What follows belongs to an exercise in optimizing a design on an open flow for small area, a short achievable clock period and few clock cycles; a production flow would make more cautious choices.
Where RTL was checked, it was by simulation tests only, not by an equivalence proof against the original.
Some runs may be left out. An edit can pass the tests and still lose a function that they never use.
For runs 2 to 6, only the layout was checked, not whether the RTL still works.
Power figures rest on the tool's default switching activity, not on a simulated workload.

### Clock routing, run 1

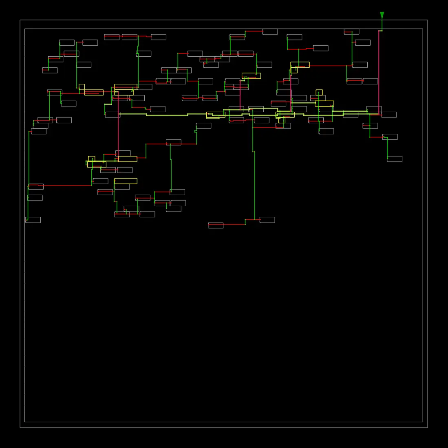
### Worst path highlighted, run 1

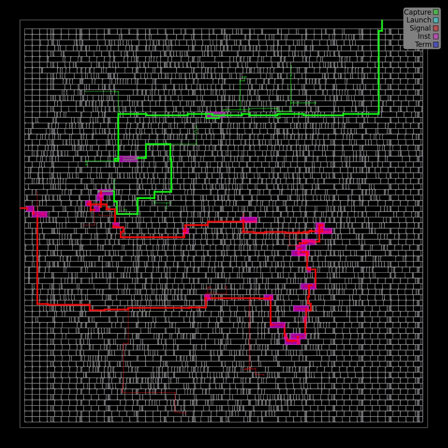
### Metal layers overlaid, run 1

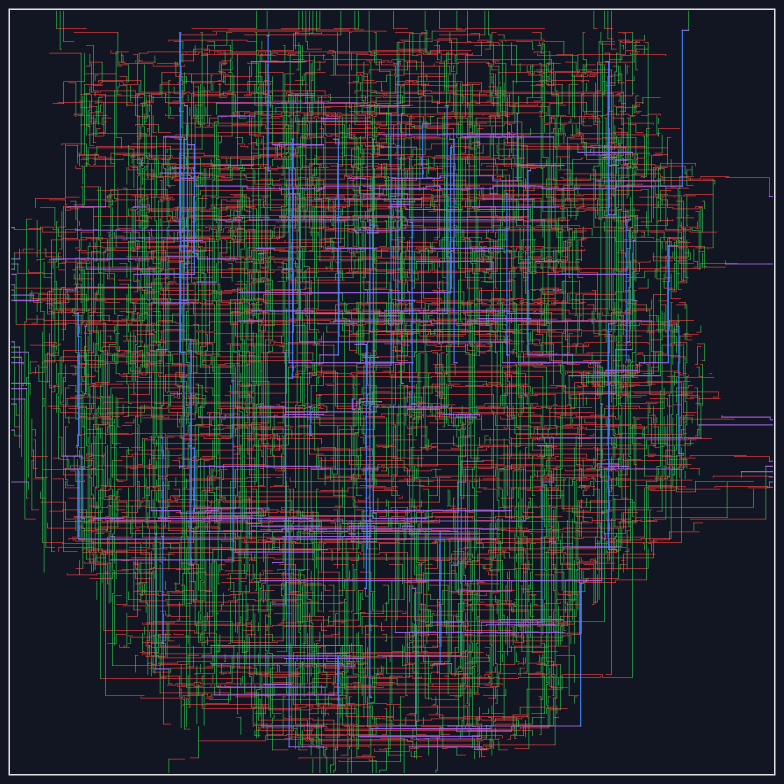
===== flow/design.v =====
module cascaded_alu (A1, B1, op_sel, clk, rst, start_op, end_op, result);
    parameter DATA_WIDTH = 16;
    parameter RESULT_WIDTH = 32;
    input [DATA_WIDTH-1:0] A1;
    input [DATA_WIDTH-1:0] B1;
    input [2:0] op_sel;
    input clk;
    input rst;
    input start_op;
    output end_op;
    output [RESULT_WIDTH-1:0] result;
    wire end_op_alu1;  
    wire [RESULT_WIDTH-1:0] result_alu1;  
    alu1 #(.DATA_WIDTH(DATA_WIDTH), .RESULT_WIDTH(RESULT_WIDTH)) alu1
    (
        .A(A1),
        .B(B1),
        .op_sel(op_sel),
        .clk(clk),
        .rst(rst),
        .start_op(start_op),
        .end_op(end_op_alu1),
        .result(result_alu1)
    );
    alu2 #(.DATA_WIDTH(DATA_WIDTH), .RESULT_WIDTH(RESULT_WIDTH)) alu2
    (
        .A(result_alu1[RESULT_WIDTH-1:DATA_WIDTH]),
        .B(result_alu1[DATA_WIDTH-1:0]),
        .op_sel(op_sel),
        .clk(clk),
        .rst(rst),
        .start_op(end_op_alu1),
        .end_op(end_op),
        .result(result)
    );
endmodule
module alu1 (A, B, op_sel, clk, rst, start_op, end_op, result);
    parameter DATA_WIDTH = 16;
    parameter RESULT_WIDTH = 32;
    input [DATA_WIDTH-1:0] A;
    input [DATA_WIDTH-1:0] B;
    input [2:0] op_sel;
    input clk;
    input rst;
    input start_op;
    output end_op;
    output [RESULT_WIDTH-1:0] result;
    wire [RESULT_WIDTH-1:0] result_zero, result_single, result_mult;
    wire start_op_zero, start_op_single, start_op_mult, end_op_zero, end_op_single, end_op_mult;
    assign start_op_zero = start_op & op_sel[2];
    assign start_op_single = start_op & (op_sel != 3'b000) & ~op_sel[2];
    assign start_op_mult   = start_op & (op_sel == 3'b000);
    zero_cycle #(.DATA_WIDTH(DATA_WIDTH), .RESULT_WIDTH(RESULT_WIDTH)) pass_through
    (
        .A(A),
        .B(B),
        .op_sel(op_sel),
        .clk(clk),
        .rst(rst),
        .start_op(start_op_zero),
        .end_op(end_op_zero),
        .result(result_zero)
    );
    single_cycle1 #(.DATA_WIDTH(DATA_WIDTH), .RESULT_WIDTH(RESULT_WIDTH)) single
    (
        .A(A),
        .B(B),
        .op_sel(op_sel),
        .clk(clk),
        .rst(rst),
        .start_op(start_op_single),
        .end_op(end_op_single),
        .result(result_single)
    );
    three_cycle #(.DATA_WIDTH(DATA_WIDTH), .RESULT_WIDTH(RESULT_WIDTH)) mult
    (
        .A(A),
        .B(B),
        .clk(clk),
        .rst(rst),
        .start_op(start_op_mult),
        .end_op(end_op_mult),
        .result(result_mult)
    );
    assign result = op_sel[2] ? result_zero : (op_sel == 3'b000) ? result_mult : result_single;
    assign end_op = op_sel[2] ? end_op_zero : (op_sel == 3'b000) ? end_op_mult : end_op_single;
endmodule
module alu2 (A, B, op_sel, clk, rst, start_op, end_op, result);
    parameter DATA_WIDTH = 16;
    parameter RESULT_WIDTH = 32;
    input [DATA_WIDTH-1:0] A;
    input [DATA_WIDTH-1:0] B;
    input [2:0] op_sel;
    input clk;
    input rst;
    input start_op;
    output end_op;
    output [RESULT_WIDTH-1:0] result;
    wire [RESULT_WIDTH-1:0] result_zero, result_single;
    wire start_op_zero, start_op_single, end_op_zero, end_op_single;
    assign start_op_zero = start_op & ~op_sel[2];
    assign start_op_single = start_op & op_sel[2];
    zero_cycle #(.DATA_WIDTH(DATA_WIDTH), .RESULT_WIDTH(RESULT_WIDTH)) pass_through
    (
        .A(A),
        .B(B),
        .op_sel(op_sel),
        .clk(clk),
        .rst(rst),
        .start_op(start_op_zero),
        .end_op(end_op_zero),
        .result(result_zero)
    );
    single_cycle2 #(.DATA_WIDTH(DATA_WIDTH), .RESULT_WIDTH(RESULT_WIDTH)) single
    (
        .A(A),
        .B(B),
        .op_sel(op_sel),
        .clk(clk),
        .rst(rst),
        .start_op(start_op_single),
        .end_op(end_op_single),
        .result(result_single)
    );
    assign result = ~op_sel[2] ? result_zero : result_single;
    assign end_op = ~op_sel[2] ? end_op_zero : end_op_single;
endmodule
module zero_cycle (A, B, op_sel, clk, rst, start_op, end_op, result);
    parameter DATA_WIDTH = 16;
    parameter RESULT_WIDTH = 32;
    input [DATA_WIDTH-1:0] A;
    input [DATA_WIDTH-1:0] B;
    input [2:0] op_sel;
    input clk;
    input rst;
    input start_op;
    output logic end_op;
    output logic [RESULT_WIDTH-1:0] result;
    assign result = {A, B};
    assign end_op = start_op;  
endmodule
module single_cycle1 (A, B, op_sel, clk, rst, start_op, end_op, result);
    parameter DATA_WIDTH = 16;
    parameter RESULT_WIDTH = 32;
    input [DATA_WIDTH-1:0] A;
    input [DATA_WIDTH-1:0] B;
    input [2:0] op_sel;
    input clk;
    input rst;
    input start_op;
    output logic end_op;
    output logic [RESULT_WIDTH-1:0] result;
    always_ff @(posedge clk)
        if (rst)
            result <= '0;
        else
            case(op_sel)
                3'b001 : result <= A + B;
                3'b010 : result <= A - B;
                3'b011 : result <= A + B + 1;
            endcase
    always_ff @(posedge clk)
        if (rst)
            end_op <= '0;
        else
            end_op = (start_op == '1);
endmodule
module single_cycle2 (A, B, op_sel, clk, rst, start_op, end_op, result);
    parameter DATA_WIDTH = 16;
    parameter RESULT_WIDTH = 32;
    input [DATA_WIDTH-1:0] A;
    input [DATA_WIDTH-1:0] B;
    input [2:0] op_sel;
    input clk;
    input rst;
    input start_op;
    output logic end_op;
    output logic [RESULT_WIDTH-1:0] result;
    always_ff @(posedge clk)
        if (rst)
            result <= '0;
        else
            case(op_sel)
                3'b100 : result <= A | B;
                3'b101 : result <= A & B;
                3'b110 : result <= A ^ B;
                3'b111 : result <= {~A, ~B};
            endcase
    always_ff @(posedge clk)
        if (rst)
            end_op <= '0;
        else
            end_op = (start_op == '1);
endmodule
module three_cycle (A, B, clk, rst, start_op, end_op, result);
    parameter DATA_WIDTH = 16;
    parameter RESULT_WIDTH = 32;
    input [DATA_WIDTH-1:0] A;
    input [DATA_WIDTH-1:0] B;
    input clk;
    input rst;
    input start_op;
    output logic end_op;
    output logic [RESULT_WIDTH-1:0] result;
    typedef enum logic [1:0] {
        MUL_IDLE,
        MUL_START,
        MUL_WAIT
    } mul_state_t;
    mul_state_t mul_state;
    always_ff @(posedge clk) begin
        if (rst) begin
            mul_state <= MUL_IDLE;
            end_op <= '0;
            result <= '0;
        end else begin
            unique case (mul_state)
                MUL_IDLE: begin
                    if (start_op) begin
                        mul_state <= MUL_START;
                    end
                    end_op <= '0;
                end
                MUL_START: begin
                    mul_state <= MUL_WAIT;
                end             
                MUL_WAIT: begin
                    result <= A * B;
                    end_op <= '1;
                    mul_state <= MUL_IDLE;
                end
            endcase
        end
    end
endmodule

===== flow/run.sh =====
#!/bin/bash
# synth_recipe.tcl (not shown) runs the flow's synth.tcl, then flattens the netlist and writes it again
# the make line also repeats each setting of config.mk as NAME=value (left out here)
make -C /OpenROAD-flow-scripts/flow DESIGN_CONFIG=/design/flow/config.mk WORK_HOME=/design/flow/orfs CLKGATE_MAP_FILE= SYNTH_SCRIPT=/design/flow/synth_recipe.tcl finish

===== flow/config.mk =====
export PLATFORM = sky130hd
export DESIGN_NAME = cascaded_alu
export DESIGN_NICKNAME = cascaded_alu
export VERILOG_FILES = /design/flow/design.v
export SDC_FILE = /design/flow/constraint.sdc
export NUM_CORES = 4
export LEC_CHECK = 0
export CAP_MARGIN = 20
export CORE_MARGIN = 2
export CORE_UTILIZATION = 40
export SLEW_MARGIN = 20

===== flow/constraint.sdc =====
create_clock -name core_clock -period 7.5 [get_ports {clk}]
set_input_delay 1.5000 -clock core_clock [delete_from_list [all_inputs] [get_ports {clk}]]
set_output_delay 1.5000 -clock core_clock [all_outputs]
set_load 0.01 [all_outputs]

==> impl_metrics.py, run 1 <==
metrics = {
    "layout": {
        "n_all_inverters": 367,
        "seq_area_um2": 1760,
        "num-nonclk-buffers": 290,
        "syn_to_final_growth_pct": 21.5,
        "stdcell_area_um2": 18700,
        "largestClassByArea": "multi-input gates",
        "drive_gt1_share_pct": 14.7,
        "nClkBuffers": 9,
        "layout.cells.most_common": "inv_1",
        "multi_input_area_share_pct": 64.5,
        "nets": 2548,
        "multi_input_cells": 1386,
        "diodes": 0,
        "clock_area_share_pct": 1.75,
        "multiInputGateArea_um2": 12100,
        "final_cell_mix": "350 x inv_1, 234 x nor2_1, 202 x nand2_1",
        "reg.largest.list": "alu1.mult.result x32, alu2.single.result x32, alu1.single.result x19",
        "seq_share_pct": 9.42,
    },
    "floorplan": {
        "die_h_um": 200,
        "start_util_pct": 40.8,
        "fp.dieW_um": 200,
        "taps": 511,
        "die_area_um2": 40100,
        "boundaryPins": 71,
        "core_area_um2": 37800,
    },
    "setup_path": {
        "slowest_stage": "fa_1",
        "timing.rr.end": "alu2.single.result[6]",
        "crit_path_end_kind": "flip-flop",
        "crit_family": "adder cells",
        "start_kind": "input port",
        "crit_path_end": "alu1.mult.result[29]",
        "worstPathRequired_ns": 7.75,
        "crit_buf_inv": 7,
        "path_class": "input port to flip-flop",
        "worstPathArrival_ns": 7.64,
        "critPathMaxFanout": 7,
        "r2r_cells": 9,
        "crit_start": "A1[8]",
        "crit_top_cell": "fa_1",
        "cpPeakStageDelay_ns": 0.52,
        "rrSetupSlack_ns": 4.93,
        "r2r-start": "alu1.single.result[30]",
    },
    "power_and_ir_drop": {
        "vdd_drop_max_uv": 558,
        "swShare_pct": 48.1,
        "powerComb_mw": 7.52,
        "power_mw": 8.53,
        "p_leak_nw": 9.11,
        "clkPwrFrac_pct": 6.0,
        "combPwrFrac_pct": 88.1,
        "power-top-group": "combinational cells",
        "seq_power_share_pct": 5.9,
        "p_seq_mw": 0.501,
    },
    "place": {
        "gp_congestion": 0.922,
        "pre_cts_ws_ns": -0.548,
        "place_inst": 2624,
        "dpl.hpwl_um": 43600,
        "numPortBuffers": 70,
        "place_area_um2": 17900,
    },
    "sta": {
        "fmax_mhz": 135,
        "rsz0062_at_grt": "yes",
        "holdWs_ns": 0.451,
        "relSlewSlack_pct": 30.4,
        "maxSlewViolCount": 0,
        "worstMarginPinSlew_ns": 1.04,
    },
    "route": {
        "wire_per_inst_um": 20.2,
        "drc_errors": 0,
        "maxUsedRoutingLayer": "met4",
        "dr_wl_met3_um": 3390,
        "routed-wl-met2_um": 25700,
        "num_vias": 14229,
        "avgViaCountPerCell": 5.35,
        "drt_iter0_drc": 1149,
        "drt_pass1_iterations": 6,
    },
    "logic_synthesis": {
        "syn_inst": 1940,
        "yosysUniqueCellTypes": 84,
        "syn_avg_cell_area_um2": 7.93,
        "synthTopCellsByCount": "359 x inv_1, 241 x nor2_1, 203 x nand2_1",
        "synthSimpleGateAreaFrac_pct": 15.8,
        "synth_compound_area_share_pct": 15.2,
        "yosysTopAreaCellShare_pct": 25.5,
        "ys_ff_latch": 88,
        "async_reset_ff_share_pct": 0,
        "synth_nets": 2346,
        "synth_area_leaders": "fa_1 25%, ha_1 14%, dfxtp_1 11%",
        "yosysWarnings": 3,
        "yosysTopAreaCell": "fa_1",
        "synth-xor-area-share_pct": 3.02,
        "yosysSeqAreaShare_pct": 11.4,
    },
    "clock_network": {
        "cts_resized": 5,
        "clk_pin_slew_ns": 0.07,
        "hold_buffers": 0,
        "postCtsSetupBuffers": 2,
        "htree_levels": 3,
        "clockRootBuffer": "clkbuf_16",
    },
    "grt": {
        "grt_use_met1_pct": 34.1,
        "overflow": 0,
        "grt_pass1_vias": 14491,
        "grt_usage_pct": 26.8,
        "antenna_found_initial": 0,
        "grt.busiest_layer": "met2",
        "grt_pass1_wl_um": 82400,
    },
    "status": {
        "status": "timing/DRC/antenna clean",
    },
    "hold_path": {
        "min_path_type": "flip-flop to flip-flop",
        "hp-start": "alu1.single.result[12]",
        "hold_end": "alu1.single.result[12]",
    },
}
Testbench counts for the RTL of run 1, summed over its fixed seeds: cycles 53,994.
Back to the opening pictures, 'Clock routing':
clk latency of the worst-skew pair: 0.36 ns
total CTS buffers: 9
clk pwr: 0.513 mW
Max Clock Skew: 0.00831 ns
seq_cells: 88

Back to the opening pictures, 'Worst path highlighted':
min setup slack post-route: 0.111 ns
TNS Setup: 0 ns
Final min period: 7.39 ns
fin util: 49.5%
Layout Cells excl Fill: 2658

Back to the opening pictures, 'Metal layers overlaid':
legend:
  red:
    layer: M1
    wire_length: 22.4 mm
  green:
    layer: M2
    wire_length: 25.7 mm
  purple:
    layer: M3
    wire_length: 3390 um
  blue:
    layer: M4
    wire_length: 2310 um

==> run 2: changes to the inputs <==
==> flow/design.v (replaced) <==
module cascaded_alu (A1, B1, op_sel, clk, rst, start_op, end_op, result);
    input  [15:0] A1;
    input  [15:0] B1;
    input  [2:0]  op_sel;
    input         clk;
    input         rst;
    input         start_op;
    output        end_op;
    output [31:0] result;
    localparam W = 4;
    localparam K = 16 / W;
    reg  [K:1]  s;       
    reg  [31:0] r;       
    wire mstart = start_op & (op_sel == 3'd0);
    always @(posedge clk)
        if (rst) s <= '0;
        else     s <= {s[K-1:1], mstart};
    reg [W-1:0] dig;
    integer i;
    always @* begin
        dig = {W{start_op}} & B1[W-1:0];
        for (i = 1; i < K; i = i + 1)
            dig = dig | ({W{s[i]}} & B1[i*W +: W]);
    end
    wire [15:0]   acc = start_op ? 16'd0 : r[31:16];
    wire [15+W:0] t   = acc + A1 * dig;
    always @(posedge clk)
        r <= {t, r[15:W]};
    wire        sub  = op_sel[1] & ~op_sel[0];
    wire [16:0] sum  = {1'b0, A1} + {1'b0, B1 ^ {16{sub}}} + op_sel[1];
    wire [15:0] ahi  = {{15{sub & ~sum[16]}}, sum[16] ^ sub};
    reg [31:0] res;
    always @* begin
        case (op_sel)
            3'd0:    res = r;
            3'd1, 3'd2, 3'd3: res = {ahi, sum[15:0]};
            3'd4:    res = {16'd0, A1 | B1};
            3'd5:    res = {16'd0, A1 & B1};
            3'd6:    res = {16'd0, A1 ^ B1};
            default: res = {~A1, ~B1};
        endcase
    end
    assign result = res;
    assign end_op = (start_op & (op_sel != 3'd0)) | s[K];
endmodule
### Where the registers sit, run 2

Other cells in grey.
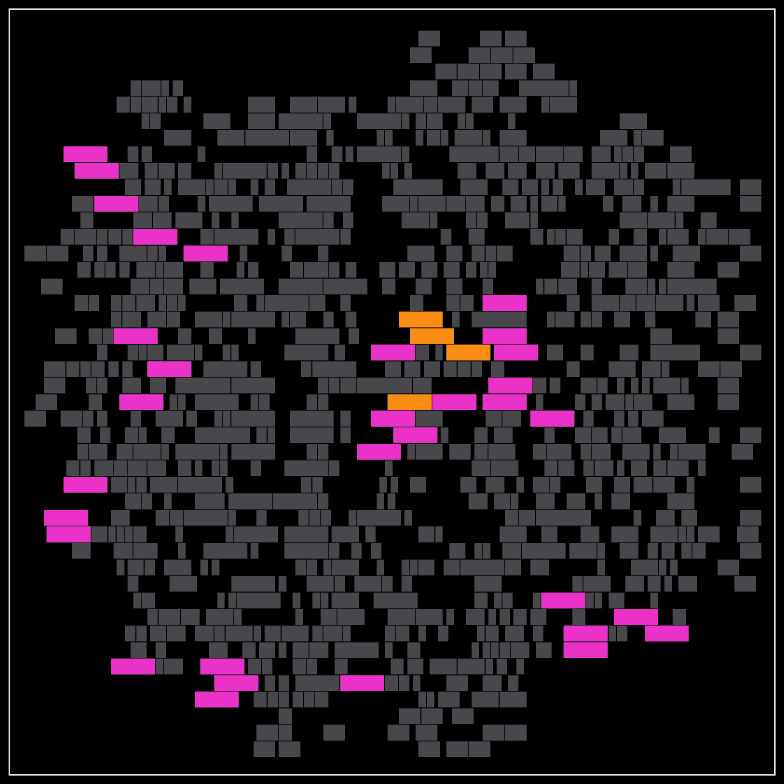
legend:
  orange:
    signal: s
    sequential_cells: 4
    where: centre
  magenta:
    signal: r
    sequential_cells: 32

### Supply network, run 2

The bar under the picture is 50 um long. Pins as bars on the die edge.
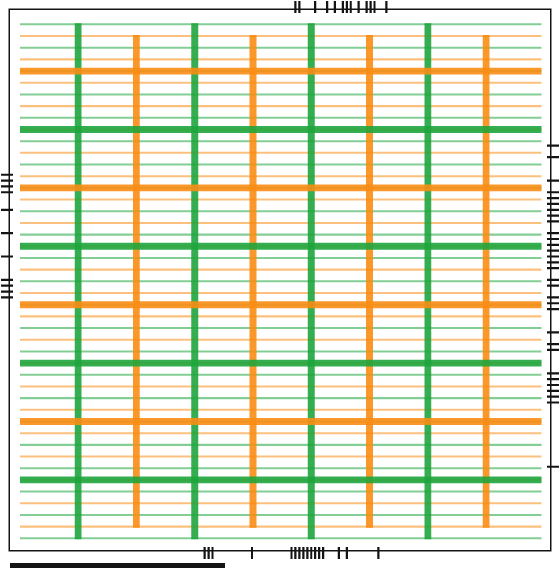
legend:
  orange:
    net: VDD
  green:
    net: VSS
rows: 44
met1 rails: 45

### Routed metal per tile, run 2

The bar under the picture is 50 um long. 25 x 25 tiles, from white (low) to dark blue (high), scaled to the fullest tile. Values are wire area over tile area, all layers added.
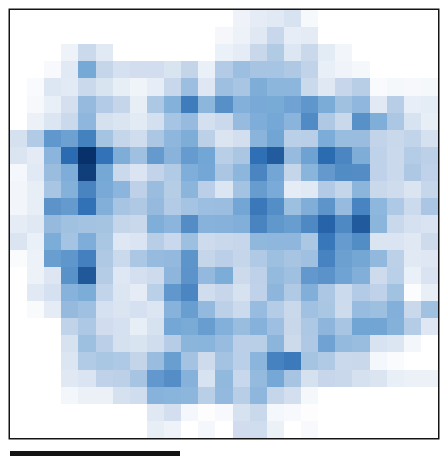
nearly empty tiles: 20%
mean over tiles: 0.18
emptiest ninth of the die: lower left
tiles over half the peak: 13%
fullest tile: 0.69

==> run 2 against run 1 <==
  * Clock power down 58%
  * Largest power group unchanged
  * Non-clock buffer count down 202
  * Final cell count down 63%
  * Still clean
  * First-iteration DRC count down 61%
  * Critical path depth down 6
  * Flip-flop and latch count down 52
  * Worst hold slack worse by 0.10 ns
  * Sequential share of layout area up 0.89 points
  * Global-route usage down 4.4 points
  * Setup slack better by 0.20 ns
  * Die area down 61%
  * Largest cell class unchanged
==> impl_metrics.py, run 2 <==
metrics = {
    "status": {
        "status": "timing/DRC/antenna clean",
    },
    "clock_network": {
        "clk_latency_ns": 0.29,
        "hold_buffers": 0,
        "htree_levels": 2,
        "cts_made_buffers": 5,
        "cts_resized": 0,
        "clk_pin_slew_ns": 0.05,
    },
    "route": {
        "routed-wl-met2_um": 8360,
        "dr_wl_met3_um": 1180,
        "drt_pass1_iterations": 6,
        "maxUsedRoutingLayer": "met4",
        "drc_errors": 0,
        "avgViaCountPerCell": 5.66,
        "drt_iter0_drc": 450,
    },
    "sta": {
        "worstMarginPinSlew_ns": 0.866,
        "finClkSkew_ns": 0.00907,
        "holdWs_ns": 0.351,
        "maxSlewViolCount": 0,
        "setup_slack_ns": 0.314,
        "setup_tns_ns": 0,
        "period_needed_ns": 7.19,
    },
    "logic_synthesis": {
        "yosysSeqAreaShare_pct": 12.2,
        "yosysTopAreaCellShare_pct": 16.0,
        "synth_nets": 903,
        "synthSimpleGateAreaFrac_pct": 11.2,
        "synth_area_leaders": "ha_1 16%, fa_1 15%, dfxtp_1 12%",
        "yosysTopAreaCell": "ha_1",
        "synth-xor-area-share_pct": 6.06,
        "synthTopCellsByCount": "119 x a21oi_1, 111 x inv_1, 76 x ha_1",
        "yosysWarnings": 1,
        "syn_avg_cell_area_um2": 7.97,
    },
    "setup_path": {
        "slowest_stage": "clkdlybuf4s50_1",
        "worstPathArrival_ns": 5.69,
        "timing.rr.end": "r[28]",
        "cpPeakStageDelay_ns": 0.56,
        "crit_path_end_kind": "output pin",
        "start_kind": "input port",
        "crit_start": "op_sel[0]",
        "r2r_cells": 14,
        "worstPathRequired_ns": 6.00,
        "r2r-start": "s[2]",
        "critPathMaxFanout": 15,
        "crit_path_end": "result[27]",
    },
    "power_and_ir_drop": {
        "seq_power_share_pct": 25.0,
        "powerComb_mw": 0.753,
        "p_seq_mw": 0.324,
        "p_leak_nw": 3.32,
        "power_mw": 1.29,
        "combPwrFrac_pct": 58.3,
        "power-top-group": "combinational cells",
        "vdd_drop_max_uv": 93.1,
        "clk-power_mw": 0.216,
    },
    "floorplan": {
        "fp.dieW_um": 126,
        "die_h_um": 126,
        "boundaryPins": 71,
        "taps": 184,
        "core_area_um2": 14500,
    },
    "layout": {
        "multi_input_cells": 557,
        "reg.largest.list": "r x32, s x4",
        "fin_cells": 985,
        "diodes": 0,
        "layout.cells.most_common": "a21oi_1",
        "syn_to_final_growth_pct": 17.9,
        "stdcell_area_um2": 6990,
        "largestClassByArea": "multi-input gates",
        "seq_area_um2": 721,
        "multi_input_area_share_pct": 66.3,
        "clock_area_share_pct": 2.13,
        "multiInputGateArea_um2": 4630,
        "nets": 959,
        "final_core_util_pct": 48.1,
    },
    "place": {
        "place_area_um2": 6840,
        "numPortBuffers": 70,
        "gp_congestion": 0.915,
        "pre_cts_ws_ns": 0.334,
        "dpl.hpwl_um": 14200,
        "place_inst": 977,
    },
    "grt": {
        "grt.busiest_layer": "met2",
        "grt_pass1_vias": 5580,
        "grt_usage_pct": 22.4,
        "grt_use_met1_pct": 30.1,
        "antenna_found_initial": 0,
    },
    "hold_path": {
        "hold_end": "r[1]",
    },
}
==> run 3: changes to the inputs <==
--- a/flow/config.mk
+++ b/flow/config.mk
@@ -8,4 +8,5 @@
 export CAP_MARGIN = 20
 export CORE_MARGIN = 2
 export CORE_UTILIZATION = 40
+export SETUP_SLACK_MARGIN = 2.0
 export SLEW_MARGIN = 20
### Where the registers sit, run 3

Other cells in grey.
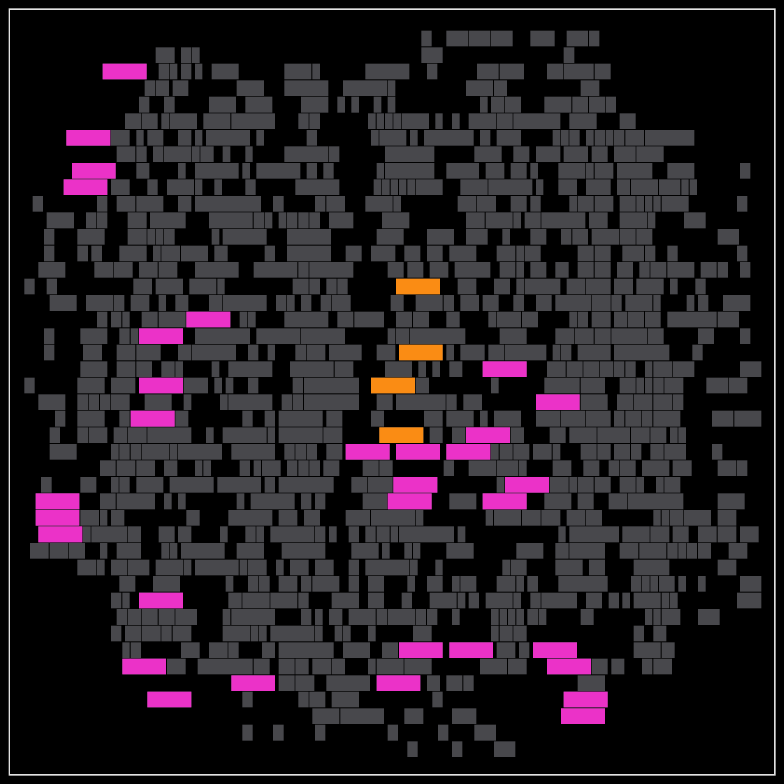
legend:
  orange:
    signal: s
    sequential_cells: 4
    where: centre
  magenta:
    signal: r
    sequential_cells: 32
    where: widely spread

### Supply network, run 3

The bar under the picture is 50 um long. Pins as bars on the die edge.
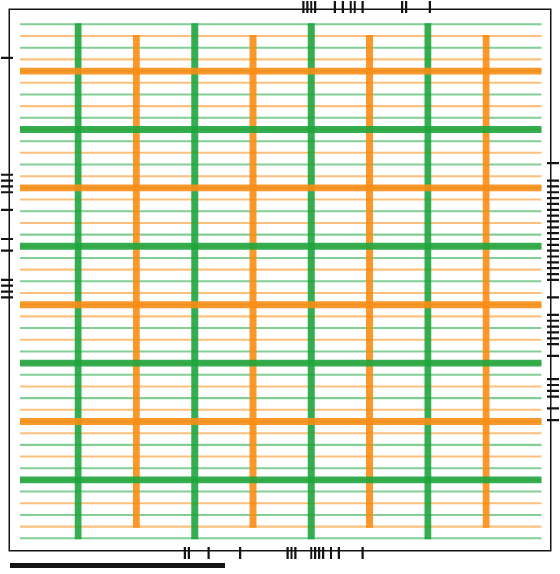
legend:
  green:
    net: VSS
  orange:
    net: VDD
met4 straps: 8
rows: 44
signal pins: 71

### Metal layers overlaid, run 3

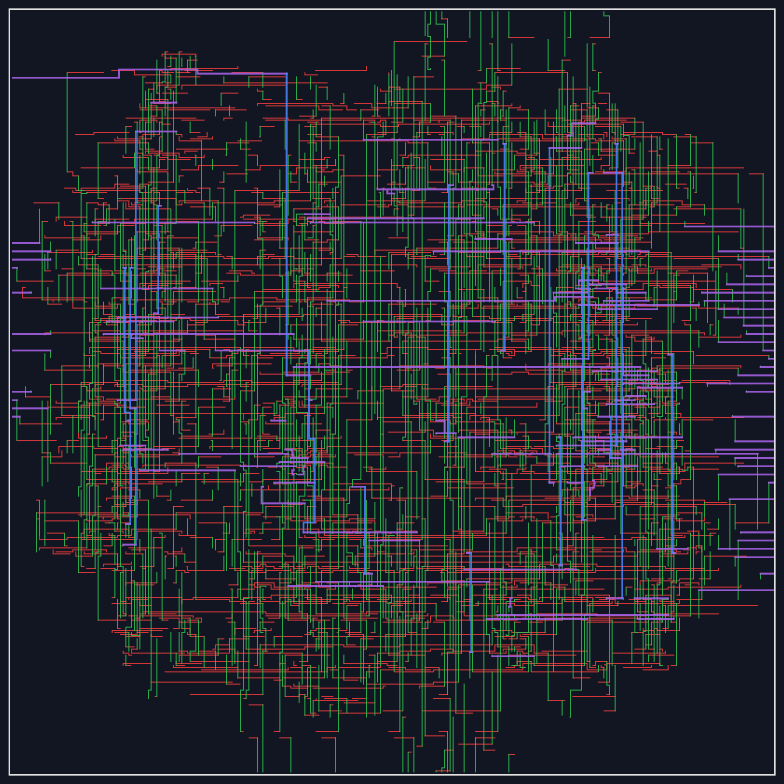
legend:
  purple:
    layer: M3
    wire_length: 1270 um
  blue:
    layer: M4
    wire_length: 647 um
  green:
    layer: M2
    wire_length: 9600 um
  red:
    layer: M1
    wire_length: 8480 um

==> run 3 against run 2 <==
  * Core utilization increased by 5.7 points
  * Sequential power about the same
  * Clock power rose by 14%
  * Via count grew 7.4%
  * Combinational power grew 15%
  * Critical path type unchanged
  * Largest cell class unchanged
==> impl_metrics.py, run 3 <==
metrics = {
    "route": {
        "drt_iter0_drc": 538,
        "wire_per_inst_um": 19.3,
        "maxUsedRoutingLayer": "met4",
        "drt_pass1_iterations": 5,
        "dr_wl_met3_um": 1270,
        "drc_errors": 0,
        "num_vias": 5983,
        "avgViaCountPerCell": 5.77,
        "routed-wl-met2_um": 9600,
    },
    "place": {
        "numPortBuffers": 70,
        "place_inst": 978,
        "gp_congestion": 0.980,
        "pre_cts_ws_ns": 0.314,
        "dpl.hpwl_um": 14900,
        "place_area_um2": 6990,
    },
    "layout": {
        "stdcell_area_um2": 7820,
        "largestClassByArea": "multi-input gates",
        "seq_share_pct": 9.21,
        "nets": 1011,
        "seq_cell_count": 36,
        "reg.largest.list": "r x32, s x4",
        "seq_area_um2": 721,
        "multiInputGateArea_um2": 5160,
        "multi_input_area_share_pct": 65.9,
        "multi_input_cells": 557,
        "area_share_nonclk_buffers_pct": 14.3,
        "fin_cells": 1037,
        "num-nonclk-buffers": 140,
        "n_all_inverters": 112,
        "layout.cells.most_common": "inv_1",
        "final_cell_mix": "99 x inv_1, 94 x a21oi_1, 70 x ha_1",
        "syn_to_final_growth_pct": 31.9,
        "final_core_util_pct": 53.8,
        "nClkBuffers": 5,
    },
    "sta": {
        "worstMarginPinSlew_ns": 0.766,
        "setup_tns_ns": 0,
        "setup_slack_ns": 1.39,
        "fmax_mhz": 164,
        "rsz0062_at_grt": "yes",
        "period_needed_ns": 6.11,
        "holdWs_ns": 0.349,
        "maxSlewViolCount": 0,
        "relSlewSlack_pct": 48.8,
        "finClkSkew_ns": 0.00736,
    },
    "floorplan": {
        "boundaryPins": 71,
        "taps": 184,
        "start_util_pct": 40.8,
        "core_area_um2": 14500,
        "die_area_um2": 15800,
        "die_h_um": 126,
        "fp.dieW_um": 126,
    },
    "grt": {
        "grt_pass1_vias": 6018,
        "grt_pass1_wl_um": 31200,
        "overflow": 0,
        "grt_use_met2_pct": 41.8,
        "grt_usage_pct": 24.5,
        "grt_max_degree": 48,
        "grt_use_met1_pct": 31.9,
        "antenna_found_initial": 0,
    },
    "logic_synthesis": {
        "synthTopCellsByCount": "119 x a21oi_1, 111 x inv_1, 76 x ha_1",
        "ys_ff_latch": 36,
        "async_reset_ff_share_pct": 0,
        "synth_edf_count": 0,
        "synth_compound_area_share_pct": 26.7,
        "syn_avg_cell_area_um2": 7.97,
        "synthSimpleGateAreaFrac_pct": 11.2,
        "yosysTopAreaCell": "ha_1",
        "synth_area_leaders": "ha_1 16%, fa_1 15%, dfxtp_1 12%",
        "yosysTopAreaCellShare_pct": 16.0,
        "synth-xor-area-share_pct": 6.06,
        "yosysSeqAreaShare_pct": 12.2,
        "yosysUniqueCellTypes": 58,
        "yosysWarnings": 1,
    },
    "power_and_ir_drop": {
        "power_mw": 1.44,
        "combPwrFrac_pct": 60.3,
        "clk-power_mw": 0.246,
        "p_leak_nw": 3.77,
        "clkPwrFrac_pct": 17.0,
        "seq_power_share_pct": 22.7,
        "p_seq_mw": 0.327,
        "swShare_pct": 43.2,
        "powerComb_mw": 0.869,
        "power-top-group": "combinational cells",
        "vdd_drop_max_uv": 134,
    },
    "setup_path": {
        "crit_path_end": "result[26]",
        "slowest_stage": "a2111o_1",
        "r2r-start": "s[2]",
        "timing.rr.end": "r[29]",
        "path_class": "input port to output pin",
        "crit_start": "op_sel[0]",
        "cpPeakStageDelay_ns": 0.40,
        "rrSetupSlack_ns": 3.12,
        "r2r_cells": 16,
        "critPathMaxFanout": 8,
        "crit_buf_inv": 4,
        "worstPathRequired_ns": 6.00,
        "crit_path_end_kind": "output pin",
        "crit_family": "compound AO/OA/AOI/OAI gates",
    },
    "clock_network": {
        "htree_levels": 2,
        "cts_resized": 202,
        "postCtsSetupBuffers": 27,
        "clockRootBuffer": "clkbuf_16",
        "clk_latency_ns": 0.29,
        "clk_pin_slew_ns": 0.05,
        "hold_buffers": 0,
        "cts_made_buffers": 5,
    },
    "hold_path": {
        "hp-start": "r[15]",
        "hold_end": "r[11]",
        "min_path_type": "flip-flop to flip-flop",
    },
    "status": {
        "status": "timing/DRC/antenna clean",
    },
}
==> run 4: changes to the inputs <==
--- a/flow/design.v
+++ b/flow/design.v
@@ -9,6 +9,30 @@
     output [31:0] result;
     localparam W = 4;
     localparam K = 16 / W;
+    localparam N = 16 + W;
+    function automatic [32:0] padd(input [31:0] x, input [31:0] y, input ci, input integer n);
+        reg [31:0] g, p, h;
+        reg [32:0] c;
+        integer i, l, j;
+        begin
+            h = x ^ y;
+            g = x & y;
+            p = h;
+            g[0] = g[0] | (p[0] & ci);
+            for (l = 0; (1 << l) < n; l = l + 1)
+                for (i = 0; i < n; i = i + 1)
+                    if ((i >> l) & 1) begin
+                        j = ((i >> l) << l) - 1;
+                        g[i] = g[i] | (p[i] & g[j]);
+                        p[i] = p[i] & p[j];
+                    end
+            c = {g, ci};
+            padd = 33'd0;
+            for (i = 0; i < n; i = i + 1)
+                padd[i] = h[i] ^ c[i];
+            padd[n] = c[n];
+        end
+    endfunction
     reg  [K:1]  s;       
     reg  [31:0] r;       
     wire mstart = start_op & (op_sel == 3'd0);
@@ -22,12 +46,24 @@
         for (i = 1; i < K; i = i + 1)
             dig = dig | ({W{s[i]}} & B1[i*W +: W]);
     end
-    wire [15:0]   acc = start_op ? 16'd0 : r[31:16];
-    wire [15+W:0] t   = acc + A1 * dig;
+    reg [N-1:0] cs_s, cs_c, row;
+    reg [32:0]  tsum;
+    integer j;
+    always @* begin
+        cs_s = {{W{1'b0}}, start_op ? 16'd0 : r[31:16]};
+        cs_c = {N{1'b0}};
+        for (j = 0; j < W; j = j + 1) begin
+            row  = {{W{1'b0}}, A1 & {16{dig[j]}}} << j;
+            {cs_s, cs_c} = {cs_s ^ cs_c ^ row,
+                            ((cs_s & cs_c) | (cs_s & row) | (cs_c & row)) << 1};
+        end
+        tsum = padd(cs_s, cs_c, 1'b0, N);
+    end
     always @(posedge clk)
-        r <= {t, r[15:W]};
+        r <= {tsum[N-1:0], r[15:W]};
     wire        sub  = op_sel[1] & ~op_sel[0];
-    wire [16:0] sum  = {1'b0, A1} + {1'b0, B1 ^ {16{sub}}} + op_sel[1];
+    wire [32:0] asum = padd({16'd0, A1}, {16'd0, B1 ^ {16{sub}}}, op_sel[1], 16);
+    wire [16:0] sum  = asum[16:0];
     wire [15:0] ahi  = {{15{sub & ~sum[16]}}, sum[16] ^ sub};
     reg [31:0] res;
     always @* begin
### Clock routing, run 4

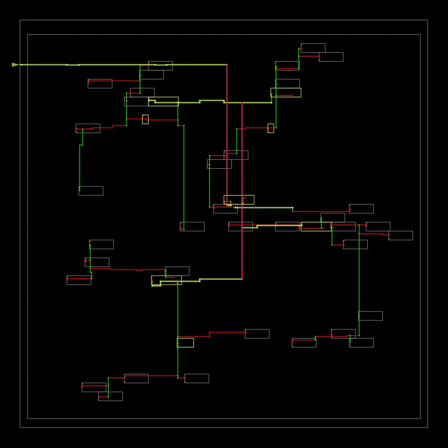
clkbuf count: 6
clk pwr: 0.230 mW

### Metal layers overlaid, run 4

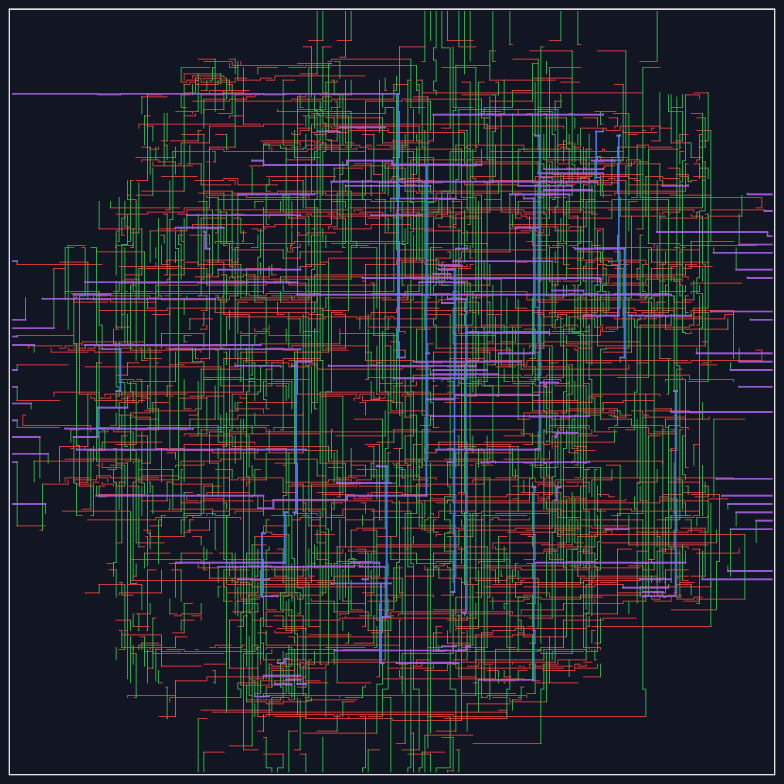
legend:
  green:
    layer: M2
    wire_length: 8980 um
  purple:
    layer: M3
    wire_length: 1340 um
  red:
    layer: M1
    wire_length: 8320 um
  blue:
    layer: M4
    wire_length: 486 um

### Where the registers sit, run 4

Other cells in grey.
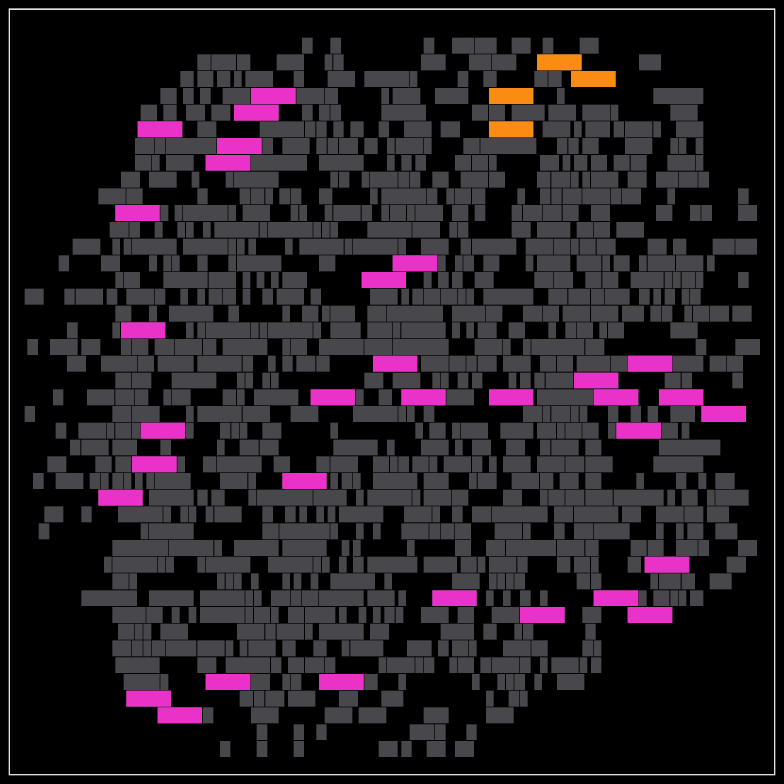
legend:
  orange:
    signal: s
    sequential_cells: 4
  magenta:
    signal: r
    sequential_cells: 32
    where: widely spread

==> run 4 against run 3 <==
  * Final cell count down 1.9%
  * Synthesized cell count shrank 0.94%
  * Via count down 5.7%
  * Combinational power down 4.3%
==> impl_metrics.py, run 4 <==
metrics = {
    "logic_synthesis": {
        "yosysTopAreaCellShare_pct": 18.7,
        "yosysWarnings": 1,
        "synth_nets": 909,
        "syn_inst": 737,
        "async_reset_ff_share_pct": 0,
        "yosysTopAreaCell": "fa_1",
        "synth-xor-area-share_pct": 5.01,
        "synthTopCellsByCount": "137 x inv_1, 91 x a21oi_1, 80 x ha_1",
        "yosysSeqAreaShare_pct": 12.5,
        "yosysUniqueCellTypes": 50,
    },
    "setup_path": {
        "path_class": "input port to output pin",
        "critPathMaxFanout": 8,
        "crit_path_end": "result[21]",
        "worstPathArrival_ns": 4.34,
        "rrSetupSlack_ns": 2.72,
        "r2r_cells": 21,
        "slowest_stage": "a311oi_2",
        "start_kind": "input port",
    },
    "power_and_ir_drop": {
        "seq_power_share_pct": 23.5,
        "vdd_drop_max_uv": 92.8,
        "p_leak_nw": 3.59,
        "powerComb_mw": 0.832,
        "power-top-group": "combinational cells",
        "p_seq_mw": 0.326,
        "clkPwrFrac_pct": 16.6,
    },
    "layout": {
        "seq_cell_count": 36,
        "n_all_inverters": 138,
        "multi_input_cells": 530,
        "drive_gt1_share_pct": 25.0,
        "area_share_nonclk_buffers_pct": 13.5,
        "seq_share_pct": 9.62,
        "fin_cells": 1017,
        "largestClassByArea": "multi-input gates",
        "nets": 1008,
        "diodes": 0,
        "multi_input_area_share_pct": 65.0,
        "multiInputGateArea_um2": 4870,
        "seq_area_um2": 721,
        "layout.cells.most_common": "inv_1",
        "syn_to_final_growth_pct": 29.9,
        "final_core_util_pct": 53.6,
    },
    "route": {
        "dr_wl_met3_um": 1340,
        "maxUsedRoutingLayer": "met4",
        "wire_per_inst_um": 18.8,
        "avgViaCountPerCell": 5.55,
    },
    "floorplan": {
        "core_area_um2": 14000,
        "boundaryPins": 71,
        "start_util_pct": 41.3,
        "taps": 180,
    },
    "hold_path": {
        "hold_end": "r[3]",
        "min_path_type": "flip-flop to flip-flop",
        "hp-start": "r[7]",
    },
    "clock_network": {
        "clk_pin_slew_ns": 0.06,
        "clk_latency_ns": 0.30,
        "hold_buffers": 0,
    },
    "place": {
        "dpl.hpwl_um": 14300,
        "pre_cts_ws_ns": 0.464,
        "place_inst": 967,
    },
    "sta": {
        "worstMarginPinSlew_ns": 1.08,
        "setup_tns_ns": 0,
        "rsz0062_at_grt": "yes",
        "finClkSkew_ns": 0.00542,
        "relSlewSlack_pct": 28.1,
        "fmax_mhz": 171,
    },
    "grt": {
        "grt_usage_pct": 25.8,
        "overflow": 0,
        "grt_pass1_vias": 5683,
        "grt_use_met1_pct": 34.0,
    },
    "status": {
        "status": "timing/DRC/antenna clean",
    },
}
==> run 5: changes to the inputs <==
--- a/flow/config.mk
+++ b/flow/config.mk
@@ -8,5 +8,5 @@
 export CAP_MARGIN = 20
 export CORE_MARGIN = 2
 export CORE_UTILIZATION = 40
-export SETUP_SLACK_MARGIN = 2.0
+export SETUP_SLACK_MARGIN = 3.0
 export SLEW_MARGIN = 20
### Metal layers overlaid, run 5

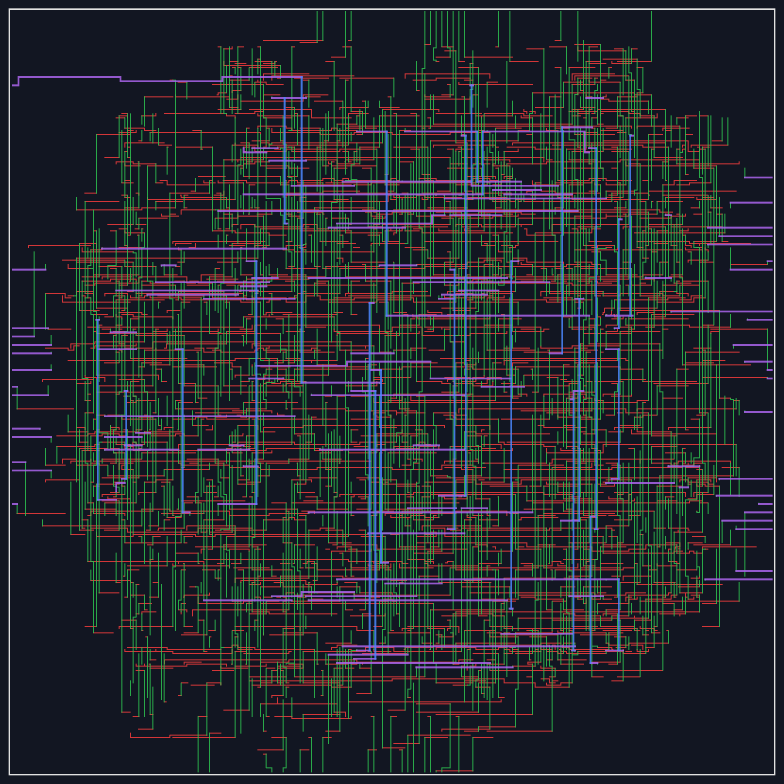
legend:
  red:
    layer: M1
    wire_length: 8520 um
  purple:
    layer: M3
    wire_length: 1360 um
  green:
    layer: M2
    wire_length: 9720 um
  blue:
    layer: M4
    wire_length: 811 um

### Worst path highlighted, run 5

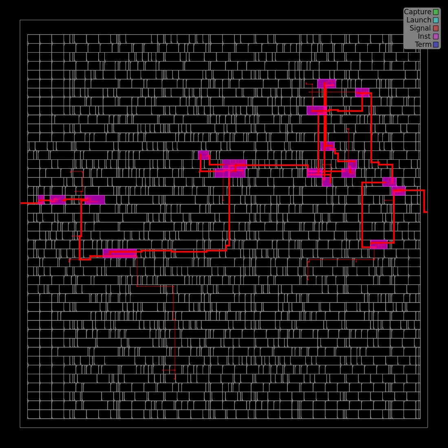
min setup slack post-route: 1.63 ns
Final min period: 5.87 ns

### Where the registers sit, run 5

Other cells in grey.
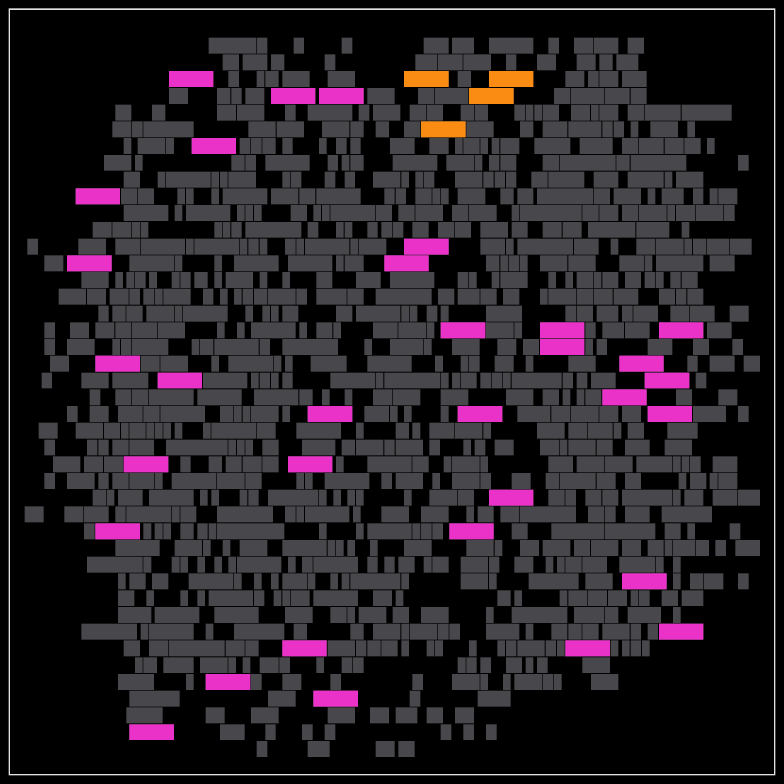
legend:
  orange:
    signal: s
    sequential_cells: 4
    where: top centre
  magenta:
    signal: r
    sequential_cells: 32
    where: widely spread

==> run 5 against run 4 <==
  * Synthesized cell count stayed put
  * Clock skew hardly changed
  * Global-route usage is 1.4 points higher
  * Count of clock-buffer cells in the layout is 1 lower
  * Fmax is 0.52% lower
  * Setup slack worse by 0.030 ns
  * Final area is 8.6% higher
  * Clock power is 14% higher
  * Die area stayed put
  * Combinational power is 14% higher
  * Via count is 4.6% higher
==> impl_metrics.py, run 5 <==
metrics = {
    "grt": {
        "grt_pass1_wl_um": 31600,
        "grt_pass1_vias": 6011,
        "antenna_found_initial": 0,
        "grt_usage_pct": 27.2,
        "overflow": 0,
        "grt.busiest_layer": "met2",
    },
    "floorplan": {
        "taps": 180,
        "fp.dieW_um": 124,
        "start_util_pct": 41.3,
        "boundaryPins": 71,
        "core_area_um2": 14000,
        "die_h_um": 124,
    },
    "route": {
        "avgViaCountPerCell": 5.58,
        "maxUsedRoutingLayer": "met4",
        "drt_pass1_iterations": 5,
        "dr_wl_met3_um": 1360,
        "num_vias": 5901,
    },
    "place": {
        "dpl.hpwl_um": 14200,
        "place_inst": 968,
        "place_area_um2": 6940,
    },
    "setup_path": {
        "critPathMaxFanout": 7,
        "crit_buf_inv": 6,
        "crit_path_end_kind": "output pin",
        "cpPeakStageDelay_ns": 0.32,
        "r2r-start": "s[2]",
        "crit_start": "op_sel[0]",
        "slowest_stage": "ha_1",
        "crit_family": "compound AO/OA/AOI/OAI gates",
        "rrSetupSlack_ns": 2.60,
        "timing.rr.end": "r[29]",
        "worstPathRequired_ns": 6.00,
        "crit_path_end": "result[25]",
        "r2r_cells": 21,
    },
    "power_and_ir_drop": {
        "vdd_drop_max_uv": 105,
        "powerComb_mw": 0.950,
        "combPwrFrac_pct": 61.7,
        "seq_power_share_pct": 21.3,
        "clkPwrFrac_pct": 17.0,
        "swShare_pct": 42.6,
        "clk-power_mw": 0.262,
    },
    "layout": {
        "num-nonclk-buffers": 164,
        "nets": 1048,
        "diodes": 0,
        "multi_input_area_share_pct": 62.5,
        "reg.largest.list": "r x32, s x4",
        "layout.cells.most_common": "inv_1",
        "clock_area_share_pct": 2.06,
        "area_share_nonclk_buffers_pct": 17.4,
        "seq_share_pct": 8.85,
        "seq_cell_count": 36,
        "syn_to_final_growth_pct": 41.1,
        "final_core_util_pct": 58.2,
        "final_cell_mix": "120 x inv_1, 71 x a21oi_1, 68 x ha_1",
    },
    "sta": {
        "rsz0062_at_grt": "yes",
        "relSlewSlack_pct": 53.0,
        "maxSlewViolCount": 0,
        "worstMarginPinSlew_ns": 0.705,
        "fmax_mhz": 170,
    },
    "clock_network": {
        "hold_buffers": 0,
        "postCtsSetupBuffers": 60,
        "clk_latency_ns": 0.30,
        "clk_pin_slew_ns": 0.07,
        "cts_resized": 277,
        "clockRootBuffer": "clkbuf_16",
    },
    "logic_synthesis": {
        "ys_ff_latch": 36,
        "synthTopCellsByCount": "137 x inv_1, 91 x a21oi_1, 80 x ha_1",
        "synth_nets": 909,
        "synth_area_leaders": "fa_1 19%, ha_1 17%, dfxtp_1 12%",
        "async_reset_ff_share_pct": 0,
        "yosysUniqueCellTypes": 50,
        "synth_edf_count": 0,
    },
    "status": {
        "status": "timing/DRC/antenna clean",
    },
    "hold_path": {
        "min_path_type": "flip-flop to flip-flop",
        "hold_end": "r[1]",
    },
}
==> run 6: changes to the inputs <==
--- a/flow/config.mk
+++ b/flow/config.mk
@@ -5,6 +5,7 @@
 export SDC_FILE = /design/flow/constraint.sdc
 export NUM_CORES = 4
 export LEC_CHECK = 0
+export ABC_AREA = 1
 export CAP_MARGIN = 20
 export CORE_MARGIN = 2
 export CORE_UTILIZATION = 40
### Routed metal per tile, run 6

The bar under the picture is 20 um long. 24 x 24 tiles, from white (low) to dark blue (high), scaled to the fullest tile. Values are wire area over tile area, all layers added.
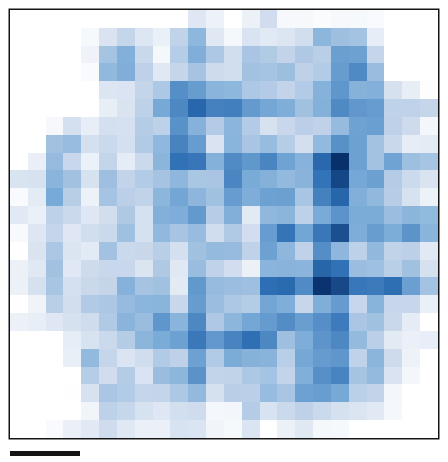
mean over tiles: 0.19
fullest tile: 0.65
tiles over half the peak: 17%
densest ninth of the die: middle right
emptiest ninth of the die: upper left
nearly empty tiles: 15%

### Clock routing, run 6

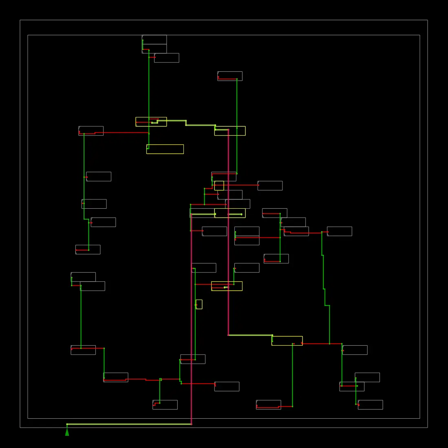
clk pwr: 0.251 mW
clk latency of the worst-skew pair: 0.30 ns
seq_cells: 36

### Supply network, run 6

The bar under the picture is 20 um long. Pins as bars on the die edge.
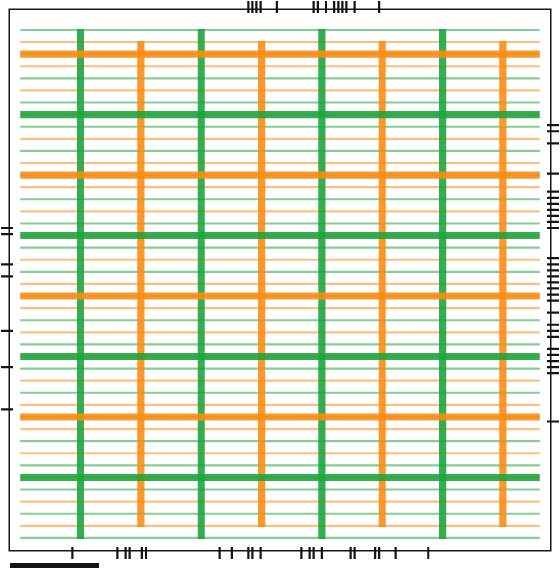
legend:
  green:
    net: VSS
  orange:
    net: VDD
met1 rails: 43
met4 straps: 8
rows: 42
met5 straps: 8

==> run 6 against run 5 <==
  * Synthesized area down 4.4%
  * Register-to-register slack gained 0.21 ns
  * Fmax is 6.0% higher
  * Still clean on timing, DRC and antenna
  * Critical path depth increased by 4
==> impl_metrics.py, run 6 <==
metrics = {
    "clock_network": {
        "hold_buffers": 0,
        "htree_levels": 2,
        "cts_resized": 290,
        "clockRootBuffer": "clkbuf_16",
        "clk_pin_slew_ns": 0.07,
        "cts_made_buffers": 5,
        "postCtsSetupBuffers": 39,
    },
    "sta": {
        "finClkSkew_ns": 0.0111,
        "period_needed_ns": 5.54,
        "holdWs_ns": 0.356,
        "setup_tns_ns": 0,
        "maxSlewViolCount": 0,
        "rsz0062_at_grt": "yes",
        "fmax_mhz": 181,
        "setup_slack_ns": 1.96,
    },
    "grt": {
        "grt.busiest_layer": "met2",
        "overflow": 0,
        "antenna_found_initial": 0,
        "grt_use_met2_pct": 41.9,
        "grt_max_degree": 21,
        "grt_pass1_vias": 5448,
        "grt_pass1_wl_um": 27700,
        "grt_use_met1_pct": 32.0,
        "grt_usage_pct": 24.6,
    },
    "logic_synthesis": {
        "synth_edf_count": 0,
        "synth_area_leaders": "fa_1 20%, ha_1 18%, dfxtp_1 13%",
        "synth_compound_area_share_pct": 11.1,
        "async_reset_ff_share_pct": 0,
        "yosysUniqueCellTypes": 35,
        "syn_avg_cell_area_um2": 7.18,
        "synth-xor-area-share_pct": 4.29,
        "yosysTopAreaCellShare_pct": 19.6,
        "yosysWarnings": 1,
        "yosysSeqAreaShare_pct": 13.1,
        "ys_ff_latch": 36,
        "yosysTopAreaCell": "fa_1",
        "synthTopCellsByCount": "189 x inv_1, 128 x nand2_1, 94 x nor2_1",
    },
    "layout": {
        "layout.cells.most_common": "inv_1",
        "seq_area_um2": 721,
        "final_core_util_pct": 59.6,
        "nClkBuffers": 5,
        "clock_area_share_pct": 2.11,
        "diodes": 0,
        "stdcell_area_um2": 7960,
        "nets": 1072,
        "area_share_nonclk_buffers_pct": 15.3,
        "drive_gt1_share_pct": 32.1,
        "multi_input_area_share_pct": 61.2,
        "reg.largest.list": "r x32, s x4",
        "multi_input_cells": 523,
        "final_cell_mix": "172 x inv_1, 101 x nand2_1, 85 x nor2_1",
        "num-nonclk-buffers": 142,
        "fin_cells": 1077,
        "n_all_inverters": 192,
        "largestClassByArea": "multi-input gates",
        "syn_to_final_growth_pct": 44.2,
    },
    "setup_path": {
        "rrSetupSlack_ns": 2.81,
        "crit_path_end_kind": "flip-flop",
        "r2r-start": "s[1]",
        "crit_start": "start_op",
        "crit_family": "adder cells",
        "path_class": "input port to flip-flop",
        "cpPeakStageDelay_ns": 0.49,
        "start_kind": "input port",
        "crit_path_end": "r[28]",
        "critPathMaxFanout": 8,
        "worstPathRequired_ns": 7.67,
        "worstPathArrival_ns": 5.70,
    },
    "floorplan": {
        "die_area_um2": 14800,
        "taps": 176,
        "start_util_pct": 41.3,
        "core_area_um2": 13300,
        "fp.dieW_um": 121,
        "boundaryPins": 71,
    },
    "route": {
        "wire_per_inst_um": 16.5,
        "routed-wl-met2_um": 8790,
        "drt_iter0_drc": 330,
        "drt_pass1_iterations": 4,
        "num_vias": 5410,
        "drc_errors": 0,
        "avgViaCountPerCell": 5.02,
    },
    "place": {
        "place_area_um2": 6640,
        "gp_congestion": 0.940,
        "dpl.hpwl_um": 13100,
        "place_inst": 1002,
    },
    "power_and_ir_drop": {
        "clkPwrFrac_pct": 17.1,
        "combPwrFrac_pct": 60.3,
        "p_leak_nw": 4.12,
        "vdd_drop_max_uv": 139,
        "power-top-group": "combinational cells",
        "power_mw": 1.47,
        "p_seq_mw": 0.333,
        "seq_power_share_pct": 22.6,
        "swShare_pct": 44.0,
    },
    "hold_path": {
        "hp-start": "r[10]",
        "min_path_type": "flip-flop to flip-flop",
    },
    "status": {
        "status": "timing/DRC/antenna clean",
    },
}
==> run 7: changes to the inputs <==
--- a/flow/design.v
+++ b/flow/design.v
@@ -61,21 +61,24 @@
     end
     always @(posedge clk)
         r <= {tsum[N-1:0], r[15:W]};
-    wire        sub  = op_sel[1] & ~op_sel[0];
+    wire d0  = (op_sel == 3'd0);
+    wire dar = ~op_sel[2] & (op_sel[1] | op_sel[0]);
+    wire sub = (op_sel == 3'd2);
+    wire d4  = (op_sel == 3'd4);
+    wire d5  = (op_sel == 3'd5);
+    wire d6  = (op_sel == 3'd6);
+    wire d7  = (op_sel == 3'd7);
     wire [32:0] asum = padd({16'd0, A1}, {16'd0, B1 ^ {16{sub}}}, op_sel[1], 16);
-    wire [16:0] sum  = asum[16:0];
-    wire [15:0] ahi  = {{15{sub & ~sum[16]}}, sum[16] ^ sub};
-    reg [31:0] res;
-    always @* begin
-        case (op_sel)
-            3'd0:    res = r;
-            3'd1, 3'd2, 3'd3: res = {ahi, sum[15:0]};
-            3'd4:    res = {16'd0, A1 | B1};
-            3'd5:    res = {16'd0, A1 & B1};
-            3'd6:    res = {16'd0, A1 ^ B1};
-            default: res = {~A1, ~B1};
-        endcase
-    end
-    assign result = res;
-    assign end_op = (start_op & (op_sel != 3'd0)) | s[K];
+    wire        c16  = asum[16];
+    wire [15:0] lo = ({16{d0}}  & r[15:0])
+                   | ({16{dar}} & asum[15:0])
+                   | ({16{d4}}  & (A1 | B1))
+                   | ({16{d5}}  & (A1 & B1))
+                   | ({16{d6}}  & (A1 ^ B1))
+                   | ({16{d7}}  & ~B1);
+    wire [15:0] hi = ({16{d0}}  & r[31:16])
+                   | ({16{d7}}  & ~A1)
+                   | {{15{sub & ~c16}}, dar & (c16 ^ sub)};
+    assign result = {hi, lo};
+    assign end_op = (start_op & ~d0) | s[K];
 endmodule
--- a/flow/config.mk
+++ b/flow/config.mk
@@ -5,9 +5,8 @@
 export SDC_FILE = /design/flow/constraint.sdc
 export NUM_CORES = 4
 export LEC_CHECK = 0
-export ABC_AREA = 1
 export CAP_MARGIN = 20
 export CORE_MARGIN = 2
 export CORE_UTILIZATION = 40
-export SETUP_SLACK_MARGIN = 3.0
+export SETUP_SLACK_MARGIN = 2.0
 export SLEW_MARGIN = 20
### Supply network, run 7

The bar under the picture is 20 um long. Pins as bars on the die edge.
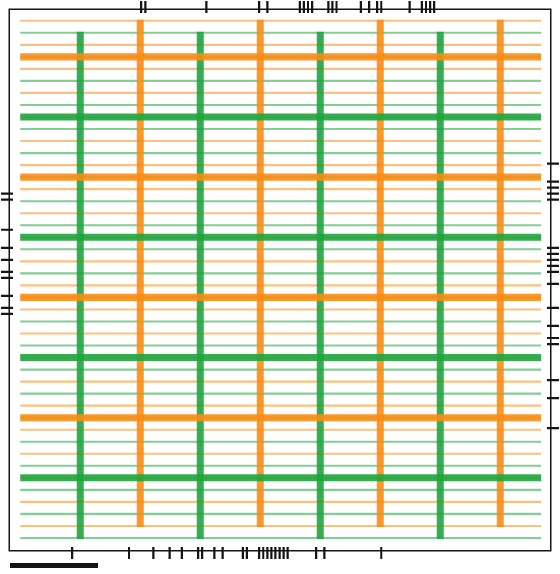
legend:
  orange:
    net: VDD
  green:
    net: VSS
met5 straps: 8
met4 straps: 8

### Worst path highlighted, run 7

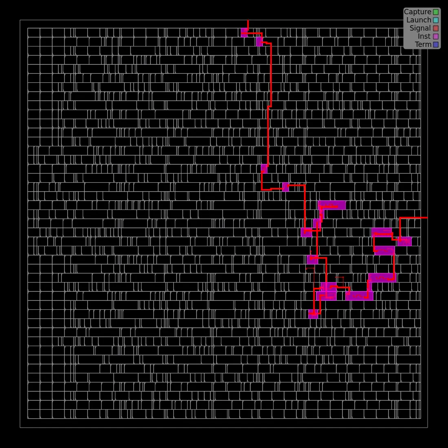
Final min period: 5.90 ns
Layout Cells excl Fill: 991
fin util: 53.1%
min setup slack post-route: 1.60 ns

### Clock routing, run 7

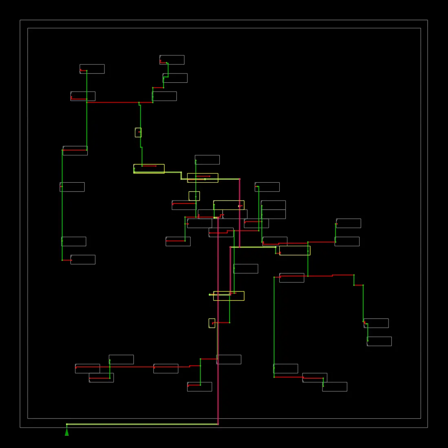
Clock Sinks: 36
clk pwr: 0.217 mW

==> run 7 against run 6 <==
  * Via count down 2.4%
  * Setup slack worse by 0.36 ns
  * Clock skew about the same
  * First-iteration DRC count shrank 0.30%
  * Combinational power fell by 9.7%
  * Count of clock-buffer cells in the layout is the same
  * Worst hold slack about the same
  * Largest power group unchanged
==> impl_metrics.py, run 7 <==
metrics = {
    "clock_network": {
        "clk_pin_slew_ns": 0.07,
        "clockRootBuffer": "clkbuf_16",
        "cts_tree": "done",
        "cts_resized": 202,
        "htree_levels": 2,
        "clk_latency_ns": 0.29,
        "hold_buffers": 0,
        "cts_made_buffers": 5,
    },
    "route": {
        "final_antenna_net_count": 0,
        "drt_pass1_iterations": 5,
        "dr_wl_met3_um": 849,
        "routed-wl-met2_um": 8870,
        "maxUsedRoutingLayer": "met4",
        "drc_errors": 0,
        "wire_per_inst_um": 17.9,
        "drt_iter0_drc": 329,
    },
    "power_and_ir_drop": {
        "vdd_drop_max_uv": 108,
        "swShare_pct": 42.9,
        "clkPwrFrac_pct": 16.1,
        "power_mw": 1.34,
        "p_leak_nw": 3.52,
        "combPwrFrac_pct": 59.6,
        "powerComb_mw": 0.802,
        "p_seq_mw": 0.326,
        "power-top-group": "combinational cells",
    },
    "floorplan": {
        "start_util_pct": 40.5,
        "die_area_um2": 14900,
        "taps": 180,
        "core_area_um2": 13800,
        "die_h_um": 122,
        "fp.dieW_um": 122,
    },
    "logic_synthesis": {
        "yosysWarnings": 1,
        "ys_ff_latch": 36,
        "yosysTopAreaCellShare_pct": 19.4,
        "synth_edf_count": 0,
        "synthSimpleGateAreaFrac_pct": 11.9,
        "synth_area_leaders": "fa_1 19%, ha_1 18%, dfxtp_1 13%",
        "synth-xor-area-share_pct": 5.49,
        "synthTopCellsByCount": "135 x inv_1, 80 x ha_1, 78 x a21oi_1",
        "async_reset_ff_share_pct": 0,
        "yosysSeqAreaShare_pct": 12.9,
        "synth_nets": 880,
        "synth_compound_area_share_pct": 20.3,
        "yosysUniqueCellTypes": 47,
        "syn_inst": 708,
        "yosysTopAreaCell": "fa_1",
        "syn_avg_cell_area_um2": 7.88,
    },
    "grt": {
        "grt_pass1_wl_um": 27900,
        "grt.busiest_layer": "met2",
        "grt_use_met2_pct": 41.7,
        "antenna_found_initial": 0,
        "grt_pass1_vias": 5554,
        "grt_usage_pct": 24.4,
        "grt_use_met1_pct": 30.6,
    },
    "layout": {
        "syn_to_final_growth_pct": 31.0,
        "n_all_inverters": 136,
        "final_cell_mix": "126 x inv_1, 72 x ha_1, 63 x a21oi_1",
        "reg.largest.list": "r x32, s x4",
        "stdcell_area_um2": 7310,
        "multi_input_area_share_pct": 63.7,
        "layout.cells.most_common": "inv_1",
        "num-nonclk-buffers": 124,
        "area_share_nonclk_buffers_pct": 14.4,
        "seq_share_pct": 9.86,
        "clock_area_share_pct": 1.97,
        "nClkBuffers": 5,
        "multi_input_cells": 507,
        "nets": 982,
        "drive_gt1_share_pct": 22.3,
        "largestClassByArea": "multi-input gates",
        "seq_area_um2": 721,
    },
    "setup_path": {
        "crit_start": "op_sel[0]",
        "crit_top_cell": "fa_2",
        "r2r_cells": 20,
        "worstPathArrival_ns": 4.40,
        "crit_buf_inv": 4,
        "crit_family": "compound AO/OA/AOI/OAI gates",
        "crit_path_end_kind": "output pin",
        "critPathMaxFanout": 3,
        "r2r-start": "s[1]",
        "timing.rr.end": "r[28]",
        "cpPeakStageDelay_ns": 0.35,
        "rrSetupSlack_ns": 2.90,
        "worstPathRequired_ns": 6.00,
        "path_class": "input port to output pin",
        "crit_path_end": "result[9]",
        "start_kind": "input port",
    },
    "hold_path": {
        "min_path_type": "flip-flop to flip-flop",
        "hold_end": "r[9]",
        "hp-start": "r[13]",
    },
    "status": {
        "status": "timing/DRC/antenna clean",
    },
    "sta": {
        "relSlewSlack_pct": 53.3,
        "maxSlewViolCount": 0,
        "rsz0062_at_grt": "yes",
        "fmax_mhz": 170,
        "holdWs_ns": 0.355,
        "finClkSkew_ns": 0.0114,
        "setup_tns_ns": 0,
        "worstMarginPinSlew_ns": 0.700,
    },
    "place": {
        "place_inst": 941,
        "dpl.hpwl_um": 13400,
        "place_area_um2": 6610,
        "pre_cts_ws_ns": 0.493,
        "numPortBuffers": 70,
    },
}
Testbench counts for the RTL of run 7, summed over its fixed seeds: cycles 35,988.
==> run 8: changes to the inputs <==
--- a/flow/config.mk
+++ b/flow/config.mk
@@ -5,6 +5,7 @@
 export SDC_FILE = /design/flow/constraint.sdc
 export NUM_CORES = 4
 export LEC_CHECK = 0
+export ABC_AREA = 1
 export CAP_MARGIN = 20
 export CORE_MARGIN = 2
 export CORE_UTILIZATION = 40
### Where the registers sit, run 8

Other cells in grey.
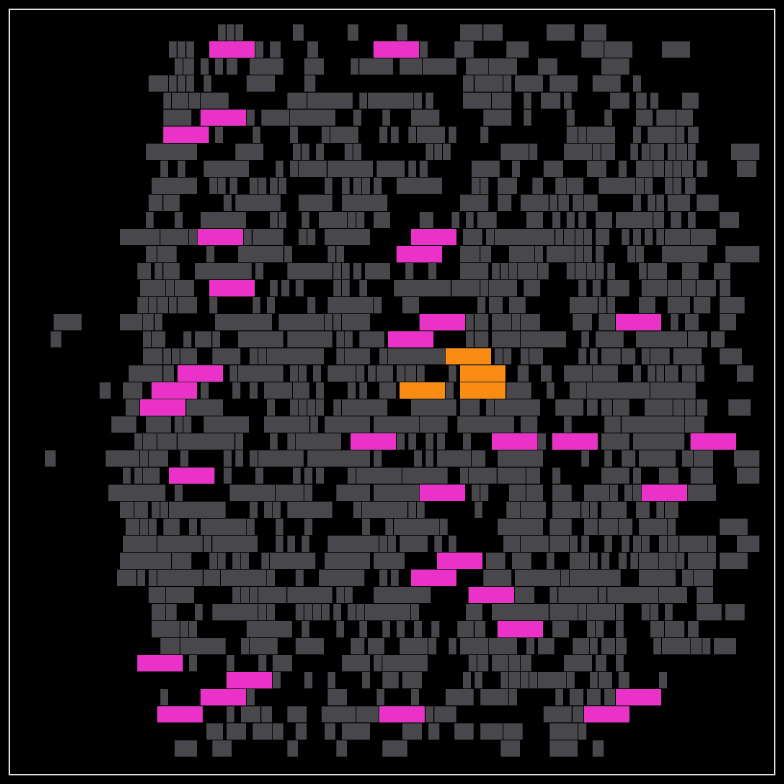
legend:
  magenta:
    signal: r
    sequential_cells: 32
  orange:
    signal: s
    sequential_cells: 4
    where: centre

### Routed metal per tile, run 8

The bar under the picture is 20 um long. 24 x 24 tiles, from white (low) to dark blue (high), scaled to the fullest tile. Values are wire area over tile area, all layers added.
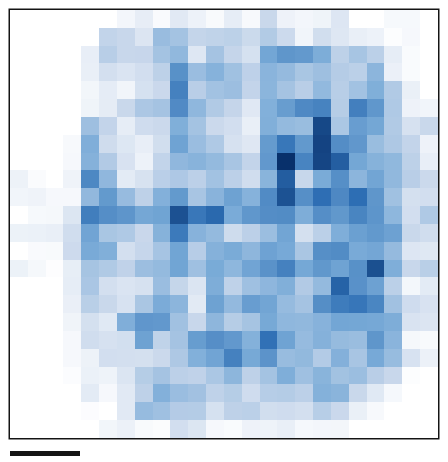
mean over tiles: 0.19
emptiest ninth of the die: upper left
nearly empty tiles: 17%
fullest tile: 0.66

### Clock routing, run 8

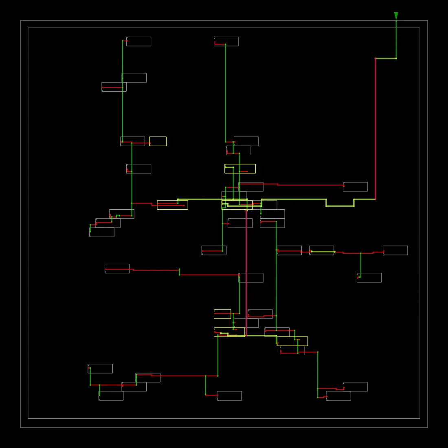
clk pwr: 0.229 mW
clkbuf count: 7
clk latency of the worst-skew pair: 0.29 ns

==> run 8 against run 7 <==
  * Clock skew is 0.0050 ns lower
  * Non-clock buffer count fell by 12
  * Core utilization grew 0.19 points
  * Via count decreased by 0.81%
  * Synthesized cell count up 6.5%
  * Global-route usage up 0.13 points
  * Still clean on timing, DRC and antenna
  * Flip-flop and latch count stayed put
  * Critical path depth rose by 4
  * Critical path type is now input port to flip-flop
  * Sequential power is 5% lower
==> impl_metrics.py, run 8 <==
metrics = {
    "logic_synthesis": {
        "synth-xor-area-share_pct": 4.10,
        "synth_edf_count": 0,
        "synthTopCellsByCount": "197 x inv_1, 128 x nand2_1, 80 x ha_1",
        "synth_nets": 926,
        "synth_compound_area_share_pct": 11.2,
        "synthSimpleGateAreaFrac_pct": 18.8,
        "yosysSeqAreaShare_pct": 13.0,
        "yosysTopAreaCellShare_pct": 19.4,
        "synth_area_leaders": "fa_1 19%, ha_1 18%, inv_1 13%",
    },
    "grt": {
        "overflow": 0,
        "grt_pass1_vias": 5435,
        "antenna_found_initial": 0,
        "grt.busiest_layer": "met2",
    },
    "sta": {
        "fmax_mhz": 183,
        "period_needed_ns": 5.45,
        "rsz0062_at_grt": "yes",
        "maxSlewViolCount": 0,
        "finClkSkew_ns": 0.00636,
    },
    "setup_path": {
        "crit_path_end_kind": "flip-flop",
        "crit_path_end": "r[28]",
        "rrSetupSlack_ns": 2.88,
        "crit_family": "adder cells",
    },
    "place": {
        "place_inst": 993,
        "place_area_um2": 6480,
        "pre_cts_ws_ns": 0.514,
    },
    "clock_network": {
        "cts_tree": "done",
        "clockRootBuffer": "clkbuf_16",
        "cts_made_buffers": 5,
        "cts_num_sinks": 36,
    },
    "route": {
        "dr_wl_met3_um": 804,
        "maxUsedRoutingLayer": "met4",
        "drt_iter0_drc": 331,
        "wire_per_inst_um": 16.8,
    },
    "status": {
        "status": "timing/DRC/antenna clean",
    },
    "power_and_ir_drop": {
        "vdd_drop_max_uv": 115,
        "combPwrFrac_pct": 61.1,
        "swShare_pct": 44.0,
        "p_leak_nw": 3.94,
        "p_seq_mw": 0.310,
    },
    "layout": {
        "area_share_nonclk_buffers_pct": 14.3,
        "drive_gt1_share_pct": 21.7,
        "clock_area_share_pct": 2.09,
        "multi_input_cells": 499,
        "reg.largest.list": "r x32, s x4",
        "final_core_util_pct": 53.3,
        "stdcell_area_um2": 7310,
    },
    "hold_path": {
        "hp-start": "r[5]",
        "hold_end": "r[1]",
    },
    "floorplan": {
        "start_util_pct": 40.5,
        "die_area_um2": 14900,
    },
}
==> run 9: changes to the inputs <==
==> flow/flow/run.sh (new file) <==
#!/bin/bash
# Standard layout, unchanged; full tool output goes to standard.log.
bash standard.sh > standard.log 2>&1
==> flow/standard.sh (new file) <==
#!/bin/bash
# synth_recipe.tcl (not shown) runs the flow's synth.tcl, then flattens the netlist and writes it again
# the make line also repeats each setting of config.mk as NAME=value (left out here)
make -C /OpenROAD-flow-scripts/flow DESIGN_CONFIG=/design/flow/config.mk WORK_HOME=/design/flow/orfs CLKGATE_MAP_FILE= SYNTH_SCRIPT=/design/flow/synth_recipe.tcl "${@:-finish}"
--- a/flow/config.mk
+++ b/flow/config.mk
@@ -5,7 +5,6 @@
 export SDC_FILE = /design/flow/constraint.sdc
 export NUM_CORES = 4
 export LEC_CHECK = 0
-export ABC_AREA = 1
 export CAP_MARGIN = 20
 export CORE_MARGIN = 2
 export CORE_UTILIZATION = 40
removed: flow/run.sh
### Metal layers overlaid, run 9

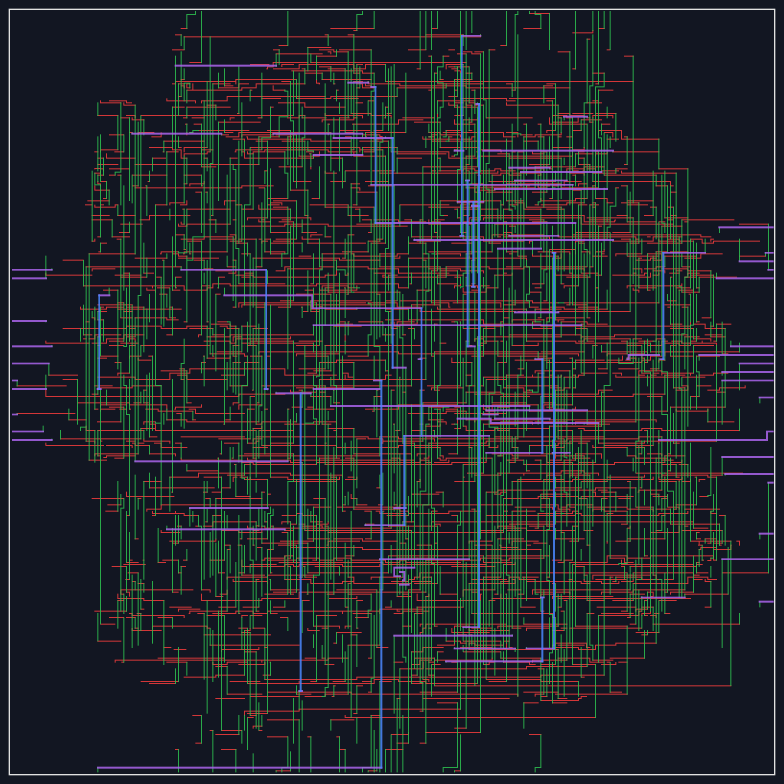
legend:
  blue:
    layer: M4
    wire_length: 498 um
  purple:
    layer: M3
    wire_length: 850 um
  red:
    layer: M1
    wire_length: 7570 um
  green:
    layer: M2
    wire_length: 8870 um

### Routed metal per tile, run 9

The bar under the picture is 20 um long. 24 x 24 tiles, from white (low) to dark blue (high), scaled to the fullest tile. Values are wire area over tile area, all layers added.
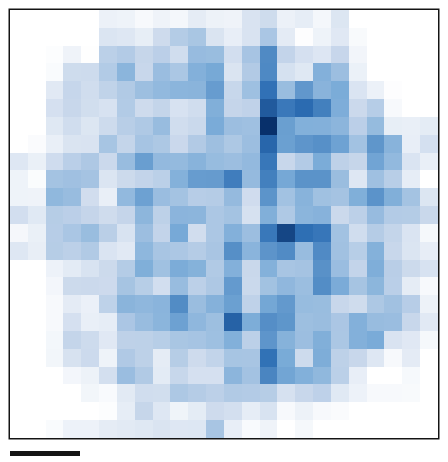
nearly empty tiles: 16%
densest ninth of the die: centre
fullest tile: 0.74

### Where the registers sit, run 9

Other cells in grey.
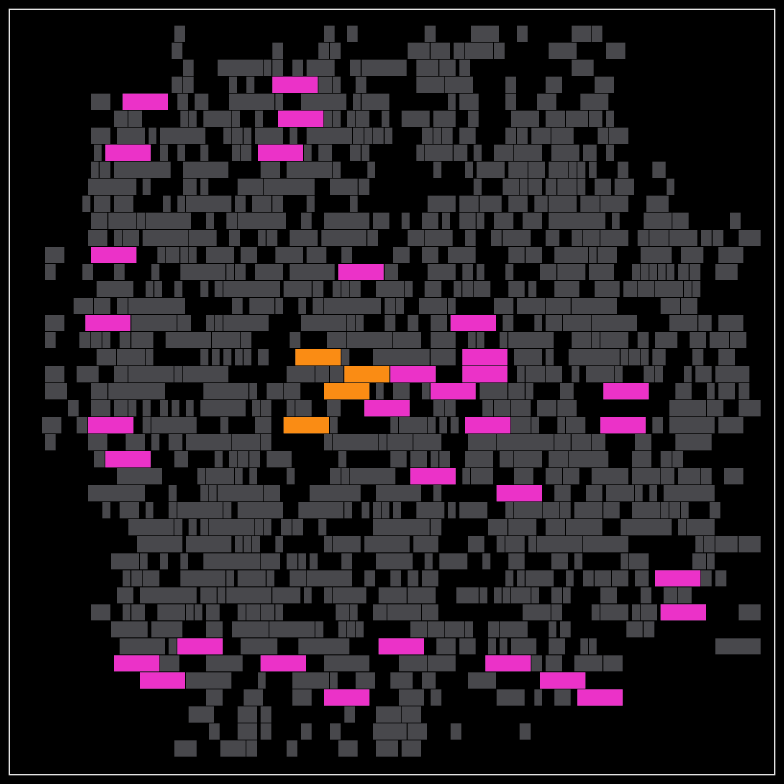
legend:
  orange:
    signal: s
    sequential_cells: 4
    where: centre
  magenta:
    signal: r
    sequential_cells: 32
    where: widely spread

==> run 9 against run 8 <==
  * Highest routed layer unchanged
  * Core utilization is 0.19 points lower
  * Die area is 0.35% higher
  * Final cell count is 4.5% lower
  * Still clean on timing, DRC and antenna
  * Sequential share of layout area hardly changed
==> impl_metrics.py, run 9 <==
metrics = {
    "layout": {
        "syn_to_final_growth_pct": 31.0,
        "layout.cells.most_common": "inv_1",
        "diodes": 0,
        "num-nonclk-buffers": 124,
        "nets": 982,
        "seq_area_um2": 721,
        "multi_input_cells": 507,
        "multiInputGateArea_um2": 4650,
        "reg.largest.list": "r x32, s x4",
        "final_core_util_pct": 53.1,
        "fin_cells": 991,
        "multi_input_area_share_pct": 63.7,
        "area_share_nonclk_buffers_pct": 14.4,
        "stdcell_area_um2": 7310,
        "seq_cell_count": 36,
    },
    "route": {
        "drc_errors": 0,
        "dr_wl_met3_um": 849,
        "final_antenna_net_count": 0,
        "maxUsedRoutingLayer": "met4",
    },
    "setup_path": {
        "timing.rr.end": "r[28]",
        "start_kind": "input port",
        "critPathMaxFanout": 3,
        "crit_family": "compound AO/OA/AOI/OAI gates",
        "r2r-start": "s[1]",
        "worstPathArrival_ns": 4.40,
        "worstPathRequired_ns": 6.00,
        "cpPeakStageDelay_ns": 0.35,
        "crit_path_end_kind": "output pin",
        "crit_top_cell": "fa_2",
    },
    "sta": {
        "holdWs_ns": 0.355,
        "worstMarginPinSlew_ns": 0.700,
        "setup_slack_ns": 1.60,
        "relSlewSlack_pct": 53.3,
        "period_needed_ns": 5.90,
        "finClkSkew_ns": 0.0114,
        "fmax_mhz": 170,
    },
    "floorplan": {
        "taps": 180,
        "start_util_pct": 40.5,
        "die_area_um2": 14900,
        "fp.dieW_um": 122,
        "core_area_um2": 13800,
        "die_h_um": 122,
    },
    "grt": {
        "antenna_found_initial": 0,
        "grt_max_degree": 52,
        "grt_usage_pct": 24.4,
        "grt_pass1_wl_um": 27900,
        "overflow": 0,
    },
    "place": {
        "place_inst": 941,
        "numPortBuffers": 70,
    },
    "hold_path": {
        "hp-start": "r[13]",
        "min_path_type": "flip-flop to flip-flop",
        "hold_end": "r[9]",
    },
    "power_and_ir_drop": {
        "seq_power_share_pct": 24.2,
        "power-top-group": "combinational cells",
        "vdd_drop_max_uv": 108,
        "power_mw": 1.34,
        "clk-power_mw": 0.217,
        "combPwrFrac_pct": 59.6,
    },
    "clock_network": {
        "clockRootBuffer": "clkbuf_16",
        "hold_buffers": 0,
        "clk_pin_slew_ns": 0.07,
        "cts_resized": 202,
        "cts_made_buffers": 5,
    },
    "logic_synthesis": {
        "syn_inst": 708,
        "yosysTopAreaCellShare_pct": 19.4,
        "yosysWarnings": 1,
        "syn_avg_cell_area_um2": 7.88,
        "ys_ff_latch": 36,
        "async_reset_ff_share_pct": 0,
        "synth_nets": 880,
    },
    "status": {
        "status": "timing/DRC/antenna clean",
    },
}

==> re-timing with driven ports <==
How much do the figures lean on ideal ports? The routed layouts below were timed once more, with nothing changed but the port constraints.
Step 1: set_driving_cell puts a clkbuf_16 on clk and a buf_2 on each other input, an assumption about the parent block.
Step 2, shift: input delay + t, output delay - t, t = (earliest + latest rising clock arrival at the registers) / 2. This alone moves slack from input paths to output paths.
a / b / c = ideal / step 1 / step 2; a / b = the first two.
| run | t, ns | setup WS [ns] | hold WS [ns] | latest minus earliest clock arrival (ns) | worst register clock-pin slew, ns |
|---|---|---|---|---|---|
| run 1 | 0.399 | 0.111 / 0.135 / -0.264 | 0.451 / 0.451 / 0.451 | 0.010 / 0.010 | 0.07 / 0.07 |
| run 2 | 0.329 | 0.314 / 0.290 / 0.290 | 0.351 / 0.351 / 0.351 | 0.010 / 0.009 | 0.06 / 0.06 |
| run 3 | 0.325 | 1.389 / 1.357 / 1.357 | 0.349 / 0.349 / 0.349 | 0.007 / 0.007 | 0.06 / 0.06 |
| run 4 | 0.339 | 1.660 / 1.628 / 1.604 | 0.360 / 0.360 / 0.360 | 0.005 / 0.005 | 0.06 / 0.06 |
| run 5 | 0.342 | 1.630 / 1.594 / 1.407 | 0.355 / 0.355 / 0.355 | 0.005 / 0.006 | 0.07 / 0.07 |
| run 6 | 0.329 | 1.964 / 1.918 / 1.634 | 0.356 / 0.356 / 0.356 | 0.011 / 0.011 | 0.07 / 0.07 |
| run 7 | 0.326 | 1.605 / 1.569 / 1.569 | 0.355 / 0.355 / 0.355 | 0.013 / 0.012 | 0.07 / 0.07 |
| run 8 | 0.328 | 2.046 / 2.003 / 1.731 | 0.354 / 0.354 / 0.354 | 0.006 / 0.007 | 0.06 / 0.06 |
| run 9 | 0.326 | 1.605 / 1.569 / 1.569 | 0.355 / 0.355 / 0.355 | 0.013 / 0.012 | 0.07 / 0.07 |
Met with ideal ports but missed after step 2: setup timing in run 1. The setup slack of run 1, which loses most, moves by +0.024 ns with the drivers and by -0.375 ns with both steps.
